This is an optimization exercise on Yosys and OpenROAD, whose aim is small area and a short achievable clock period, not a production implementation. The RTL was checked by simulation tests, not by an equivalence proof against the original design. Some runs may be left out. An edit can pass the tests and still lose a function that they never use.

$ cat flow/design.v
module EdgeRasterizer_add16(a, b, ci, s, co);
	input [15:0] a, b;
	input ci;
	output [15:0] s;
	output co;
	wire [15:0] p = a ^ b;
	wire [15:0] G [0:7];
	wire [15:0] P [0:7];
	assign G[0] = (a & b) | {15'd0, p[0] & ci};
	assign P[0] = p;
	genvar l, i;
	generate
		for (l = 0; l < 7; l = l + 1) begin : lv
			localparam integer D = (l < 4) ? (1 << l) : (1 << (6 - l));
			for (i = 0; i < 16; i = i + 1) begin : bt
				if ((l < 4 && i % (2 * D) == 2 * D - 1) || (l >= 4 && i >= 3 * D - 1 && (i - (3 * D - 1)) % (2 * D) == 0)) begin : op
					assign G[l + 1][i] = G[l][i] | (P[l][i] & G[l][i - D]);
					assign P[l + 1][i] = P[l][i] & P[l][i - D];
				end else begin : pass
					assign G[l + 1][i] = G[l][i];
					assign P[l + 1][i] = P[l][i];
				end
			end
		end
	endgenerate
	assign s = p ^ {G[7][14:0], ci};
	assign co = G[7][15];
endmodule
module EdgeRasterizer(clock,
						in_sig_start_new_triangle,
						in_sig_get_boundary_coords,
						in_sig_form_edges,
						in_sig_pixel_loop_setup,
						in_sig_rasterize_pixels,
						in_v0_screen_x, in_v0_screen_y,
						in_v1_screen_x, in_v1_screen_y,
						in_v2_screen_x, in_v2_screen_y,
						in_v0_depth, in_v1_depth, in_v2_depth,
						in_color,
						out_sig_rasterize_write_pixel,
						out_sig_rasterize_done,
						out_pixel_x, out_pixel_y,
						out_pixel_depth,
						out_pixel_color);
	input [0:0] clock;
	input [0:0] in_sig_start_new_triangle;
	input [0:0] in_sig_get_boundary_coords;
	input [0:0] in_sig_form_edges;
	input [0:0] in_sig_pixel_loop_setup;
	input [0:0] in_sig_rasterize_pixels;
	input [15:0] in_v0_screen_x, in_v0_screen_y;
	input [15:0] in_v1_screen_x, in_v1_screen_y;
	input [15:0] in_v2_screen_x, in_v2_screen_y;
	input [1:0] in_v0_depth, in_v1_depth, in_v2_depth;
	input [15:0] in_color;
	output [0:0] out_sig_rasterize_write_pixel;
	output [0:0] out_sig_rasterize_done;
	output [15:0] out_pixel_x, out_pixel_y;
	output [1:0] out_pixel_depth;
	output [15:0] out_pixel_color;
	wire st = in_sig_start_new_triangle;
	wire bd = in_sig_get_boundary_coords;
	wire fe = in_sig_form_edges;
	wire ls = in_sig_pixel_loop_setup;
	wire rs = in_sig_rasterize_pixels;
	reg ph_a, ph_b, ph_c;	 
	reg setup_bc;		 
	always @(posedge clock) begin
		if (st | bd | fe | ls | rs) begin
			ph_a <= st;
			ph_b <= bd;
			ph_c <= fe;
			setup_bc <= bd | fe;
		end
	end
	reg [15:0] r0, r1, r2, r3, r4, r5;
	reg [1:0] dep0, dep1, dep2;
	reg [15:0] color;
	reg [15:0] max_x;
	reg [15:0] x, y;
	reg [15:0] area;
	reg [15:0] e1, e2;
	reg [15:0] rs1, rs2;	 
	reg [8:0] p1l, p2l;	 
	reg j1, j2;
	reg nsel, nincx, nincy;	 
	reg natx, naty;		 
	reg w0;			 
	wire [15:0] vx0 = r0, vy0 = r1, vx1 = r2, vy1 = r3, vx2 = r4, vy2 = r5;
	wire [15:0] a1, a2, b1, b2;
	wire ca1, ca2, cb1, cb2;	 
	EdgeRasterizer_add16 u_a1(vy2, ~vy0, 1'b1, a1, ca1);	 
	EdgeRasterizer_add16 u_a2(vy0, ~vy1, 1'b1, a2, ca2);	 
	EdgeRasterizer_add16 u_b1(vx0, ~vx2, 1'b1, b1, cb1);	 
	EdgeRasterizer_add16 u_b2(vx1, ~vx0, 1'b1, b2, cb2);	 
	wire za1 = ~|a1, za2 = ~|a2, zb1 = ~|b1, zb2 = ~|b2;
	wire x10 = ~cb2, x01 = cb2 & ~zb2;	 
	wire x02 = ~cb1, x20 = cb1 & ~zb1;
	wire x12 = vx1 < vx2, x21 = ~x12 & (vx1 != vx2);
	wire y20 = ~ca1, y02 = ca1 & ~za1;
	wire y01 = ~ca2, y10 = ca2 & ~za2;
	wire y12 = vy1 < vy2, y21 = ~y12 & (vy1 != vy2);
	wire ix0 = x01 & x02, ix1 = x10 & x12;		 
	wire iy0 = y01 & y02, iy1 = y10 & y12;		 
	wire kx0 = x10 & x20, kx1 = x01 & x21;		 
	wire ky0 = y10 & y20, ky1 = y01 & y21;		 
	wire [15:0] mnx = ix0 ? vx0 : ix1 ? vx1 : vx2;
	wire [15:0] mny = iy0 ? vy0 : iy1 ? vy1 : vy2;
	wire [15:0] mxx = kx0 ? vx0 : kx1 ? vx1 : vx2;
	wire [15:0] mxy = ky0 ? vy0 : ky1 ? vy1 : vy2;
	wire [15:0] xj = iy0 ? vx0 : iy1 ? vx1 : vx2;
	wire [15:0] p1 = {r0[15:9], p1l};
	wire [15:0] p2 = {r1[15:9], p2l};
	wire [15:0] q1 = e1;
	wire [15:0] q2 = e2;
	wire m1t_p1 = p1[0] & q1[0];
	wire m1t_p2 = p1[1] & q1[0];
	wire m1t_p3 = p1[2] & q1[0];
	wire m1t_p4 = p1[3] & q1[0];
	wire m1t_p5 = p1[4] & q1[0];
	wire m1t_p6 = p1[5] & q1[0];
	wire m1t_p7 = p1[6] & q1[0];
	wire m1t_p8 = p1[7] & q1[0];
	wire m1t_p9 = p1[8] & q1[0];
	wire m1t_p10 = p1[9] & q1[0];
	wire m1t_p11 = p1[10] & q1[0];
	wire m1t_p12 = p1[11] & q1[0];
	wire m1t_p13 = p1[12] & q1[0];
	wire m1t_p14 = p1[13] & q1[0];
	wire m1t_p15 = p1[14] & q1[0];
	wire m1t_p16 = p1[15] & q1[0];
	wire m1t_p17 = p1[0] & q1[1];
	wire m1t_p18 = p1[1] & q1[1];
	wire m1t_p19 = p1[2] & q1[1];
	wire m1t_p20 = p1[3] & q1[1];
	wire m1t_p21 = p1[4] & q1[1];
	wire m1t_p22 = p1[5] & q1[1];
	wire m1t_p23 = p1[6] & q1[1];
	wire m1t_p24 = p1[7] & q1[1];
	wire m1t_p25 = p1[8] & q1[1];
	wire m1t_p26 = p1[9] & q1[1];
	wire m1t_p27 = p1[10] & q1[1];
	wire m1t_p28 = p1[11] & q1[1];
	wire m1t_p29 = p1[12] & q1[1];
	wire m1t_p30 = p1[13] & q1[1];
	wire m1t_p31 = p1[14] & q1[1];
	wire m1t_p32 = p1[0] & q1[2];
	wire m1t_p33 = p1[1] & q1[2];
	wire m1t_p34 = p1[2] & q1[2];
	wire m1t_p35 = p1[3] & q1[2];
	wire m1t_p36 = p1[4] & q1[2];
	wire m1t_p37 = p1[5] & q1[2];
	wire m1t_p38 = p1[6] & q1[2];
	wire m1t_p39 = p1[7] & q1[2];
	wire m1t_p40 = p1[8] & q1[2];
	wire m1t_p41 = p1[9] & q1[2];
	wire m1t_p42 = p1[10] & q1[2];
	wire m1t_p43 = p1[11] & q1[2];
	wire m1t_p44 = p1[12] & q1[2];
	wire m1t_p45 = p1[13] & q1[2];
	wire m1t_p46 = p1[0] & q1[3];
	wire m1t_p47 = p1[1] & q1[3];
	wire m1t_p48 = p1[2] & q1[3];
	wire m1t_p49 = p1[3] & q1[3];
	wire m1t_p50 = p1[4] & q1[3];
	wire m1t_p51 = p1[5] & q1[3];
	wire m1t_p52 = p1[6] & q1[3];
	wire m1t_p53 = p1[7] & q1[3];
	wire m1t_p54 = p1[8] & q1[3];
	wire m1t_p55 = p1[9] & q1[3];
	wire m1t_p56 = p1[10] & q1[3];
	wire m1t_p57 = p1[11] & q1[3];
	wire m1t_p58 = p1[12] & q1[3];
	wire m1t_p59 = p1[0] & q1[4];
	wire m1t_p60 = p1[1] & q1[4];
	wire m1t_p61 = p1[2] & q1[4];
	wire m1t_p62 = p1[3] & q1[4];
	wire m1t_p63 = p1[4] & q1[4];
	wire m1t_p64 = p1[5] & q1[4];
	wire m1t_p65 = p1[6] & q1[4];
	wire m1t_p66 = p1[7] & q1[4];
	wire m1t_p67 = p1[8] & q1[4];
	wire m1t_p68 = p1[9] & q1[4];
	wire m1t_p69 = p1[10] & q1[4];
	wire m1t_p70 = p1[11] & q1[4];
	wire m1t_p71 = p1[0] & q1[5];
	wire m1t_p72 = p1[1] & q1[5];
	wire m1t_p73 = p1[2] & q1[5];
	wire m1t_p74 = p1[3] & q1[5];
	wire m1t_p75 = p1[4] & q1[5];
	wire m1t_p76 = p1[5] & q1[5];
	wire m1t_p77 = p1[6] & q1[5];
	wire m1t_p78 = p1[7] & q1[5];
	wire m1t_p79 = p1[8] & q1[5];
	wire m1t_p80 = p1[9] & q1[5];
	wire m1t_p81 = p1[10] & q1[5];
	wire m1t_p82 = p1[0] & q1[6];
	wire m1t_p83 = p1[1] & q1[6];
	wire m1t_p84 = p1[2] & q1[6];
	wire m1t_p85 = p1[3] & q1[6];
	wire m1t_p86 = p1[4] & q1[6];
	wire m1t_p87 = p1[5] & q1[6];
	wire m1t_p88 = p1[6] & q1[6];
	wire m1t_p89 = p1[7] & q1[6];
	wire m1t_p90 = p1[8] & q1[6];
	wire m1t_p91 = p1[9] & q1[6];
	wire m1t_p92 = p1[0] & q1[7];
	wire m1t_p93 = p1[1] & q1[7];
	wire m1t_p94 = p1[2] & q1[7];
	wire m1t_p95 = p1[3] & q1[7];
	wire m1t_p96 = p1[4] & q1[7];
	wire m1t_p97 = p1[5] & q1[7];
	wire m1t_p98 = p1[6] & q1[7];
	wire m1t_p99 = p1[7] & q1[7];
	wire m1t_p100 = p1[8] & q1[7];
	wire m1t_p101 = p1[0] & q1[8];
	wire m1t_p102 = p1[1] & q1[8];
	wire m1t_p103 = p1[2] & q1[8];
	wire m1t_p104 = p1[3] & q1[8];
	wire m1t_p105 = p1[4] & q1[8];
	wire m1t_p106 = p1[5] & q1[8];
	wire m1t_p107 = p1[6] & q1[8];
	wire m1t_p108 = p1[7] & q1[8];
	wire m1t_p109 = p1[0] & q1[9];
	wire m1t_p110 = p1[1] & q1[9];
	wire m1t_p111 = p1[2] & q1[9];
	wire m1t_p112 = p1[3] & q1[9];
	wire m1t_p113 = p1[4] & q1[9];
	wire m1t_p114 = p1[5] & q1[9];
	wire m1t_p115 = p1[6] & q1[9];
	wire m1t_p116 = p1[0] & q1[10];
	wire m1t_p117 = p1[1] & q1[10];
	wire m1t_p118 = p1[2] & q1[10];
	wire m1t_p119 = p1[3] & q1[10];
	wire m1t_p120 = p1[4] & q1[10];
	wire m1t_p121 = p1[5] & q1[10];
	wire m1t_p122 = p1[0] & q1[11];
	wire m1t_p123 = p1[1] & q1[11];
	wire m1t_p124 = p1[2] & q1[11];
	wire m1t_p125 = p1[3] & q1[11];
	wire m1t_p126 = p1[4] & q1[11];
	wire m1t_p127 = p1[0] & q1[12];
	wire m1t_p128 = p1[1] & q1[12];
	wire m1t_p129 = p1[2] & q1[12];
	wire m1t_p130 = p1[3] & q1[12];
	wire m1t_p131 = p1[0] & q1[13];
	wire m1t_p132 = p1[1] & q1[13];
	wire m1t_p133 = p1[2] & q1[13];
	wire m1t_p134 = p1[0] & q1[14];
	wire m1t_p135 = p1[1] & q1[14];
	wire m1t_p136 = p1[0] & q1[15];
	wire m1t_s137 = m1t_p14 ^ m1t_p29;
	wire m1t_c138 = m1t_p14 & m1t_p29;
	wire m1t_s139 = m1t_p15 ^ m1t_p30 ^ m1t_p44;
	wire m1t_c140 = (m1t_p15 & m1t_p30) | (m1t_p15 & m1t_p44) | (m1t_p30 & m1t_p44);
	wire m1t_s141 = m1t_p57 ^ m1t_p69;
	wire m1t_c142 = m1t_p57 & m1t_p69;
	wire m1t_s143 = m1t_p16 ^ m1t_p31 ^ m1t_p45;
	wire m1t_c144 = (m1t_p16 & m1t_p31) | (m1t_p16 & m1t_p45) | (m1t_p31 & m1t_p45);
	wire m1t_s145 = m1t_p58 ^ m1t_p70 ^ m1t_p81;
	wire m1t_c146 = (m1t_p58 & m1t_p70) | (m1t_p58 & m1t_p81) | (m1t_p70 & m1t_p81);
	wire m1t_s147 = m1t_p91 ^ m1t_p100;
	wire m1t_c148 = m1t_p91 & m1t_p100;
	wire m1t_s149 = m1t_p10 ^ m1t_p25;
	wire m1t_c150 = m1t_p10 & m1t_p25;
	wire m1t_s151 = m1t_p11 ^ m1t_p26 ^ m1t_p40;
	wire m1t_c152 = (m1t_p11 & m1t_p26) | (m1t_p11 & m1t_p40) | (m1t_p26 & m1t_p40);
	wire m1t_s153 = m1t_p53 ^ m1t_p65;
	wire m1t_c154 = m1t_p53 & m1t_p65;
	wire m1t_s155 = m1t_p12 ^ m1t_p27 ^ m1t_p41;
	wire m1t_c156 = (m1t_p12 & m1t_p27) | (m1t_p12 & m1t_p41) | (m1t_p27 & m1t_p41);
	wire m1t_s157 = m1t_p54 ^ m1t_p66 ^ m1t_p77;
	wire m1t_c158 = (m1t_p54 & m1t_p66) | (m1t_p54 & m1t_p77) | (m1t_p66 & m1t_p77);
	wire m1t_s159 = m1t_p87 ^ m1t_p96;
	wire m1t_c160 = m1t_p87 & m1t_p96;
	wire m1t_s161 = m1t_p13 ^ m1t_p28 ^ m1t_p42;
	wire m1t_c162 = (m1t_p13 & m1t_p28) | (m1t_p13 & m1t_p42) | (m1t_p28 & m1t_p42);
	wire m1t_s163 = m1t_p55 ^ m1t_p67 ^ m1t_p78;
	wire m1t_c164 = (m1t_p55 & m1t_p67) | (m1t_p55 & m1t_p78) | (m1t_p67 & m1t_p78);
	wire m1t_s165 = m1t_p88 ^ m1t_p97 ^ m1t_p105;
	wire m1t_c166 = (m1t_p88 & m1t_p97) | (m1t_p88 & m1t_p105) | (m1t_p97 & m1t_p105);
	wire m1t_s167 = m1t_p112 ^ m1t_p118;
	wire m1t_c168 = m1t_p112 & m1t_p118;
	wire m1t_s169 = m1t_s137 ^ m1t_p43 ^ m1t_p56;
	wire m1t_c170 = (m1t_s137 & m1t_p43) | (m1t_s137 & m1t_p56) | (m1t_p43 & m1t_p56);
	wire m1t_s171 = m1t_p68 ^ m1t_p79 ^ m1t_p89;
	wire m1t_c172 = (m1t_p68 & m1t_p79) | (m1t_p68 & m1t_p89) | (m1t_p79 & m1t_p89);
	wire m1t_s173 = m1t_p98 ^ m1t_p106 ^ m1t_p113;
	wire m1t_c174 = (m1t_p98 & m1t_p106) | (m1t_p98 & m1t_p113) | (m1t_p106 & m1t_p113);
	wire m1t_s175 = m1t_p119 ^ m1t_p124 ^ m1t_p128;
	wire m1t_c176 = (m1t_p119 & m1t_p124) | (m1t_p119 & m1t_p128) | (m1t_p124 & m1t_p128);
	wire m1t_s177 = m1t_s139 ^ m1t_s141 ^ m1t_p80;
	wire m1t_c178 = (m1t_s139 & m1t_s141) | (m1t_s139 & m1t_p80) | (m1t_s141 & m1t_p80);
	wire m1t_s179 = m1t_p90 ^ m1t_p99 ^ m1t_p107;
	wire m1t_c180 = (m1t_p90 & m1t_p99) | (m1t_p90 & m1t_p107) | (m1t_p99 & m1t_p107);
	wire m1t_s181 = m1t_p114 ^ m1t_p120 ^ m1t_p125;
	wire m1t_c182 = (m1t_p114 & m1t_p120) | (m1t_p114 & m1t_p125) | (m1t_p120 & m1t_p125);
	wire m1t_s183 = m1t_p129 ^ m1t_p132 ^ m1t_p134;
	wire m1t_c184 = (m1t_p129 & m1t_p132) | (m1t_p129 & m1t_p134) | (m1t_p132 & m1t_p134);
	wire m1t_s185 = m1t_s143 ^ m1t_s145 ^ m1t_s147;
	wire m1t_c186 = (m1t_s143 & m1t_s145) | (m1t_s143 & m1t_s147) | (m1t_s145 & m1t_s147);
	wire m1t_s187 = m1t_p108 ^ m1t_p115 ^ m1t_p121;
	wire m1t_c188 = (m1t_p108 & m1t_p115) | (m1t_p108 & m1t_p121) | (m1t_p115 & m1t_p121);
	wire m1t_s189 = m1t_p126 ^ m1t_p130 ^ m1t_p133;
	wire m1t_c190 = (m1t_p126 & m1t_p130) | (m1t_p126 & m1t_p133) | (m1t_p130 & m1t_p133);
	wire m1t_s191 = m1t_p135 ^ m1t_p136 ^ m1t_c140;
	wire m1t_c192 = (m1t_p135 & m1t_p136) | (m1t_p135 & m1t_c140) | (m1t_p136 & m1t_c140);
	wire m1t_s193 = m1t_p7 ^ m1t_p22;
	wire m1t_c194 = m1t_p7 & m1t_p22;
	wire m1t_s195 = m1t_p8 ^ m1t_p23 ^ m1t_p37;
	wire m1t_c196 = (m1t_p8 & m1t_p23) | (m1t_p8 & m1t_p37) | (m1t_p23 & m1t_p37);
	wire m1t_s197 = m1t_p50 ^ m1t_p62;
	wire m1t_c198 = m1t_p50 & m1t_p62;
	wire m1t_s199 = m1t_p9 ^ m1t_p24 ^ m1t_p38;
	wire m1t_c200 = (m1t_p9 & m1t_p24) | (m1t_p9 & m1t_p38) | (m1t_p24 & m1t_p38);
	wire m1t_s201 = m1t_p51 ^ m1t_p63 ^ m1t_p74;
	wire m1t_c202 = (m1t_p51 & m1t_p63) | (m1t_p51 & m1t_p74) | (m1t_p63 & m1t_p74);
	wire m1t_s203 = m1t_p84 ^ m1t_p93;
	wire m1t_c204 = m1t_p84 & m1t_p93;
	wire m1t_s205 = m1t_s149 ^ m1t_p39 ^ m1t_p52;
	wire m1t_c206 = (m1t_s149 & m1t_p39) | (m1t_s149 & m1t_p52) | (m1t_p39 & m1t_p52);
	wire m1t_s207 = m1t_p64 ^ m1t_p75 ^ m1t_p85;
	wire m1t_c208 = (m1t_p64 & m1t_p75) | (m1t_p64 & m1t_p85) | (m1t_p75 & m1t_p85);
	wire m1t_s209 = m1t_p94 ^ m1t_p102 ^ m1t_p109;
	wire m1t_c210 = (m1t_p94 & m1t_p102) | (m1t_p94 & m1t_p109) | (m1t_p102 & m1t_p109);
	wire m1t_s211 = m1t_s151 ^ m1t_s153 ^ m1t_p76;
	wire m1t_c212 = (m1t_s151 & m1t_s153) | (m1t_s151 & m1t_p76) | (m1t_s153 & m1t_p76);
	wire m1t_s213 = m1t_p86 ^ m1t_p95 ^ m1t_p103;
	wire m1t_c214 = (m1t_p86 & m1t_p95) | (m1t_p86 & m1t_p103) | (m1t_p95 & m1t_p103);
	wire m1t_s215 = m1t_p110 ^ m1t_p116 ^ m1t_c150;
	wire m1t_c216 = (m1t_p110 & m1t_p116) | (m1t_p110 & m1t_c150) | (m1t_p116 & m1t_c150);
	wire m1t_s217 = m1t_s155 ^ m1t_s157 ^ m1t_s159;
	wire m1t_c218 = (m1t_s155 & m1t_s157) | (m1t_s155 & m1t_s159) | (m1t_s157 & m1t_s159);
	wire m1t_s219 = m1t_p104 ^ m1t_p111 ^ m1t_p117;
	wire m1t_c220 = (m1t_p104 & m1t_p111) | (m1t_p104 & m1t_p117) | (m1t_p111 & m1t_p117);
	wire m1t_s221 = m1t_p122 ^ m1t_c152 ^ m1t_c154;
	wire m1t_c222 = (m1t_p122 & m1t_c152) | (m1t_p122 & m1t_c154) | (m1t_c152 & m1t_c154);
	wire m1t_s223 = m1t_s161 ^ m1t_s163 ^ m1t_s165;
	wire m1t_c224 = (m1t_s161 & m1t_s163) | (m1t_s161 & m1t_s165) | (m1t_s163 & m1t_s165);
	wire m1t_s225 = m1t_s167 ^ m1t_p123 ^ m1t_p127;
	wire m1t_c226 = (m1t_s167 & m1t_p123) | (m1t_s167 & m1t_p127) | (m1t_p123 & m1t_p127);
	wire m1t_s227 = m1t_c156 ^ m1t_c158 ^ m1t_c160;
	wire m1t_c228 = (m1t_c156 & m1t_c158) | (m1t_c156 & m1t_c160) | (m1t_c158 & m1t_c160);
	wire m1t_s229 = m1t_s169 ^ m1t_s171 ^ m1t_s173;
	wire m1t_c230 = (m1t_s169 & m1t_s171) | (m1t_s169 & m1t_s173) | (m1t_s171 & m1t_s173);
	wire m1t_s231 = m1t_s175 ^ m1t_p131 ^ m1t_c162;
	wire m1t_c232 = (m1t_s175 & m1t_p131) | (m1t_s175 & m1t_c162) | (m1t_p131 & m1t_c162);
	wire m1t_s233 = m1t_c164 ^ m1t_c166 ^ m1t_c168;
	wire m1t_c234 = (m1t_c164 & m1t_c166) | (m1t_c164 & m1t_c168) | (m1t_c166 & m1t_c168);
	wire m1t_s235 = m1t_s177 ^ m1t_s179 ^ m1t_s181;
	wire m1t_c236 = (m1t_s177 & m1t_s179) | (m1t_s177 & m1t_s181) | (m1t_s179 & m1t_s181);
	wire m1t_s237 = m1t_s183 ^ m1t_c138 ^ m1t_c170;
	wire m1t_c238 = (m1t_s183 & m1t_c138) | (m1t_s183 & m1t_c170) | (m1t_c138 & m1t_c170);
	wire m1t_s239 = m1t_c172 ^ m1t_c174 ^ m1t_c176;
	wire m1t_c240 = (m1t_c172 & m1t_c174) | (m1t_c172 & m1t_c176) | (m1t_c174 & m1t_c176);
	wire m1t_s241 = m1t_s185 ^ m1t_s187 ^ m1t_s189;
	wire m1t_c242 = (m1t_s185 & m1t_s187) | (m1t_s185 & m1t_s189) | (m1t_s187 & m1t_s189);
	wire m1t_s243 = m1t_s191 ^ m1t_c142 ^ m1t_c178;
	wire m1t_c244 = (m1t_s191 & m1t_c142) | (m1t_s191 & m1t_c178) | (m1t_c142 & m1t_c178);
	wire m1t_s245 = m1t_c180 ^ m1t_c182 ^ m1t_c184;
	wire m1t_c246 = (m1t_c180 & m1t_c182) | (m1t_c180 & m1t_c184) | (m1t_c182 & m1t_c184);
	wire m1t_s247 = m1t_p5 ^ m1t_p20;
	wire m1t_c248 = m1t_p5 & m1t_p20;
	wire m1t_s249 = m1t_p6 ^ m1t_p21 ^ m1t_p35;
	wire m1t_c250 = (m1t_p6 & m1t_p21) | (m1t_p6 & m1t_p35) | (m1t_p21 & m1t_p35);
	wire m1t_s251 = m1t_p48 ^ m1t_p60;
	wire m1t_c252 = m1t_p48 & m1t_p60;
	wire m1t_s253 = m1t_s193 ^ m1t_p36 ^ m1t_p49;
	wire m1t_c254 = (m1t_s193 & m1t_p36) | (m1t_s193 & m1t_p49) | (m1t_p36 & m1t_p49);
	wire m1t_s255 = m1t_p61 ^ m1t_p72 ^ m1t_p82;
	wire m1t_c256 = (m1t_p61 & m1t_p72) | (m1t_p61 & m1t_p82) | (m1t_p72 & m1t_p82);
	wire m1t_s257 = m1t_s195 ^ m1t_s197 ^ m1t_p73;
	wire m1t_c258 = (m1t_s195 & m1t_s197) | (m1t_s195 & m1t_p73) | (m1t_s197 & m1t_p73);
	wire m1t_s259 = m1t_p83 ^ m1t_p92 ^ m1t_c194;
	wire m1t_c260 = (m1t_p83 & m1t_p92) | (m1t_p83 & m1t_c194) | (m1t_p92 & m1t_c194);
	wire m1t_s261 = m1t_s199 ^ m1t_s201 ^ m1t_s203;
	wire m1t_c262 = (m1t_s199 & m1t_s201) | (m1t_s199 & m1t_s203) | (m1t_s201 & m1t_s203);
	wire m1t_s263 = m1t_p101 ^ m1t_c196 ^ m1t_c198;
	wire m1t_c264 = (m1t_p101 & m1t_c196) | (m1t_p101 & m1t_c198) | (m1t_c196 & m1t_c198);
	wire m1t_s265 = m1t_s205 ^ m1t_s207 ^ m1t_s209;
	wire m1t_c266 = (m1t_s205 & m1t_s207) | (m1t_s205 & m1t_s209) | (m1t_s207 & m1t_s209);
	wire m1t_s267 = m1t_c200 ^ m1t_c202 ^ m1t_c204;
	wire m1t_c268 = (m1t_c200 & m1t_c202) | (m1t_c200 & m1t_c204) | (m1t_c202 & m1t_c204);
	wire m1t_s269 = m1t_s211 ^ m1t_s213 ^ m1t_s215;
	wire m1t_c270 = (m1t_s211 & m1t_s213) | (m1t_s211 & m1t_s215) | (m1t_s213 & m1t_s215);
	wire m1t_s271 = m1t_c206 ^ m1t_c208 ^ m1t_c210;
	wire m1t_c272 = (m1t_c206 & m1t_c208) | (m1t_c206 & m1t_c210) | (m1t_c208 & m1t_c210);
	wire m1t_s273 = m1t_s217 ^ m1t_s219 ^ m1t_s221;
	wire m1t_c274 = (m1t_s217 & m1t_s219) | (m1t_s217 & m1t_s221) | (m1t_s219 & m1t_s221);
	wire m1t_s275 = m1t_c212 ^ m1t_c214 ^ m1t_c216;
	wire m1t_c276 = (m1t_c212 & m1t_c214) | (m1t_c212 & m1t_c216) | (m1t_c214 & m1t_c216);
	wire m1t_s277 = m1t_s223 ^ m1t_s225 ^ m1t_s227;
	wire m1t_c278 = (m1t_s223 & m1t_s225) | (m1t_s223 & m1t_s227) | (m1t_s225 & m1t_s227);
	wire m1t_s279 = m1t_c218 ^ m1t_c220 ^ m1t_c222;
	wire m1t_c280 = (m1t_c218 & m1t_c220) | (m1t_c218 & m1t_c222) | (m1t_c220 & m1t_c222);
	wire m1t_s281 = m1t_s229 ^ m1t_s231 ^ m1t_s233;
	wire m1t_c282 = (m1t_s229 & m1t_s231) | (m1t_s229 & m1t_s233) | (m1t_s231 & m1t_s233);
	wire m1t_s283 = m1t_c224 ^ m1t_c226 ^ m1t_c228;
	wire m1t_c284 = (m1t_c224 & m1t_c226) | (m1t_c224 & m1t_c228) | (m1t_c226 & m1t_c228);
	wire m1t_s285 = m1t_s235 ^ m1t_s237 ^ m1t_s239;
	wire m1t_c286 = (m1t_s235 & m1t_s237) | (m1t_s235 & m1t_s239) | (m1t_s237 & m1t_s239);
	wire m1t_s287 = m1t_c230 ^ m1t_c232 ^ m1t_c234;
	wire m1t_c288 = (m1t_c230 & m1t_c232) | (m1t_c230 & m1t_c234) | (m1t_c232 & m1t_c234);
	wire m1t_s289 = m1t_s241 ^ m1t_s243 ^ m1t_s245;
	wire m1t_c290 = (m1t_s241 & m1t_s243) | (m1t_s241 & m1t_s245) | (m1t_s243 & m1t_s245);
	wire m1t_s291 = m1t_c236 ^ m1t_c238 ^ m1t_c240;
	wire m1t_c292 = (m1t_c236 & m1t_c238) | (m1t_c236 & m1t_c240) | (m1t_c238 & m1t_c240);
	wire m1t_s293 = m1t_p4 ^ m1t_p19;
	wire m1t_c294 = m1t_p4 & m1t_p19;
	wire m1t_s295 = m1t_s247 ^ m1t_p34 ^ m1t_p47;
	wire m1t_c296 = (m1t_s247 & m1t_p34) | (m1t_s247 & m1t_p47) | (m1t_p34 & m1t_p47);
	wire m1t_s297 = m1t_s249 ^ m1t_s251 ^ m1t_p71;
	wire m1t_c298 = (m1t_s249 & m1t_s251) | (m1t_s249 & m1t_p71) | (m1t_s251 & m1t_p71);
	wire m1t_s299 = m1t_s253 ^ m1t_s255 ^ m1t_c250;
	wire m1t_c300 = (m1t_s253 & m1t_s255) | (m1t_s253 & m1t_c250) | (m1t_s255 & m1t_c250);
	wire m1t_s301 = m1t_s257 ^ m1t_s259 ^ m1t_c254;
	wire m1t_c302 = (m1t_s257 & m1t_s259) | (m1t_s257 & m1t_c254) | (m1t_s259 & m1t_c254);
	wire m1t_s303 = m1t_s261 ^ m1t_s263 ^ m1t_c258;
	wire m1t_c304 = (m1t_s261 & m1t_s263) | (m1t_s261 & m1t_c258) | (m1t_s263 & m1t_c258);
	wire m1t_s305 = m1t_s265 ^ m1t_s267 ^ m1t_c262;
	wire m1t_c306 = (m1t_s265 & m1t_s267) | (m1t_s265 & m1t_c262) | (m1t_s267 & m1t_c262);
	wire m1t_s307 = m1t_s269 ^ m1t_s271 ^ m1t_c266;
	wire m1t_c308 = (m1t_s269 & m1t_s271) | (m1t_s269 & m1t_c266) | (m1t_s271 & m1t_c266);
	wire m1t_s309 = m1t_s273 ^ m1t_s275 ^ m1t_c270;
	wire m1t_c310 = (m1t_s273 & m1t_s275) | (m1t_s273 & m1t_c270) | (m1t_s275 & m1t_c270);
	wire m1t_s311 = m1t_s277 ^ m1t_s279 ^ m1t_c274;
	wire m1t_c312 = (m1t_s277 & m1t_s279) | (m1t_s277 & m1t_c274) | (m1t_s279 & m1t_c274);
	wire m1t_s313 = m1t_s281 ^ m1t_s283 ^ m1t_c278;
	wire m1t_c314 = (m1t_s281 & m1t_s283) | (m1t_s281 & m1t_c278) | (m1t_s283 & m1t_c278);
	wire m1t_s315 = m1t_s285 ^ m1t_s287 ^ m1t_c282;
	wire m1t_c316 = (m1t_s285 & m1t_s287) | (m1t_s285 & m1t_c282) | (m1t_s287 & m1t_c282);
	wire m1t_s317 = m1t_s289 ^ m1t_s291 ^ m1t_c286;
	wire m1t_c318 = (m1t_s289 & m1t_s291) | (m1t_s289 & m1t_c286) | (m1t_s291 & m1t_c286);
	wire m1t_s319 = m1t_p3 ^ m1t_p18;
	wire m1t_c320 = m1t_p3 & m1t_p18;
	wire m1t_s321 = m1t_s293 ^ m1t_p33 ^ m1t_p46;
	wire m1t_c322 = (m1t_s293 & m1t_p33) | (m1t_s293 & m1t_p46) | (m1t_p33 & m1t_p46);
	wire m1t_s323 = m1t_s295 ^ m1t_p59 ^ m1t_c294;
	wire m1t_c324 = (m1t_s295 & m1t_p59) | (m1t_s295 & m1t_c294) | (m1t_p59 & m1t_c294);
	wire m1t_s325 = m1t_s297 ^ m1t_c248 ^ m1t_c296;
	wire m1t_c326 = (m1t_s297 & m1t_c248) | (m1t_s297 & m1t_c296) | (m1t_c248 & m1t_c296);
	wire m1t_s327 = m1t_s299 ^ m1t_c252 ^ m1t_c298;
	wire m1t_c328 = (m1t_s299 & m1t_c252) | (m1t_s299 & m1t_c298) | (m1t_c252 & m1t_c298);
	wire m1t_s329 = m1t_s301 ^ m1t_c256 ^ m1t_c300;
	wire m1t_c330 = (m1t_s301 & m1t_c256) | (m1t_s301 & m1t_c300) | (m1t_c256 & m1t_c300);
	wire m1t_s331 = m1t_s303 ^ m1t_c260 ^ m1t_c302;
	wire m1t_c332 = (m1t_s303 & m1t_c260) | (m1t_s303 & m1t_c302) | (m1t_c260 & m1t_c302);
	wire m1t_s333 = m1t_s305 ^ m1t_c264 ^ m1t_c304;
	wire m1t_c334 = (m1t_s305 & m1t_c264) | (m1t_s305 & m1t_c304) | (m1t_c264 & m1t_c304);
	wire m1t_s335 = m1t_s307 ^ m1t_c268 ^ m1t_c306;
	wire m1t_c336 = (m1t_s307 & m1t_c268) | (m1t_s307 & m1t_c306) | (m1t_c268 & m1t_c306);
	wire m1t_s337 = m1t_s309 ^ m1t_c272 ^ m1t_c308;
	wire m1t_c338 = (m1t_s309 & m1t_c272) | (m1t_s309 & m1t_c308) | (m1t_c272 & m1t_c308);
	wire m1t_s339 = m1t_s311 ^ m1t_c276 ^ m1t_c310;
	wire m1t_c340 = (m1t_s311 & m1t_c276) | (m1t_s311 & m1t_c310) | (m1t_c276 & m1t_c310);
	wire m1t_s341 = m1t_s313 ^ m1t_c280 ^ m1t_c312;
	wire m1t_c342 = (m1t_s313 & m1t_c280) | (m1t_s313 & m1t_c312) | (m1t_c280 & m1t_c312);
	wire m1t_s343 = m1t_s315 ^ m1t_c284 ^ m1t_c314;
	wire m1t_c344 = (m1t_s315 & m1t_c284) | (m1t_s315 & m1t_c314) | (m1t_c284 & m1t_c314);
	wire m1t_s345 = m1t_s317 ^ m1t_c288 ^ m1t_c316;
	wire m1t_c346 = (m1t_s317 & m1t_c288) | (m1t_s317 & m1t_c316) | (m1t_c288 & m1t_c316);
	wire [15:0] s1v = {m1t_s345, m1t_s343, m1t_s341, m1t_s339, m1t_s337, m1t_s335, m1t_s333, m1t_s331, m1t_s329, m1t_s327, m1t_s325, m1t_s323, m1t_s321, m1t_s319, m1t_p2, m1t_p1};
	wire [15:0] c1v = {m1t_c344, m1t_c342, m1t_c340, m1t_c338, m1t_c336, m1t_c334, m1t_c332, m1t_c330, m1t_c328, m1t_c326, m1t_c324, m1t_c322, m1t_c320, m1t_p32, m1t_p17, 1'b0};
	wire m2t_p1 = p2[0] & q2[0];
	wire m2t_p2 = p2[1] & q2[0];
	wire m2t_p3 = p2[2] & q2[0];
	wire m2t_p4 = p2[3] & q2[0];
	wire m2t_p5 = p2[4] & q2[0];
	wire m2t_p6 = p2[5] & q2[0];
	wire m2t_p7 = p2[6] & q2[0];
	wire m2t_p8 = p2[7] & q2[0];
	wire m2t_p9 = p2[8] & q2[0];
	wire m2t_p10 = p2[9] & q2[0];
	wire m2t_p11 = p2[10] & q2[0];
	wire m2t_p12 = p2[11] & q2[0];
	wire m2t_p13 = p2[12] & q2[0];
	wire m2t_p14 = p2[13] & q2[0];
	wire m2t_p15 = p2[14] & q2[0];
	wire m2t_p16 = p2[15] & q2[0];
	wire m2t_p17 = p2[0] & q2[1];
	wire m2t_p18 = p2[1] & q2[1];
	wire m2t_p19 = p2[2] & q2[1];
	wire m2t_p20 = p2[3] & q2[1];
	wire m2t_p21 = p2[4] & q2[1];
	wire m2t_p22 = p2[5] & q2[1];
	wire m2t_p23 = p2[6] & q2[1];
	wire m2t_p24 = p2[7] & q2[1];
	wire m2t_p25 = p2[8] & q2[1];
	wire m2t_p26 = p2[9] & q2[1];
	wire m2t_p27 = p2[10] & q2[1];
	wire m2t_p28 = p2[11] & q2[1];
	wire m2t_p29 = p2[12] & q2[1];
	wire m2t_p30 = p2[13] & q2[1];
	wire m2t_p31 = p2[14] & q2[1];
	wire m2t_p32 = p2[0] & q2[2];
	wire m2t_p33 = p2[1] & q2[2];
	wire m2t_p34 = p2[2] & q2[2];
	wire m2t_p35 = p2[3] & q2[2];
	wire m2t_p36 = p2[4] & q2[2];
	wire m2t_p37 = p2[5] & q2[2];
	wire m2t_p38 = p2[6] & q2[2];
	wire m2t_p39 = p2[7] & q2[2];
	wire m2t_p40 = p2[8] & q2[2];
	wire m2t_p41 = p2[9] & q2[2];
	wire m2t_p42 = p2[10] & q2[2];
	wire m2t_p43 = p2[11] & q2[2];
	wire m2t_p44 = p2[12] & q2[2];
	wire m2t_p45 = p2[13] & q2[2];
	wire m2t_p46 = p2[0] & q2[3];
	wire m2t_p47 = p2[1] & q2[3];
	wire m2t_p48 = p2[2] & q2[3];
	wire m2t_p49 = p2[3] & q2[3];
	wire m2t_p50 = p2[4] & q2[3];
	wire m2t_p51 = p2[5] & q2[3];
	wire m2t_p52 = p2[6] & q2[3];
	wire m2t_p53 = p2[7] & q2[3];
	wire m2t_p54 = p2[8] & q2[3];
	wire m2t_p55 = p2[9] & q2[3];
	wire m2t_p56 = p2[10] & q2[3];
	wire m2t_p57 = p2[11] & q2[3];
	wire m2t_p58 = p2[12] & q2[3];
	wire m2t_p59 = p2[0] & q2[4];
	wire m2t_p60 = p2[1] & q2[4];
	wire m2t_p61 = p2[2] & q2[4];
	wire m2t_p62 = p2[3] & q2[4];
	wire m2t_p63 = p2[4] & q2[4];
	wire m2t_p64 = p2[5] & q2[4];
	wire m2t_p65 = p2[6] & q2[4];
	wire m2t_p66 = p2[7] & q2[4];
	wire m2t_p67 = p2[8] & q2[4];
	wire m2t_p68 = p2[9] & q2[4];
	wire m2t_p69 = p2[10] & q2[4];
	wire m2t_p70 = p2[11] & q2[4];
	wire m2t_p71 = p2[0] & q2[5];
	wire m2t_p72 = p2[1] & q2[5];
	wire m2t_p73 = p2[2] & q2[5];
	wire m2t_p74 = p2[3] & q2[5];
	wire m2t_p75 = p2[4] & q2[5];
	wire m2t_p76 = p2[5] & q2[5];
	wire m2t_p77 = p2[6] & q2[5];
	wire m2t_p78 = p2[7] & q2[5];
	wire m2t_p79 = p2[8] & q2[5];
	wire m2t_p80 = p2[9] & q2[5];
	wire m2t_p81 = p2[10] & q2[5];
	wire m2t_p82 = p2[0] & q2[6];
	wire m2t_p83 = p2[1] & q2[6];
	wire m2t_p84 = p2[2] & q2[6];
	wire m2t_p85 = p2[3] & q2[6];
	wire m2t_p86 = p2[4] & q2[6];
	wire m2t_p87 = p2[5] & q2[6];
	wire m2t_p88 = p2[6] & q2[6];
	wire m2t_p89 = p2[7] & q2[6];
	wire m2t_p90 = p2[8] & q2[6];
	wire m2t_p91 = p2[9] & q2[6];
	wire m2t_p92 = p2[0] & q2[7];
	wire m2t_p93 = p2[1] & q2[7];
	wire m2t_p94 = p2[2] & q2[7];
	wire m2t_p95 = p2[3] & q2[7];
	wire m2t_p96 = p2[4] & q2[7];
	wire m2t_p97 = p2[5] & q2[7];
	wire m2t_p98 = p2[6] & q2[7];
	wire m2t_p99 = p2[7] & q2[7];
	wire m2t_p100 = p2[8] & q2[7];
	wire m2t_p101 = p2[0] & q2[8];
	wire m2t_p102 = p2[1] & q2[8];
	wire m2t_p103 = p2[2] & q2[8];
	wire m2t_p104 = p2[3] & q2[8];
	wire m2t_p105 = p2[4] & q2[8];
	wire m2t_p106 = p2[5] & q2[8];
	wire m2t_p107 = p2[6] & q2[8];
	wire m2t_p108 = p2[7] & q2[8];
	wire m2t_p109 = p2[0] & q2[9];
	wire m2t_p110 = p2[1] & q2[9];
	wire m2t_p111 = p2[2] & q2[9];
	wire m2t_p112 = p2[3] & q2[9];
	wire m2t_p113 = p2[4] & q2[9];
	wire m2t_p114 = p2[5] & q2[9];
	wire m2t_p115 = p2[6] & q2[9];
	wire m2t_p116 = p2[0] & q2[10];
	wire m2t_p117 = p2[1] & q2[10];
	wire m2t_p118 = p2[2] & q2[10];
	wire m2t_p119 = p2[3] & q2[10];
	wire m2t_p120 = p2[4] & q2[10];
	wire m2t_p121 = p2[5] & q2[10];
	wire m2t_p122 = p2[0] & q2[11];
	wire m2t_p123 = p2[1] & q2[11];
	wire m2t_p124 = p2[2] & q2[11];
	wire m2t_p125 = p2[3] & q2[11];
	wire m2t_p126 = p2[4] & q2[11];
	wire m2t_p127 = p2[0] & q2[12];
	wire m2t_p128 = p2[1] & q2[12];
	wire m2t_p129 = p2[2] & q2[12];
	wire m2t_p130 = p2[3] & q2[12];
	wire m2t_p131 = p2[0] & q2[13];
	wire m2t_p132 = p2[1] & q2[13];
	wire m2t_p133 = p2[2] & q2[13];
	wire m2t_p134 = p2[0] & q2[14];
	wire m2t_p135 = p2[1] & q2[14];
	wire m2t_p136 = p2[0] & q2[15];
	wire m2t_s137 = m2t_p14 ^ m2t_p29;
	wire m2t_c138 = m2t_p14 & m2t_p29;
	wire m2t_s139 = m2t_p15 ^ m2t_p30 ^ m2t_p44;
	wire m2t_c140 = (m2t_p15 & m2t_p30) | (m2t_p15 & m2t_p44) | (m2t_p30 & m2t_p44);
	wire m2t_s141 = m2t_p57 ^ m2t_p69;
	wire m2t_c142 = m2t_p57 & m2t_p69;
	wire m2t_s143 = m2t_p16 ^ m2t_p31 ^ m2t_p45;
	wire m2t_c144 = (m2t_p16 & m2t_p31) | (m2t_p16 & m2t_p45) | (m2t_p31 & m2t_p45);
	wire m2t_s145 = m2t_p58 ^ m2t_p70 ^ m2t_p81;
	wire m2t_c146 = (m2t_p58 & m2t_p70) | (m2t_p58 & m2t_p81) | (m2t_p70 & m2t_p81);
	wire m2t_s147 = m2t_p91 ^ m2t_p100;
	wire m2t_c148 = m2t_p91 & m2t_p100;
	wire m2t_s149 = m2t_p10 ^ m2t_p25;
	wire m2t_c150 = m2t_p10 & m2t_p25;
	wire m2t_s151 = m2t_p11 ^ m2t_p26 ^ m2t_p40;
	wire m2t_c152 = (m2t_p11 & m2t_p26) | (m2t_p11 & m2t_p40) | (m2t_p26 & m2t_p40);
	wire m2t_s153 = m2t_p53 ^ m2t_p65;
	wire m2t_c154 = m2t_p53 & m2t_p65;
	wire m2t_s155 = m2t_p12 ^ m2t_p27 ^ m2t_p41;
	wire m2t_c156 = (m2t_p12 & m2t_p27) | (m2t_p12 & m2t_p41) | (m2t_p27 & m2t_p41);
	wire m2t_s157 = m2t_p54 ^ m2t_p66 ^ m2t_p77;
	wire m2t_c158 = (m2t_p54 & m2t_p66) | (m2t_p54 & m2t_p77) | (m2t_p66 & m2t_p77);
	wire m2t_s159 = m2t_p87 ^ m2t_p96;
	wire m2t_c160 = m2t_p87 & m2t_p96;
	wire m2t_s161 = m2t_p13 ^ m2t_p28 ^ m2t_p42;
	wire m2t_c162 = (m2t_p13 & m2t_p28) | (m2t_p13 & m2t_p42) | (m2t_p28 & m2t_p42);
	wire m2t_s163 = m2t_p55 ^ m2t_p67 ^ m2t_p78;
	wire m2t_c164 = (m2t_p55 & m2t_p67) | (m2t_p55 & m2t_p78) | (m2t_p67 & m2t_p78);
	wire m2t_s165 = m2t_p88 ^ m2t_p97 ^ m2t_p105;
	wire m2t_c166 = (m2t_p88 & m2t_p97) | (m2t_p88 & m2t_p105) | (m2t_p97 & m2t_p105);
	wire m2t_s167 = m2t_p112 ^ m2t_p118;
	wire m2t_c168 = m2t_p112 & m2t_p118;
	wire m2t_s169 = m2t_s137 ^ m2t_p43 ^ m2t_p56;
	wire m2t_c170 = (m2t_s137 & m2t_p43) | (m2t_s137 & m2t_p56) | (m2t_p43 & m2t_p56);
	wire m2t_s171 = m2t_p68 ^ m2t_p79 ^ m2t_p89;
	wire m2t_c172 = (m2t_p68 & m2t_p79) | (m2t_p68 & m2t_p89) | (m2t_p79 & m2t_p89);
	wire m2t_s173 = m2t_p98 ^ m2t_p106 ^ m2t_p113;
	wire m2t_c174 = (m2t_p98 & m2t_p106) | (m2t_p98 & m2t_p113) | (m2t_p106 & m2t_p113);
	wire m2t_s175 = m2t_p119 ^ m2t_p124 ^ m2t_p128;
	wire m2t_c176 = (m2t_p119 & m2t_p124) | (m2t_p119 & m2t_p128) | (m2t_p124 & m2t_p128);
	wire m2t_s177 = m2t_s139 ^ m2t_s141 ^ m2t_p80;
	wire m2t_c178 = (m2t_s139 & m2t_s141) | (m2t_s139 & m2t_p80) | (m2t_s141 & m2t_p80);
	wire m2t_s179 = m2t_p90 ^ m2t_p99 ^ m2t_p107;
	wire m2t_c180 = (m2t_p90 & m2t_p99) | (m2t_p90 & m2t_p107) | (m2t_p99 & m2t_p107);
	wire m2t_s181 = m2t_p114 ^ m2t_p120 ^ m2t_p125;
	wire m2t_c182 = (m2t_p114 & m2t_p120) | (m2t_p114 & m2t_p125) | (m2t_p120 & m2t_p125);
	wire m2t_s183 = m2t_p129 ^ m2t_p132 ^ m2t_p134;
	wire m2t_c184 = (m2t_p129 & m2t_p132) | (m2t_p129 & m2t_p134) | (m2t_p132 & m2t_p134);
	wire m2t_s185 = m2t_s143 ^ m2t_s145 ^ m2t_s147;
	wire m2t_c186 = (m2t_s143 & m2t_s145) | (m2t_s143 & m2t_s147) | (m2t_s145 & m2t_s147);
	wire m2t_s187 = m2t_p108 ^ m2t_p115 ^ m2t_p121;
	wire m2t_c188 = (m2t_p108 & m2t_p115) | (m2t_p108 & m2t_p121) | (m2t_p115 & m2t_p121);
	wire m2t_s189 = m2t_p126 ^ m2t_p130 ^ m2t_p133;
	wire m2t_c190 = (m2t_p126 & m2t_p130) | (m2t_p126 & m2t_p133) | (m2t_p130 & m2t_p133);
	wire m2t_s191 = m2t_p135 ^ m2t_p136 ^ m2t_c140;
	wire m2t_c192 = (m2t_p135 & m2t_p136) | (m2t_p135 & m2t_c140) | (m2t_p136 & m2t_c140);
	wire m2t_s193 = m2t_p7 ^ m2t_p22;
	wire m2t_c194 = m2t_p7 & m2t_p22;
	wire m2t_s195 = m2t_p8 ^ m2t_p23 ^ m2t_p37;
	wire m2t_c196 = (m2t_p8 & m2t_p23) | (m2t_p8 & m2t_p37) | (m2t_p23 & m2t_p37);
	wire m2t_s197 = m2t_p50 ^ m2t_p62;
	wire m2t_c198 = m2t_p50 & m2t_p62;
	wire m2t_s199 = m2t_p9 ^ m2t_p24 ^ m2t_p38;
	wire m2t_c200 = (m2t_p9 & m2t_p24) | (m2t_p9 & m2t_p38) | (m2t_p24 & m2t_p38);
	wire m2t_s201 = m2t_p51 ^ m2t_p63 ^ m2t_p74;
	wire m2t_c202 = (m2t_p51 & m2t_p63) | (m2t_p51 & m2t_p74) | (m2t_p63 & m2t_p74);
	wire m2t_s203 = m2t_p84 ^ m2t_p93;
	wire m2t_c204 = m2t_p84 & m2t_p93;
	wire m2t_s205 = m2t_s149 ^ m2t_p39 ^ m2t_p52;
	wire m2t_c206 = (m2t_s149 & m2t_p39) | (m2t_s149 & m2t_p52) | (m2t_p39 & m2t_p52);
	wire m2t_s207 = m2t_p64 ^ m2t_p75 ^ m2t_p85;
	wire m2t_c208 = (m2t_p64 & m2t_p75) | (m2t_p64 & m2t_p85) | (m2t_p75 & m2t_p85);
	wire m2t_s209 = m2t_p94 ^ m2t_p102 ^ m2t_p109;
	wire m2t_c210 = (m2t_p94 & m2t_p102) | (m2t_p94 & m2t_p109) | (m2t_p102 & m2t_p109);
	wire m2t_s211 = m2t_s151 ^ m2t_s153 ^ m2t_p76;
	wire m2t_c212 = (m2t_s151 & m2t_s153) | (m2t_s151 & m2t_p76) | (m2t_s153 & m2t_p76);
	wire m2t_s213 = m2t_p86 ^ m2t_p95 ^ m2t_p103;
	wire m2t_c214 = (m2t_p86 & m2t_p95) | (m2t_p86 & m2t_p103) | (m2t_p95 & m2t_p103);
	wire m2t_s215 = m2t_p110 ^ m2t_p116 ^ m2t_c150;
	wire m2t_c216 = (m2t_p110 & m2t_p116) | (m2t_p110 & m2t_c150) | (m2t_p116 & m2t_c150);
	wire m2t_s217 = m2t_s155 ^ m2t_s157 ^ m2t_s159;
	wire m2t_c218 = (m2t_s155 & m2t_s157) | (m2t_s155 & m2t_s159) | (m2t_s157 & m2t_s159);
	wire m2t_s219 = m2t_p104 ^ m2t_p111 ^ m2t_p117;
	wire m2t_c220 = (m2t_p104 & m2t_p111) | (m2t_p104 & m2t_p117) | (m2t_p111 & m2t_p117);
	wire m2t_s221 = m2t_p122 ^ m2t_c152 ^ m2t_c154;
	wire m2t_c222 = (m2t_p122 & m2t_c152) | (m2t_p122 & m2t_c154) | (m2t_c152 & m2t_c154);
	wire m2t_s223 = m2t_s161 ^ m2t_s163 ^ m2t_s165;
	wire m2t_c224 = (m2t_s161 & m2t_s163) | (m2t_s161 & m2t_s165) | (m2t_s163 & m2t_s165);
	wire m2t_s225 = m2t_s167 ^ m2t_p123 ^ m2t_p127;
	wire m2t_c226 = (m2t_s167 & m2t_p123) | (m2t_s167 & m2t_p127) | (m2t_p123 & m2t_p127);
	wire m2t_s227 = m2t_c156 ^ m2t_c158 ^ m2t_c160;
	wire m2t_c228 = (m2t_c156 & m2t_c158) | (m2t_c156 & m2t_c160) | (m2t_c158 & m2t_c160);
	wire m2t_s229 = m2t_s169 ^ m2t_s171 ^ m2t_s173;
	wire m2t_c230 = (m2t_s169 & m2t_s171) | (m2t_s169 & m2t_s173) | (m2t_s171 & m2t_s173);
	wire m2t_s231 = m2t_s175 ^ m2t_p131 ^ m2t_c162;
	wire m2t_c232 = (m2t_s175 & m2t_p131) | (m2t_s175 & m2t_c162) | (m2t_p131 & m2t_c162);
	wire m2t_s233 = m2t_c164 ^ m2t_c166 ^ m2t_c168;
	wire m2t_c234 = (m2t_c164 & m2t_c166) | (m2t_c164 & m2t_c168) | (m2t_c166 & m2t_c168);
	wire m2t_s235 = m2t_s177 ^ m2t_s179 ^ m2t_s181;
	wire m2t_c236 = (m2t_s177 & m2t_s179) | (m2t_s177 & m2t_s181) | (m2t_s179 & m2t_s181);
	wire m2t_s237 = m2t_s183 ^ m2t_c138 ^ m2t_c170;
	wire m2t_c238 = (m2t_s183 & m2t_c138) | (m2t_s183 & m2t_c170) | (m2t_c138 & m2t_c170);
	wire m2t_s239 = m2t_c172 ^ m2t_c174 ^ m2t_c176;
	wire m2t_c240 = (m2t_c172 & m2t_c174) | (m2t_c172 & m2t_c176) | (m2t_c174 & m2t_c176);
	wire m2t_s241 = m2t_s185 ^ m2t_s187 ^ m2t_s189;
	wire m2t_c242 = (m2t_s185 & m2t_s187) | (m2t_s185 & m2t_s189) | (m2t_s187 & m2t_s189);
	wire m2t_s243 = m2t_s191 ^ m2t_c142 ^ m2t_c178;
	wire m2t_c244 = (m2t_s191 & m2t_c142) | (m2t_s191 & m2t_c178) | (m2t_c142 & m2t_c178);
	wire m2t_s245 = m2t_c180 ^ m2t_c182 ^ m2t_c184;
	wire m2t_c246 = (m2t_c180 & m2t_c182) | (m2t_c180 & m2t_c184) | (m2t_c182 & m2t_c184);
	wire m2t_s247 = m2t_p5 ^ m2t_p20;
	wire m2t_c248 = m2t_p5 & m2t_p20;
	wire m2t_s249 = m2t_p6 ^ m2t_p21 ^ m2t_p35;
	wire m2t_c250 = (m2t_p6 & m2t_p21) | (m2t_p6 & m2t_p35) | (m2t_p21 & m2t_p35);
	wire m2t_s251 = m2t_p48 ^ m2t_p60;
	wire m2t_c252 = m2t_p48 & m2t_p60;
	wire m2t_s253 = m2t_s193 ^ m2t_p36 ^ m2t_p49;
	wire m2t_c254 = (m2t_s193 & m2t_p36) | (m2t_s193 & m2t_p49) | (m2t_p36 & m2t_p49);
	wire m2t_s255 = m2t_p61 ^ m2t_p72 ^ m2t_p82;
	wire m2t_c256 = (m2t_p61 & m2t_p72) | (m2t_p61 & m2t_p82) | (m2t_p72 & m2t_p82);
	wire m2t_s257 = m2t_s195 ^ m2t_s197 ^ m2t_p73;
	wire m2t_c258 = (m2t_s195 & m2t_s197) | (m2t_s195 & m2t_p73) | (m2t_s197 & m2t_p73);
	wire m2t_s259 = m2t_p83 ^ m2t_p92 ^ m2t_c194;
	wire m2t_c260 = (m2t_p83 & m2t_p92) | (m2t_p83 & m2t_c194) | (m2t_p92 & m2t_c194);
	wire m2t_s261 = m2t_s199 ^ m2t_s201 ^ m2t_s203;
	wire m2t_c262 = (m2t_s199 & m2t_s201) | (m2t_s199 & m2t_s203) | (m2t_s201 & m2t_s203);
	wire m2t_s263 = m2t_p101 ^ m2t_c196 ^ m2t_c198;
	wire m2t_c264 = (m2t_p101 & m2t_c196) | (m2t_p101 & m2t_c198) | (m2t_c196 & m2t_c198);
	wire m2t_s265 = m2t_s205 ^ m2t_s207 ^ m2t_s209;
	wire m2t_c266 = (m2t_s205 & m2t_s207) | (m2t_s205 & m2t_s209) | (m2t_s207 & m2t_s209);
	wire m2t_s267 = m2t_c200 ^ m2t_c202 ^ m2t_c204;
	wire m2t_c268 = (m2t_c200 & m2t_c202) | (m2t_c200 & m2t_c204) | (m2t_c202 & m2t_c204);
	wire m2t_s269 = m2t_s211 ^ m2t_s213 ^ m2t_s215;
	wire m2t_c270 = (m2t_s211 & m2t_s213) | (m2t_s211 & m2t_s215) | (m2t_s213 & m2t_s215);
	wire m2t_s271 = m2t_c206 ^ m2t_c208 ^ m2t_c210;
	wire m2t_c272 = (m2t_c206 & m2t_c208) | (m2t_c206 & m2t_c210) | (m2t_c208 & m2t_c210);
	wire m2t_s273 = m2t_s217 ^ m2t_s219 ^ m2t_s221;
	wire m2t_c274 = (m2t_s217 & m2t_s219) | (m2t_s217 & m2t_s221) | (m2t_s219 & m2t_s221);
	wire m2t_s275 = m2t_c212 ^ m2t_c214 ^ m2t_c216;
	wire m2t_c276 = (m2t_c212 & m2t_c214) | (m2t_c212 & m2t_c216) | (m2t_c214 & m2t_c216);
	wire m2t_s277 = m2t_s223 ^ m2t_s225 ^ m2t_s227;
	wire m2t_c278 = (m2t_s223 & m2t_s225) | (m2t_s223 & m2t_s227) | (m2t_s225 & m2t_s227);
	wire m2t_s279 = m2t_c218 ^ m2t_c220 ^ m2t_c222;
	wire m2t_c280 = (m2t_c218 & m2t_c220) | (m2t_c218 & m2t_c222) | (m2t_c220 & m2t_c222);
	wire m2t_s281 = m2t_s229 ^ m2t_s231 ^ m2t_s233;
	wire m2t_c282 = (m2t_s229 & m2t_s231) | (m2t_s229 & m2t_s233) | (m2t_s231 & m2t_s233);
	wire m2t_s283 = m2t_c224 ^ m2t_c226 ^ m2t_c228;
	wire m2t_c284 = (m2t_c224 & m2t_c226) | (m2t_c224 & m2t_c228) | (m2t_c226 & m2t_c228);
	wire m2t_s285 = m2t_s235 ^ m2t_s237 ^ m2t_s239;
	wire m2t_c286 = (m2t_s235 & m2t_s237) | (m2t_s235 & m2t_s239) | (m2t_s237 & m2t_s239);
	wire m2t_s287 = m2t_c230 ^ m2t_c232 ^ m2t_c234;
	wire m2t_c288 = (m2t_c230 & m2t_c232) | (m2t_c230 & m2t_c234) | (m2t_c232 & m2t_c234);
	wire m2t_s289 = m2t_s241 ^ m2t_s243 ^ m2t_s245;
	wire m2t_c290 = (m2t_s241 & m2t_s243) | (m2t_s241 & m2t_s245) | (m2t_s243 & m2t_s245);
	wire m2t_s291 = m2t_c236 ^ m2t_c238 ^ m2t_c240;
	wire m2t_c292 = (m2t_c236 & m2t_c238) | (m2t_c236 & m2t_c240) | (m2t_c238 & m2t_c240);
	wire m2t_s293 = m2t_p4 ^ m2t_p19;
	wire m2t_c294 = m2t_p4 & m2t_p19;
	wire m2t_s295 = m2t_s247 ^ m2t_p34 ^ m2t_p47;
	wire m2t_c296 = (m2t_s247 & m2t_p34) | (m2t_s247 & m2t_p47) | (m2t_p34 & m2t_p47);
	wire m2t_s297 = m2t_s249 ^ m2t_s251 ^ m2t_p71;
	wire m2t_c298 = (m2t_s249 & m2t_s251) | (m2t_s249 & m2t_p71) | (m2t_s251 & m2t_p71);
	wire m2t_s299 = m2t_s253 ^ m2t_s255 ^ m2t_c250;
	wire m2t_c300 = (m2t_s253 & m2t_s255) | (m2t_s253 & m2t_c250) | (m2t_s255 & m2t_c250);
	wire m2t_s301 = m2t_s257 ^ m2t_s259 ^ m2t_c254;
	wire m2t_c302 = (m2t_s257 & m2t_s259) | (m2t_s257 & m2t_c254) | (m2t_s259 & m2t_c254);
	wire m2t_s303 = m2t_s261 ^ m2t_s263 ^ m2t_c258;
	wire m2t_c304 = (m2t_s261 & m2t_s263) | (m2t_s261 & m2t_c258) | (m2t_s263 & m2t_c258);
	wire m2t_s305 = m2t_s265 ^ m2t_s267 ^ m2t_c262;
	wire m2t_c306 = (m2t_s265 & m2t_s267) | (m2t_s265 & m2t_c262) | (m2t_s267 & m2t_c262);
	wire m2t_s307 = m2t_s269 ^ m2t_s271 ^ m2t_c266;
	wire m2t_c308 = (m2t_s269 & m2t_s271) | (m2t_s269 & m2t_c266) | (m2t_s271 & m2t_c266);
	wire m2t_s309 = m2t_s273 ^ m2t_s275 ^ m2t_c270;
	wire m2t_c310 = (m2t_s273 & m2t_s275) | (m2t_s273 & m2t_c270) | (m2t_s275 & m2t_c270);
	wire m2t_s311 = m2t_s277 ^ m2t_s279 ^ m2t_c274;
	wire m2t_c312 = (m2t_s277 & m2t_s279) | (m2t_s277 & m2t_c274) | (m2t_s279 & m2t_c274);
	wire m2t_s313 = m2t_s281 ^ m2t_s283 ^ m2t_c278;
	wire m2t_c314 = (m2t_s281 & m2t_s283) | (m2t_s281 & m2t_c278) | (m2t_s283 & m2t_c278);
	wire m2t_s315 = m2t_s285 ^ m2t_s287 ^ m2t_c282;
	wire m2t_c316 = (m2t_s285 & m2t_s287) | (m2t_s285 & m2t_c282) | (m2t_s287 & m2t_c282);
	wire m2t_s317 = m2t_s289 ^ m2t_s291 ^ m2t_c286;
	wire m2t_c318 = (m2t_s289 & m2t_s291) | (m2t_s289 & m2t_c286) | (m2t_s291 & m2t_c286);
	wire m2t_s319 = m2t_p3 ^ m2t_p18;
	wire m2t_c320 = m2t_p3 & m2t_p18;
	wire m2t_s321 = m2t_s293 ^ m2t_p33 ^ m2t_p46;
	wire m2t_c322 = (m2t_s293 & m2t_p33) | (m2t_s293 & m2t_p46) | (m2t_p33 & m2t_p46);
	wire m2t_s323 = m2t_s295 ^ m2t_p59 ^ m2t_c294;
	wire m2t_c324 = (m2t_s295 & m2t_p59) | (m2t_s295 & m2t_c294) | (m2t_p59 & m2t_c294);
	wire m2t_s325 = m2t_s297 ^ m2t_c248 ^ m2t_c296;
	wire m2t_c326 = (m2t_s297 & m2t_c248) | (m2t_s297 & m2t_c296) | (m2t_c248 & m2t_c296);
	wire m2t_s327 = m2t_s299 ^ m2t_c252 ^ m2t_c298;
	wire m2t_c328 = (m2t_s299 & m2t_c252) | (m2t_s299 & m2t_c298) | (m2t_c252 & m2t_c298);
	wire m2t_s329 = m2t_s301 ^ m2t_c256 ^ m2t_c300;
	wire m2t_c330 = (m2t_s301 & m2t_c256) | (m2t_s301 & m2t_c300) | (m2t_c256 & m2t_c300);
	wire m2t_s331 = m2t_s303 ^ m2t_c260 ^ m2t_c302;
	wire m2t_c332 = (m2t_s303 & m2t_c260) | (m2t_s303 & m2t_c302) | (m2t_c260 & m2t_c302);
	wire m2t_s333 = m2t_s305 ^ m2t_c264 ^ m2t_c304;
	wire m2t_c334 = (m2t_s305 & m2t_c264) | (m2t_s305 & m2t_c304) | (m2t_c264 & m2t_c304);
	wire m2t_s335 = m2t_s307 ^ m2t_c268 ^ m2t_c306;
	wire m2t_c336 = (m2t_s307 & m2t_c268) | (m2t_s307 & m2t_c306) | (m2t_c268 & m2t_c306);
	wire m2t_s337 = m2t_s309 ^ m2t_c272 ^ m2t_c308;
	wire m2t_c338 = (m2t_s309 & m2t_c272) | (m2t_s309 & m2t_c308) | (m2t_c272 & m2t_c308);
	wire m2t_s339 = m2t_s311 ^ m2t_c276 ^ m2t_c310;
	wire m2t_c340 = (m2t_s311 & m2t_c276) | (m2t_s311 & m2t_c310) | (m2t_c276 & m2t_c310);
	wire m2t_s341 = m2t_s313 ^ m2t_c280 ^ m2t_c312;
	wire m2t_c342 = (m2t_s313 & m2t_c280) | (m2t_s313 & m2t_c312) | (m2t_c280 & m2t_c312);
	wire m2t_s343 = m2t_s315 ^ m2t_c284 ^ m2t_c314;
	wire m2t_c344 = (m2t_s315 & m2t_c284) | (m2t_s315 & m2t_c314) | (m2t_c284 & m2t_c314);
	wire m2t_s345 = m2t_s317 ^ m2t_c288 ^ m2t_c316;
	wire m2t_c346 = (m2t_s317 & m2t_c288) | (m2t_s317 & m2t_c316) | (m2t_c288 & m2t_c316);
	wire [15:0] s2v = {m2t_s345, m2t_s343, m2t_s341, m2t_s339, m2t_s337, m2t_s335, m2t_s333, m2t_s331, m2t_s329, m2t_s327, m2t_s325, m2t_s323, m2t_s321, m2t_s319, m2t_p2, m2t_p1};
	wire [15:0] c2v = {m2t_c344, m2t_c342, m2t_c340, m2t_c338, m2t_c336, m2t_c334, m2t_c332, m2t_c330, m2t_c328, m2t_c326, m2t_c324, m2t_c322, m2t_c320, m2t_p32, m2t_p17, 1'b0};
	wire [15:0] area_c = rs1 - rs2;
	wire [15:0] u1 = (ph_c & j1) ? area_c : 16'd0;
	wire [15:0] f1s = s1v ^ c1v ^ u1;
	wire [15:0] f1c = (s1v & c1v) | (s1v & u1) | (c1v & u1);
	wire [15:0] u2 = (ph_c & j2) ? area_c : 16'd0;
	wire [15:0] f2s = s2v ^ c2v ^ u2;
	wire [15:0] f2c = (s2v & c2v) | (s2v & u2) | (c2v & u2);
	wire [15:0] xd;
	wire xd_c;
	EdgeRasterizer_add16 u_xd(x, ~r4, 1'b1, xd, xd_c);
	wire [7:0] inv = (area_c[15:8] != 8'd0 || area_c[7:0] == 8'd0) ? 8'd0 :
		(area_c[7:0] <= 8'd1) ? 8'd128 :
		(area_c[7:0] <= 8'd2) ? 8'd64 :
		(area_c[7:0] <= 8'd3) ? 8'd42 :
		(area_c[7:0] <= 8'd4) ? 8'd32 :
		(area_c[7:0] <= 8'd5) ? 8'd25 :
		(area_c[7:0] <= 8'd6) ? 8'd21 :
		(area_c[7:0] <= 8'd7) ? 8'd18 :
		(area_c[7:0] <= 8'd8) ? 8'd16 :
		(area_c[7:0] <= 8'd9) ? 8'd14 :
		(area_c[7:0] <= 8'd10) ? 8'd12 :
		(area_c[7:0] <= 8'd11) ? 8'd11 :
		(area_c[7:0] <= 8'd12) ? 8'd10 :
		(area_c[7:0] <= 8'd14) ? 8'd9 :
		(area_c[7:0] <= 8'd16) ? 8'd8 :
		(area_c[7:0] <= 8'd18) ? 8'd7 :
		(area_c[7:0] <= 8'd21) ? 8'd6 :
		(area_c[7:0] <= 8'd25) ? 8'd5 :
		(area_c[7:0] <= 8'd32) ? 8'd4 :
		(area_c[7:0] <= 8'd42) ? 8'd3 :
		(area_c[7:0] <= 8'd64) ? 8'd2 :
		(area_c[7:0] <= 8'd128) ? 8'd1 : 8'd0;
	wire [8:0] inv3 = (area_c[15:8] != 8'd0 || area_c[7:0] == 8'd0) ? 9'd0 :
		(area_c[7:0] <= 8'd1) ? 9'd384 :
		(area_c[7:0] <= 8'd2) ? 9'd192 :
		(area_c[7:0] <= 8'd3) ? 9'd126 :
		(area_c[7:0] <= 8'd4) ? 9'd96 :
		(area_c[7:0] <= 8'd5) ? 9'd75 :
		(area_c[7:0] <= 8'd6) ? 9'd63 :
		(area_c[7:0] <= 8'd7) ? 9'd54 :
		(area_c[7:0] <= 8'd8) ? 9'd48 :
		(area_c[7:0] <= 8'd9) ? 9'd42 :
		(area_c[7:0] <= 8'd10) ? 9'd36 :
		(area_c[7:0] <= 8'd11) ? 9'd33 :
		(area_c[7:0] <= 8'd12) ? 9'd30 :
		(area_c[7:0] <= 8'd14) ? 9'd27 :
		(area_c[7:0] <= 8'd16) ? 9'd24 :
		(area_c[7:0] <= 8'd18) ? 9'd21 :
		(area_c[7:0] <= 8'd21) ? 9'd18 :
		(area_c[7:0] <= 8'd25) ? 9'd15 :
		(area_c[7:0] <= 8'd32) ? 9'd12 :
		(area_c[7:0] <= 8'd42) ? 9'd9 :
		(area_c[7:0] <= 8'd64) ? 9'd6 :
		(area_c[7:0] <= 8'd128) ? 9'd3 : 9'd0;
	function [8:0] dinv;
		input [1:0] d;
		input [7:0] i1;
		input [8:0] i3;
		dinv = (d == 2'd0) ? 9'd0 : (d == 2'd1) ? {1'b0, i1} : (d == 2'd2) ? {i1, 1'b0} : i3;
	endfunction
	wire [8:0] di0 = dinv(dep0, inv, inv3);
	wire [8:0] m1v = dinv(dep1, inv, inv3) - di0;
	wire [8:0] m2v = dinv(dep2, inv, inv3) - di0;
	wire [15:0] e0 = area - e1 - e2;
	wire in_tri = ~e0[15] & ~e1[15] & ~e2[15];
	wire [8:0] t1 = s1v[8:0] + c1v[8:0];
	wire [8:0] t2 = s2v[8:0] + c2v[8:0];
	wire [10:0] dsum = {2'b00, t1} + {2'b00, t2} + {2'b00, dep0, 1'b1, 6'd0};
	wire [1:0] dq = (dsum[10:9] != 2'b00) ? 2'b11 : dsum[8:7];
	wire [15:0] xi = x + {15'd0, nincx};
	wire [15:0] yi = y + {15'd0, nincy};
	wire [15:0] nx = nsel ? r4 : xi;
	wire atx = natx;
	wire [15:0] nxn = ~nx, yin = ~yi;
	wire nx1_max = (max_x ^ nxn) == {max_x[14:0] | nxn[14:0], 1'b0};
	wire yi1_max = (r5 ^ yin) == {r5[14:0] | yin[14:0], 1'b0};
	wire aty = naty;
	wire [15:0] ea1 = setup_bc ? f1s : atx ? rs1 : e1;
	wire [15:0] eb1 = setup_bc ? {f1c[14:0], 1'b0} : atx ? r2 : r0;
	wire [15:0] ea2 = setup_bc ? f2s : atx ? rs2 : e2;
	wire [15:0] eb2 = setup_bc ? {f2c[14:0], 1'b0} : atx ? r3 : r1;
	wire [15:0] e1n = ea1 + eb1;
	wire [15:0] e2n = ea2 + eb2;
	wire hold = atx & aty;
	wire wrap = atx & ~aty;
	reg [1:0] od;
	reg wr, dn;
	always @(posedge clock) begin
		if (st) begin
			dep0 <= in_v0_depth;
			dep1 <= in_v1_depth;
			dep2 <= in_v2_depth;
			color <= in_color;
		end
		if (st | bd) begin
			r0 <= st ? in_v0_screen_x : a1;
			r1 <= st ? in_v0_screen_y : a2;
			r2 <= bd ? b1 : in_v1_screen_x;
			r3 <= bd ? b2 : in_v1_screen_y;
			r5 <= bd ? mxy : in_v2_screen_y;
		end
		if (ph_a) begin
			max_x <= mxx;
			j1 <= iy1;
			j2 <= ~iy0 & ~iy1;
		end
		if (ph_c) begin
			w0 <= x == max_x;
			area <= area_c;
		end
		if (st | bd | fe)
			r4 <= st ? in_v2_screen_x : ph_a ? xj : x;
		if (ph_a | rs) begin
			x <= ph_a ? mnx : nx;
			y <= ph_a ? mny : yi;
		end
		if (ph_a | ls) begin
			p1l <= ph_a ? a1[8:0] : m1v;
			p2l <= ph_a ? a2[8:0] : m2v;
		end
		if (ph_a | fe | ls | (rs & ~hold)) begin
			e1 <= ph_a ? b2 : ph_b ? xd : e1n;
			e2 <= ph_a ? b1 : ph_b ? xd : e2n;
		end
		if (ph_b | ls | (rs & wrap)) begin
			rs1 <= e1n;
			rs2 <= e2n;
		end
		if (ls | rs) begin
			nsel <= ~ph_c & wrap;
			nincx <= ~ph_c & ~atx;
			nincy <= ~ph_c & wrap;
			natx <= ph_c ? x == max_x : hold | (wrap ? w0 : nx1_max);
			naty <= ph_c ? y == r5 : wrap ? yi1_max : naty;
		end
		od <= dq;
		wr <= rs & in_tri;
		dn <= rs & hold;
	end
	assign out_sig_rasterize_write_pixel = wr;
	assign out_sig_rasterize_done = dn;
	assign out_pixel_x = x;
	assign out_pixel_y = y;
	assign out_pixel_depth = od;
	assign out_pixel_color = color;
endmodule
$ cat flow/run.sh
#!/bin/bash
# synth_recipe.tcl (not shown) runs the flow's synth.tcl, then flattens the netlist and writes it again
# the make line also repeats each setting of config.mk as NAME=value (left out here)
make -C /OpenROAD-flow-scripts/flow DESIGN_CONFIG=/design/flow/config.mk WORK_HOME=/design/flow/orfs CLKGATE_MAP_FILE= SYNTH_SCRIPT=/design/flow/synth_recipe.tcl finish
$ cat flow/config.mk
export PLATFORM = sky130hd
export DESIGN_NAME = EdgeRasterizer
export DESIGN_NICKNAME = EdgeRasterizer
export VERILOG_FILES = /design/flow/design.v
export SDC_FILE = /design/flow/constraint.sdc
export NUM_CORES = 4
export LEC_CHECK = 0
export CAP_MARGIN = 20
export CORE_MARGIN = 2
export CORE_UTILIZATION = 40
export SLEW_MARGIN = 20
$ cat flow/constraint.sdc
create_clock -name core_clock -period 28.0 [get_ports {clock}]
set_input_delay 5.6000 -clock core_clock [delete_from_list [all_inputs] [get_ports {clock}]]
set_output_delay 5.6000 -clock core_clock [all_outputs]
set_load 0.01 [all_outputs]
Run 1, M2 wires:
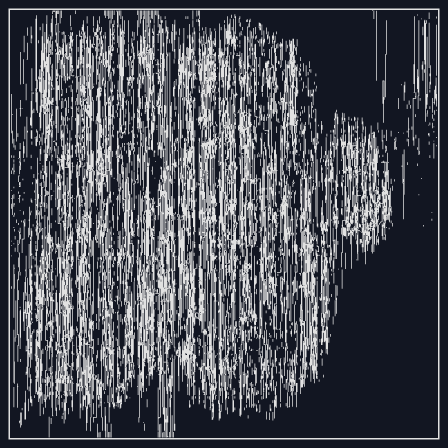
longest straight run: 118 um
nets with wire on the layer: 3378
wire length on this layer: 48.5 mm
DR vias: 25505
met2 global-route usage: 41.9%

Run 1, cell outlines without signal wires:
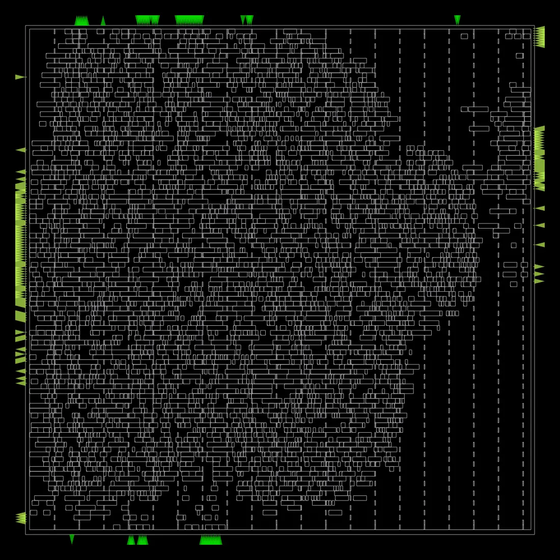
Final Non-Filler Cells: 4565
Site Rows: 103

Run 1, I/O pins on the die edge:
Pins as bars across the die edge, other pins in grey.
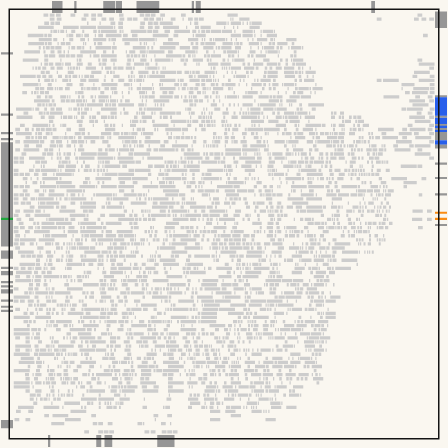
[`out_pixel_color`] blue | pins: 16 | direction: output | edge: east
[`in_sig_get_boundary_coords`] green | pins: 1 | direction: input | edge: west
[`out_pixel_depth`] orange | pins: 2 | direction: output | edge: east
Die W: 285 um
Buffers on Ports: 175
Die H: 285 um

==> qor.csv, run 1 <==
metric,value,unit
status,timing/DRC/antenna clean,
Starting Density,40.1,%
vias in the first global route,25208,
Pre-antenna DRT Iters,6,
CTS Buf Count,37,
# hold bufs at CTS,0,
Critical Path Max Stage Delay,0.63,ns
final WL,107000,um
CP required,22.40,ns
startpoint types,register,
post-route ant nets,0,
Yosys top cell area share,26.2,%
antenna violations before repair,1,
headroom to the max-slew limit,24.9,%
I/O pin count,176,
placed insts,4501,
post-cts sizing count,0,
# diodes,0,
Die Area,81200,um2
CTS Buffer Depth,3,
Final Max Tran Viols,0,
"Hold Vio Cnt, Final",0,
WP buf/inv,1,
WL per Instance,23.5,um
DP HPWL,84300,um
CP Cell Sequence,clkdlybuf4s50_1,
Max H-tree Level,2,
area grow syn2layout,12.5,%
Critical Path AT,1.83,ns
measured slew at the worst slew-check pin,1.13,ns
Core ar.,78600,um2
Synth area leader,edfxtp_1,
"Async S/R FF share, synth",0,%
CP Capture Type,primary output,
cell family with most CP delay,buffers and inverters,
"EDFF count, synth",275,
post-CTS setup buffers,0,
## run 1: final cells by class
type / instances / area (um2)
fillers: 7683 / 43100
multi-input cells: 2541 / 21100
repair buffers: 211 / 2010
well taps: 1050 / 1310
clock inverters: 14 / 129
flip-flops and latches: 279 / 8340
inverters: 420 / 1580
clock buffers: 50 / 996
## run 1: final timing paths
kind / from / endpoint / slack (ns) / depth (start not counted)
max: x[2] / out_pixel_x[2] / 20.57 / 1
min: e1[15] / wr / 0.58 / 1
max reg2reg: e1[2] / e1[15] / 20.80 / 21
min reg2reg: e1[15] / wr / 0.58 / 1
## run 1: layer usage
layer	GRT usage, %	part of all wire, %	vias to the layer above
li1	-	-	11754
met3	3.66	7.8	179
met2	41.9	45	1159
met4	10.1	4.2	2
met1	36.7	43	12411
met5	0	0.0093	-
## run 1: registers in the layout, indices dropped and copies added, names as in the netlist, 9 cells and up
signal,count
area,16
color,16
e1,16
e2,16
max_x,16
p1l,9
p2l,9
r0,16
r1,16
r2,16
r3,16
r4,16
r5,16
rs1,16
rs2,16
x,16
y,16
## run 1: cells in the final DEF, fill, tap and decap left out, drive strengths merged, types with 18 or more instances in the layout
cell           netlist  final
nand3               66     66
o21a                43     43
a221oi              18     18
nor4                20     20
nor2b               29     29
mux2i              164    164
edfxtp             275    275
and2               191    191
a21o                40     40
nand4               26     26
xor2                53     53
a21oi              142    142
inv                416    418
mux2                25     25
fa                 246    246
clkdlybuf4s50        0    173
clkbuf             115     50
nor2               225    225
ha                 274    274
xnor2              190    190
nand2              289    289
nor3                52     52
a31oi               23     23
and3                18     18
buf                 25     38
o21ai              202    202
nand2b              28     28
## run 1: per-stage QoR
| stage | setup slack (ns) | util, % | hold WS [ns] |
|---|---|---|---|
| 2_1_floorplan | 20.18 | - | 0.439 |
| 4_1_cts | 20.54 | 45.2 | 0.585 |
| 5_1_grt | 20.35 | 45.2 | 0.587 |
| 3_3_place_gp | 20.04 | 43.7 | 0.578 |
| 3_5_place_dp | 20.00 | 43.7 | 0.578 |
| 6_report | 20.57 | 45.2 | 0.579 |
## run 1: cells by family after synthesis
family	after synthesis	share of synthesized area, %
AND/OR/NAND/NOR	986	15.4
AO/OA/AOI/OAI	602	12.1
buffers and inverters	560	6.71
adder cells (fa/ha/maj)	521	26.5
flip-flops	279	26.4
XOR/XNOR	243	6.77
multiplexers	189	6.09
## run 1: cell usage after synthesis (17+ instances only)
library cell and count:
o21ai_0 152, xor2_1 53, o21ai_1 50, nor2_1 223, xnor2_1 189, o21a_1 43, a31oi_1 23, and3_1 18
ha_1 274, nor3_1 50, a21o_1 40, nor2b_1 29, inv_1 409, a221oi_1 17, mux2_2 23, mux2i_1 164
buf_1 17, and2_1 190, nand2_1 288, edfxtp_1 275, a21oi_1 142, nand3_1 66, nand2b_1 27, fa_1 246
nand4_1 26, clkbuf_1 115
Run 1, sizing map:
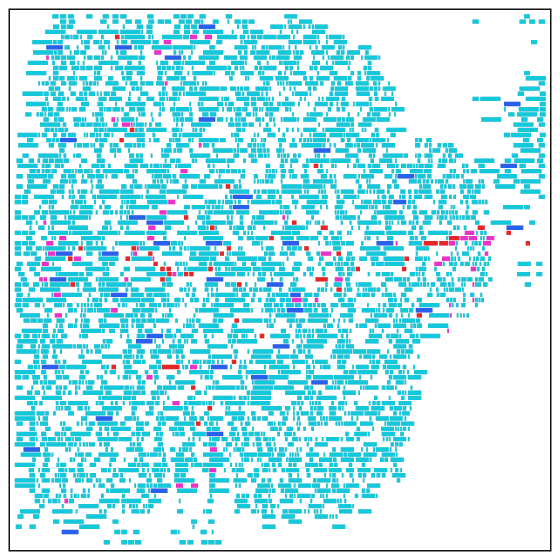

==> run 2: changes to the inputs <==
--- a/flow/config.mk
+++ b/flow/config.mk
@@ -8,4 +8,4 @@
 export CAP_MARGIN = 20
 export CORE_MARGIN = 2
 export CORE_UTILIZATION = 40
-export SLEW_MARGIN = 20
+export SLEW_MARGIN = 45
Run 2, sizing map:
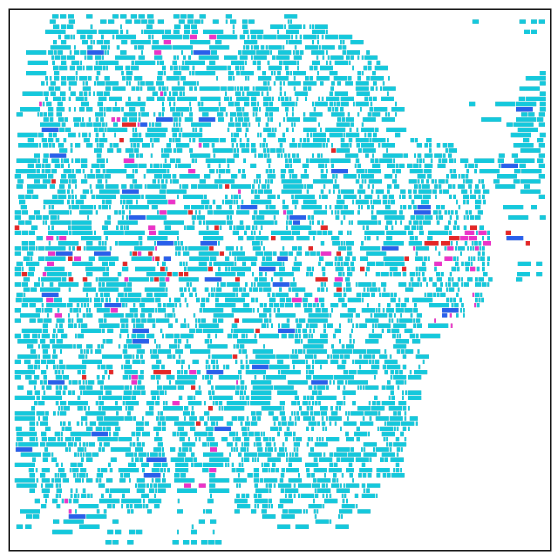
[drive 2] magenta | cells: 63 | share: 1.8%
[drive 3 to 4] red | cells: 50 | share: 1.4%
[drive 6 and up] blue | cells: 45 | share: 1.3%
[drive 1 or less] cyan | cells: 3362 | share: 96%
Non-clock buffers: 213
PnR worst setup slack: 20.57 ns
area grow syn2layout: 12.7%
Final Cell Area: 35600 um2

Run 2, the metal 3 layer:
The bar under the picture is 100 um long.
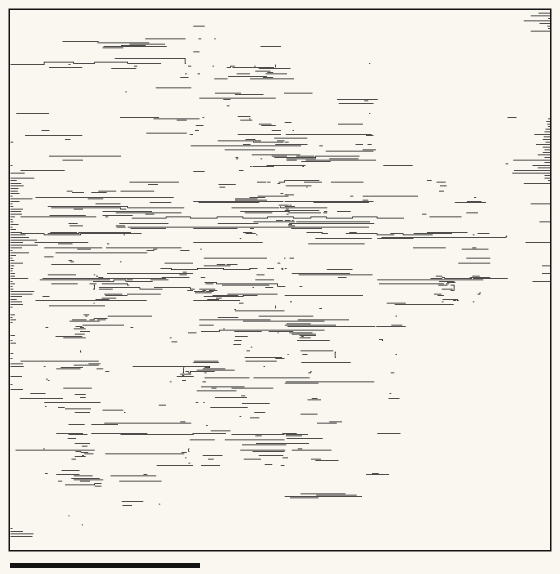
wire length on this layer: 7550 um
longest straight run: 127 um
share of all routed wire: 7.1%
routing usage on met3: 3.06%
DR vias: 25368

==> qor.csv, run 2 <==
metric,value,unit,change
Die H,285,um,unchanged
"most common cell after layout, fill and taps aside",inv_1,,unchanged
# hold bufs at CTS,0,,unchanged
Yosys top cell area share,26.2,%,unchanged
worst hold slack,0.569,ns,was 0.579 ns
Final Max Tran Viols,0,,unchanged
"Hold Vio Cnt, Final",0,,unchanged
cell family with most CP delay,buffers and inverters,,unchanged
Die W,285,um,unchanged
Max H-tree Level,2,,unchanged
CP required,22.40,ns,about the same
Synth area leader,edfxtp_1,,unchanged
"Async S/R FF share, synth",0,%,unchanged
antenna violations before repair,1,,unchanged
most numerous cell in the Yosys netlist,inv_1,,unchanged
dpl ws,19.98,ns,was 20.00 ns
CTS Buf Count,37,,unchanged
Buffers on Ports,175,,unchanged
Core ar.,78600,um2,unchanged
Critical Path AT,1.83,ns,about the same
Pre-antenna DRT Iters,6,,unchanged
I/O pin count,176,,unchanged
final WL,107000,um,about the same
status,timing/DRC/antenna clean,,unchanged
DP HPWL,84200,um,was 84300 um
run 2: cell types whose count changed in the layout (fill, tap and decap cells not counted), sizes merged:
cell,change
inv,+1
buf,+2
clkinv,+4
clkbuf,-1
clkinvlp,-1
run 2: cell type report:
class	instances	area [um2]
Inverter	420	1580
Tap cell	1050	1310
Fill cell	7681	43000
Clock buffer	49	992
Clock inverter	18	148
Sequential cell	279	8340
Multi-Input combinational cell	2541	21200
Timing Repair Buffer	213	2040
run 2: final timing paths:
path         depth (start not counted)              to    from
max                                  1  out_pixel_x[2]    x[2]
min                                  1              wr  e2[15]
min reg2reg                          1              wr  e2[15]
max reg2reg                         21          e1[15]   e1[2]
run 2: layer usage:
| layer | share of wire (%) | global-route usage, % | up-vias |
|---|---|---|---|
| li1 | - | - | 11774 |
| met1 | 44 | 36.8 | 12307 |
| met2 | 45 | 42.0 | 1119 |
| met3 | 7.1 | 3.06 | 168 |
| met4 | 4.0 | 9.37 | 0 |
| met5 | 0 | 0 | - |
run 2: cell families (layout without fill, tap and decap cells):
logic type / after synthesis / in the layout / synth area share (%)
AOI/OAI and AO/OA: 602 / 602 / 12.1
DFF: 279 / 279 / 26.4
and+or+nand+nor: 986 / 986 / 15.4
xor gates and xnor gates: 243 / 243 / 6.77
muxes: 189 / 189 / 6.09
buffers and inverters: 560 / 700 / 6.71
adders and majority gates: 521 / 521 / 26.5
run 2: stage by stage:
step,utilization (%),instances
6_report,45.2,4570
5_1_grt,45.2,4570
4_1_cts,45.2,4570
3_5_place_dp,43.8,4503
3_3_place_gp,43.7,4501
2_1_floorplan,-,3380
Run 2, I/O pins on the die edge:
Pins as bars across the die edge, other pins in grey.
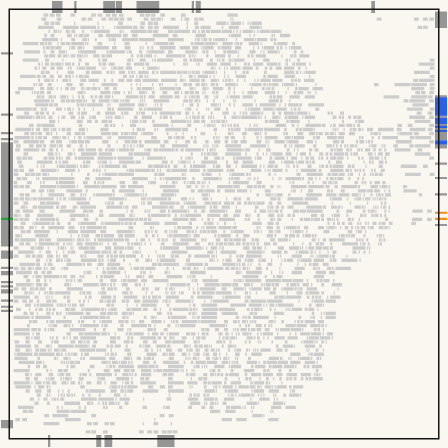

==> run 3: changes to the inputs <==
--- a/flow/design.v
+++ b/flow/design.v
@@ -878,8 +878,13 @@
 	wire [8:0] t2 = s2v[8:0] + c2v[8:0];
 	wire [10:0] dsum = {2'b00, t1} + {2'b00, t2} + {2'b00, dep0, 1'b1, 6'd0};
 	wire [1:0] dq = (dsum[10:9] != 2'b00) ? 2'b11 : dsum[8:7];
-	wire [15:0] xi = x + {15'd0, nincx};
-	wire [15:0] yi = y + {15'd0, nincy};
+	wire [16:0] xc, yc;
+	assign xc[0] = nincx;
+	assign yc[0] = nincy;
+	assign xc[16:1] = x & xc[15:0];
+	assign yc[16:1] = y & yc[15:0];
+	wire [15:0] xi = x ^ xc[15:0];
+	wire [15:0] yi = y ^ yc[15:0];
 	wire [15:0] nx = nsel ? r4 : xi;
 	wire atx = natx;
 	wire [15:0] nxn = ~nx, yin = ~yi;
Run 3, I/O pins on the die edge:
Pins as bars across the die edge, other pins in grey.
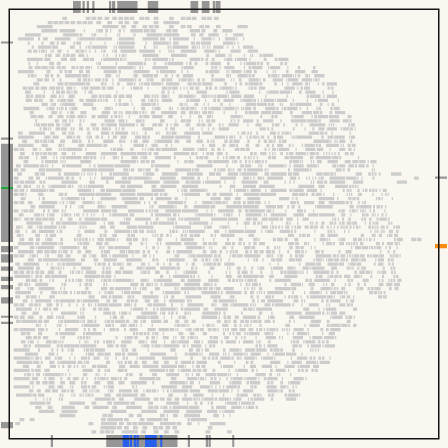
[`in_sig_get_boundary_coords`] green | pins: 1 | direction: input | edge: west
[`out_pixel_depth`] orange | pins: 2 | direction: output | edge: east
[`out_pixel_color`] blue | pins: 16 | direction: output | edge: south
all pins by edge: 71 west, 56 south, 46 north, 3 east
Die H: 284 um
Die W: 284 um

Run 3, sizing map:
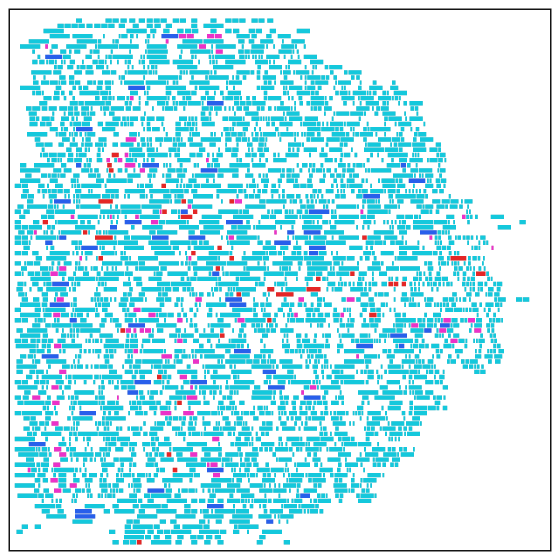
[drive 1 or less] cyan | cells: 3345 | share: 95%
[drive 6 and up] blue | cells: 57 | share: 1.6%
[drive 2] magenta | cells: 86 | share: 2.4%
[drive 3 to 4] red | cells: 39 | share: 1.1%
Final Cell Area: 35600 um2
area grow syn2layout: 13.0%

==> qor.csv, run 3 <==
metric,value,unit,change
GRT busiest layer,met2,,unchanged
headroom to the max-slew limit,44.9,%,was 44.6%
post-cts sizing count,0,,unchanged
measured slew at the worst slew-check pin,0.827,ns,was 0.831 ns
WL per Instance,24.6,um,was 23.4 um
I/O pin count,176,,unchanged
status,timing/DRC/antenna clean,,unchanged
CP Capture Type,register,,was primary output
Reg area,8340,um2,unchanged
# diodes,0,,unchanged
routing usage on met3,4.35,%,was 3.06%
CP required,28.28,ns,was 22.40 ns
DR vias,25867,,was 25368
Yosys top cell area share,26.3,%,was 26.2%
Starting Density,40.5,%,was 40.1%
most numerous cell in the Yosys netlist,nand2_1,,was inv_1
Pre-antenna DRT Iters,6,,unchanged
post-route ant nets,0,,unchanged
multi-input logic area,21100,um2,was 21200 um2
"Hold Vio Cnt, Final",0,,unchanged
Critical Path AT,7.68,ns,was 1.83 ns
CTS Buffer Depth,3,,unchanged
"EDFF count, synth",275,,unchanged
Core ar.,77600,um2,was 78600 um2
placed insts,4499,,was 4503
Filler Cells Inserted,7558,,was 7681
met2 global-route usage,44.2,%,was 42.0%
antenna violations before repair,2,,was 1
M1 GR Usage,37.8,%,was 36.8%
"most common cell after layout, fill and taps aside",nand2_1,,was inv_1
## run 3: cell count changes after synthesis, moves of 25 or more
cell     delta
nand2_1   +123
o21ai_0    +50
a31oi_1    +33
nor3_1     -25
nand3_1    -25
ha_1       +26
nor2_1     -40
mux2i_1    -43
o21ai_1    -45
xnor2_1    -33
## run 3: worst paths after layout
| path | from | to | cells after the start |
|---|---|---|---|
| setup reg to reg | e2[0] | e2[15] | 21 |
| setup / recovery | in_sig_start_new_triangle[0] | ph_b | 6 |
| hold / removal | e2[15] | wr | 1 |
| hold reg to reg | e2[15] | wr | 1 |
## run 3: cells by family after synthesis
| kind of cell | synth area share [%] |
|---|---|
| buffers and inverters | 6.73 |
| AND/OR/NAND/NOR | 14.9 |
| flip-flops | 26.5 |
| adder cells (fa/ha/maj) | 27.6 |
| XOR/XNOR | 6.27 |
| multiplexers | 5.18 |
| AO/OA/AOI/OAI | 12.8 |
## run 3: worst max-delay path, cell delays in order
cell and delay [ns]:
buf_4 0.35, buf_4 0.50, nor2_1 0.19, inv_2 0.14, buf_6 0.53, or3_1 0.32
## run 3: layout make-up
| cell class | instances | area share (%) |
|---|---|---|
| clock buffer | 42 | 2.69 |
| timing repair buffer | 213 | 5.85 |
| tap | 1040 | 3.66 |
| multi-input combinational | 2559 | 59.4 |
| inverter | 409 | 4.32 |
| clock inverter | 25 | 0.658 |
| sequential | 279 | 23.5 |
## run 3: layer usage
| metal | wire length (um) | share of wire [%] | vias up |
|---|---|---|---|
| met5 | 11 | 0.0098 | - |
| met3 | 8780 | 7.8 | 241 |
| met4 | 5320 | 4.7 | 2 |
| met2 | 50800 | 45 | 1198 |
| met1 | 47300 | 42 | 12651 |
| li1 | - | - | 11775 |
## run 3: per-stage QoR
step                instance area [um2]  worst slack, ns  utilization, %
finish                            35600            20.60            45.8
global placement                  34200            19.90            44.0
floorplan                         31500            19.47               -
CTS                               35500            20.64            45.8
detailed placement                34300            20.01            44.2
global route                      35600            20.51            45.8
Run 3, M2 wires:
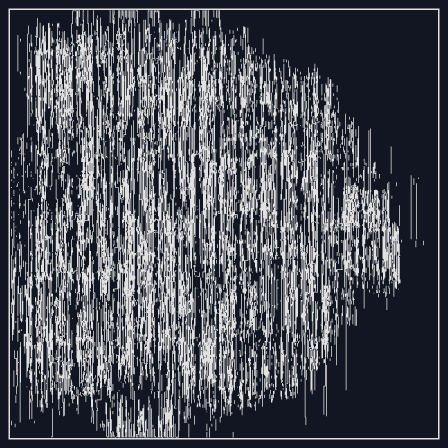

==> run 4: changes to the inputs <==
--- a/flow/design.v
+++ b/flow/design.v
@@ -935,8 +935,8 @@
 			p2l <= ph_a ? a2[8:0] : m2v;
 		end
 		if (ph_a | fe | ls | (rs & ~hold)) begin
-			e1 <= ph_a ? b2 : ph_b ? xd : e1n;
-			e2 <= ph_a ? b1 : ph_b ? xd : e2n;
+			e1 <= (ph_a | ph_b) ? (ph_a ? b2 : xd) : e1n;
+			e2 <= (ph_a | ph_b) ? (ph_a ? b1 : xd) : e2n;
 		end
 		if (ph_b | ls | (rs & wrap)) begin
 			rs1 <= e1n;
Run 4, M2 wires:
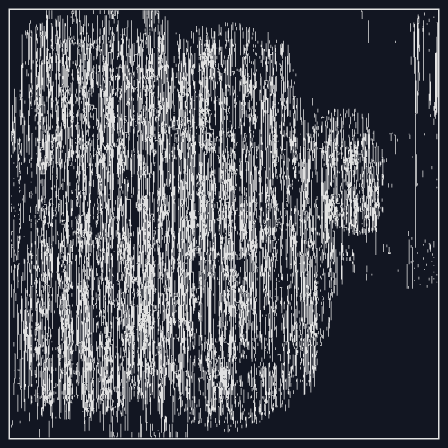
nets with wire on the layer: 3371
longest straight run: 89.1 um
wire length on this layer: 49.1 mm
DR vias: 25326
met2 global-route usage: 42.4%
final WL: 108000 um

==> qor.csv, run 4 <==
metric,value,unit,change
status,timing/DRC/antenna clean,,unchanged
reg2reg start,e1[0],,was e2[0]
worst hold start,e2[15],,unchanged
measured slew at the worst slew-check pin,0.899,ns,was 0.827 ns
Critical Path AT,7.72,ns,was 7.68 ns
post-route ant nets,0,,unchanged
CP required,28.25,ns,was 28.28 ns
Final Max Tran Viols,0,,unchanged
most numerous cell in the Yosys netlist,inv_1,,was nand2_1
Final Cell Area,35700,um2,was 35600 um2
Setup crit end,ph_c,,was ph_b
placed insts,4403,,was 4499
# diodes,0,,unchanged
"Hold Vio Cnt, Final",0,,unchanged
Worst Reg-to-Reg Cells,20,,was 21
commonest cells in the netlist,"409 x inv_1, 300 x ha_1, 275 x edfxtp_1, 246 x fa_1, 243 x nand2_1",,"was 411 x nand2_1, 407 x inv_1, 300 x ha_1, 275 x edfxtp_1, 246 x fa_1"
"Async S/R FF share, synth",0,%,unchanged
Starting Density,40.2,%,was 40.5%
DP HPWL,84600,um,was 87100 um
post-CTS setup buffers,0,,unchanged
headroom to the max-slew limit,39.9,%,was 44.9%
dpl cell area,34400,um2,was 34300 um2
startpoint types,primary input,,unchanged
Yosys top cell area share,26.2,%,was 26.3%
Critical Path Source,in_sig_get_boundary_coords[0],,was in_sig_start_new_triangle[0]
WL per Instance,24.2,um,was 24.6 um
Pre-antenna DRT Iters,7,,was 6
Final Non-Filler Cells,4467,,was 4567
CTS Buffer Depth,3,,unchanged
antenna violations before repair,1,,was 2
"most common cell after layout, fill and taps aside",inv_1,,was nand2_1
vias in the first global route,25101,,was 25785
"commonest cells after routing, fill and taps aside","407 x inv_1, 300 x ha_1, 275 x edfxtp_1",,"was 411 x nand2_1, 403 x inv_1, 300 x ha_1"
CP Capture Type,register,,unchanged
Critical Path Max Stage Delay,0.63,ns,was 0.53 ns
Run 4, I/O pins on the die edge:
Pins as bars across the die edge, other pins in grey.
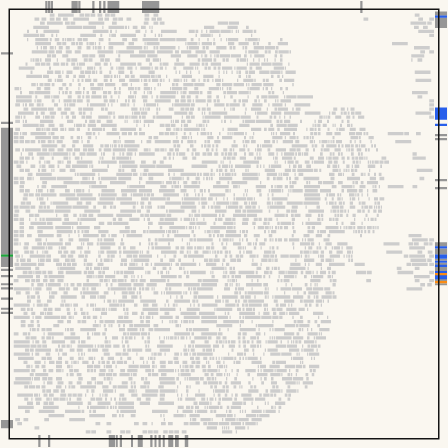
[`out_pixel_color`] blue | pins: 16 | direction: output | edge: east
[`out_pixel_depth`] orange | pins: 2 | direction: output | edge: east
[`in_sig_get_boundary_coords`] green | pins: 1 | direction: input | edge: west
Die H: 285 um
Die W: 285 um

run 4: cell families after synthesis:
family	after synthesis	share of synthesized area, %
mux	223	7.26
simple gates	847	13.6
compound gates	608	12.2
buf+inv	549	6.61
xor+xnor	230	6.41
fa+ha+maj	546	27.5
flops	279	26.4
run 4: worst min path at each step:
| stage | end | slack, ns |
|---|---|---|
| global placement | wr | 0.58 |
| CTS | wr | 0.59 |
| finish | wr | 0.59 |
| detailed placement | wr | 0.58 |
| global route | wr | 0.62 |
| floorplan | wr | 0.46 |
run 4: cell type report:
| class | instances | area (um2) | area share, % |
|---|---|---|---|
| Clock buffer | 44 | 973 | 2.73 |
| Timing Repair Buffer | 210 | 2050 | 5.76 |
| Multi-Input combinational cell | 2454 | 21200 | 59.4 |
| Sequential cell | 279 | 8340 | 23.4 |
| Inverter | 412 | 1550 | 4.33 |
| Clock inverter | 18 | 265 | 0.743 |
| Tap cell | 1050 | 1310 | 3.68 |
run 4: worst max-delay path: cells and delay by family:
kind	cells	cell delay, ns
AND/OR/NAND/NOR	2	0.46
buffers and inverters	4	1.59
run 4: per-layer routing:
| metal | global-route usage [%] | up-vias | share of wire (%) |
|---|---|---|---|
| met4 | 9.64 | 0 | 4.2 |
| li1 | - | 11538 | - |
| met2 | 42.4 | 1169 | 45 |
| met1 | 36.8 | 12420 | 43 |
| met5 | 0 | - | 0 |
| met3 | 3.72 | 199 | 7.8 |
run 4: stage by stage:
step	util, %	hold slack [ns]	setup slack (ns)
2_1_floorplan	-	0.462	20.17
3_3_place_gp	43.7	0.579	19.81
3_5_place_dp	43.8	0.581	19.98
4_1_cts	45.4	0.588	20.56
5_1_grt	45.5	0.617	20.43
6_report	45.5	0.591	20.52
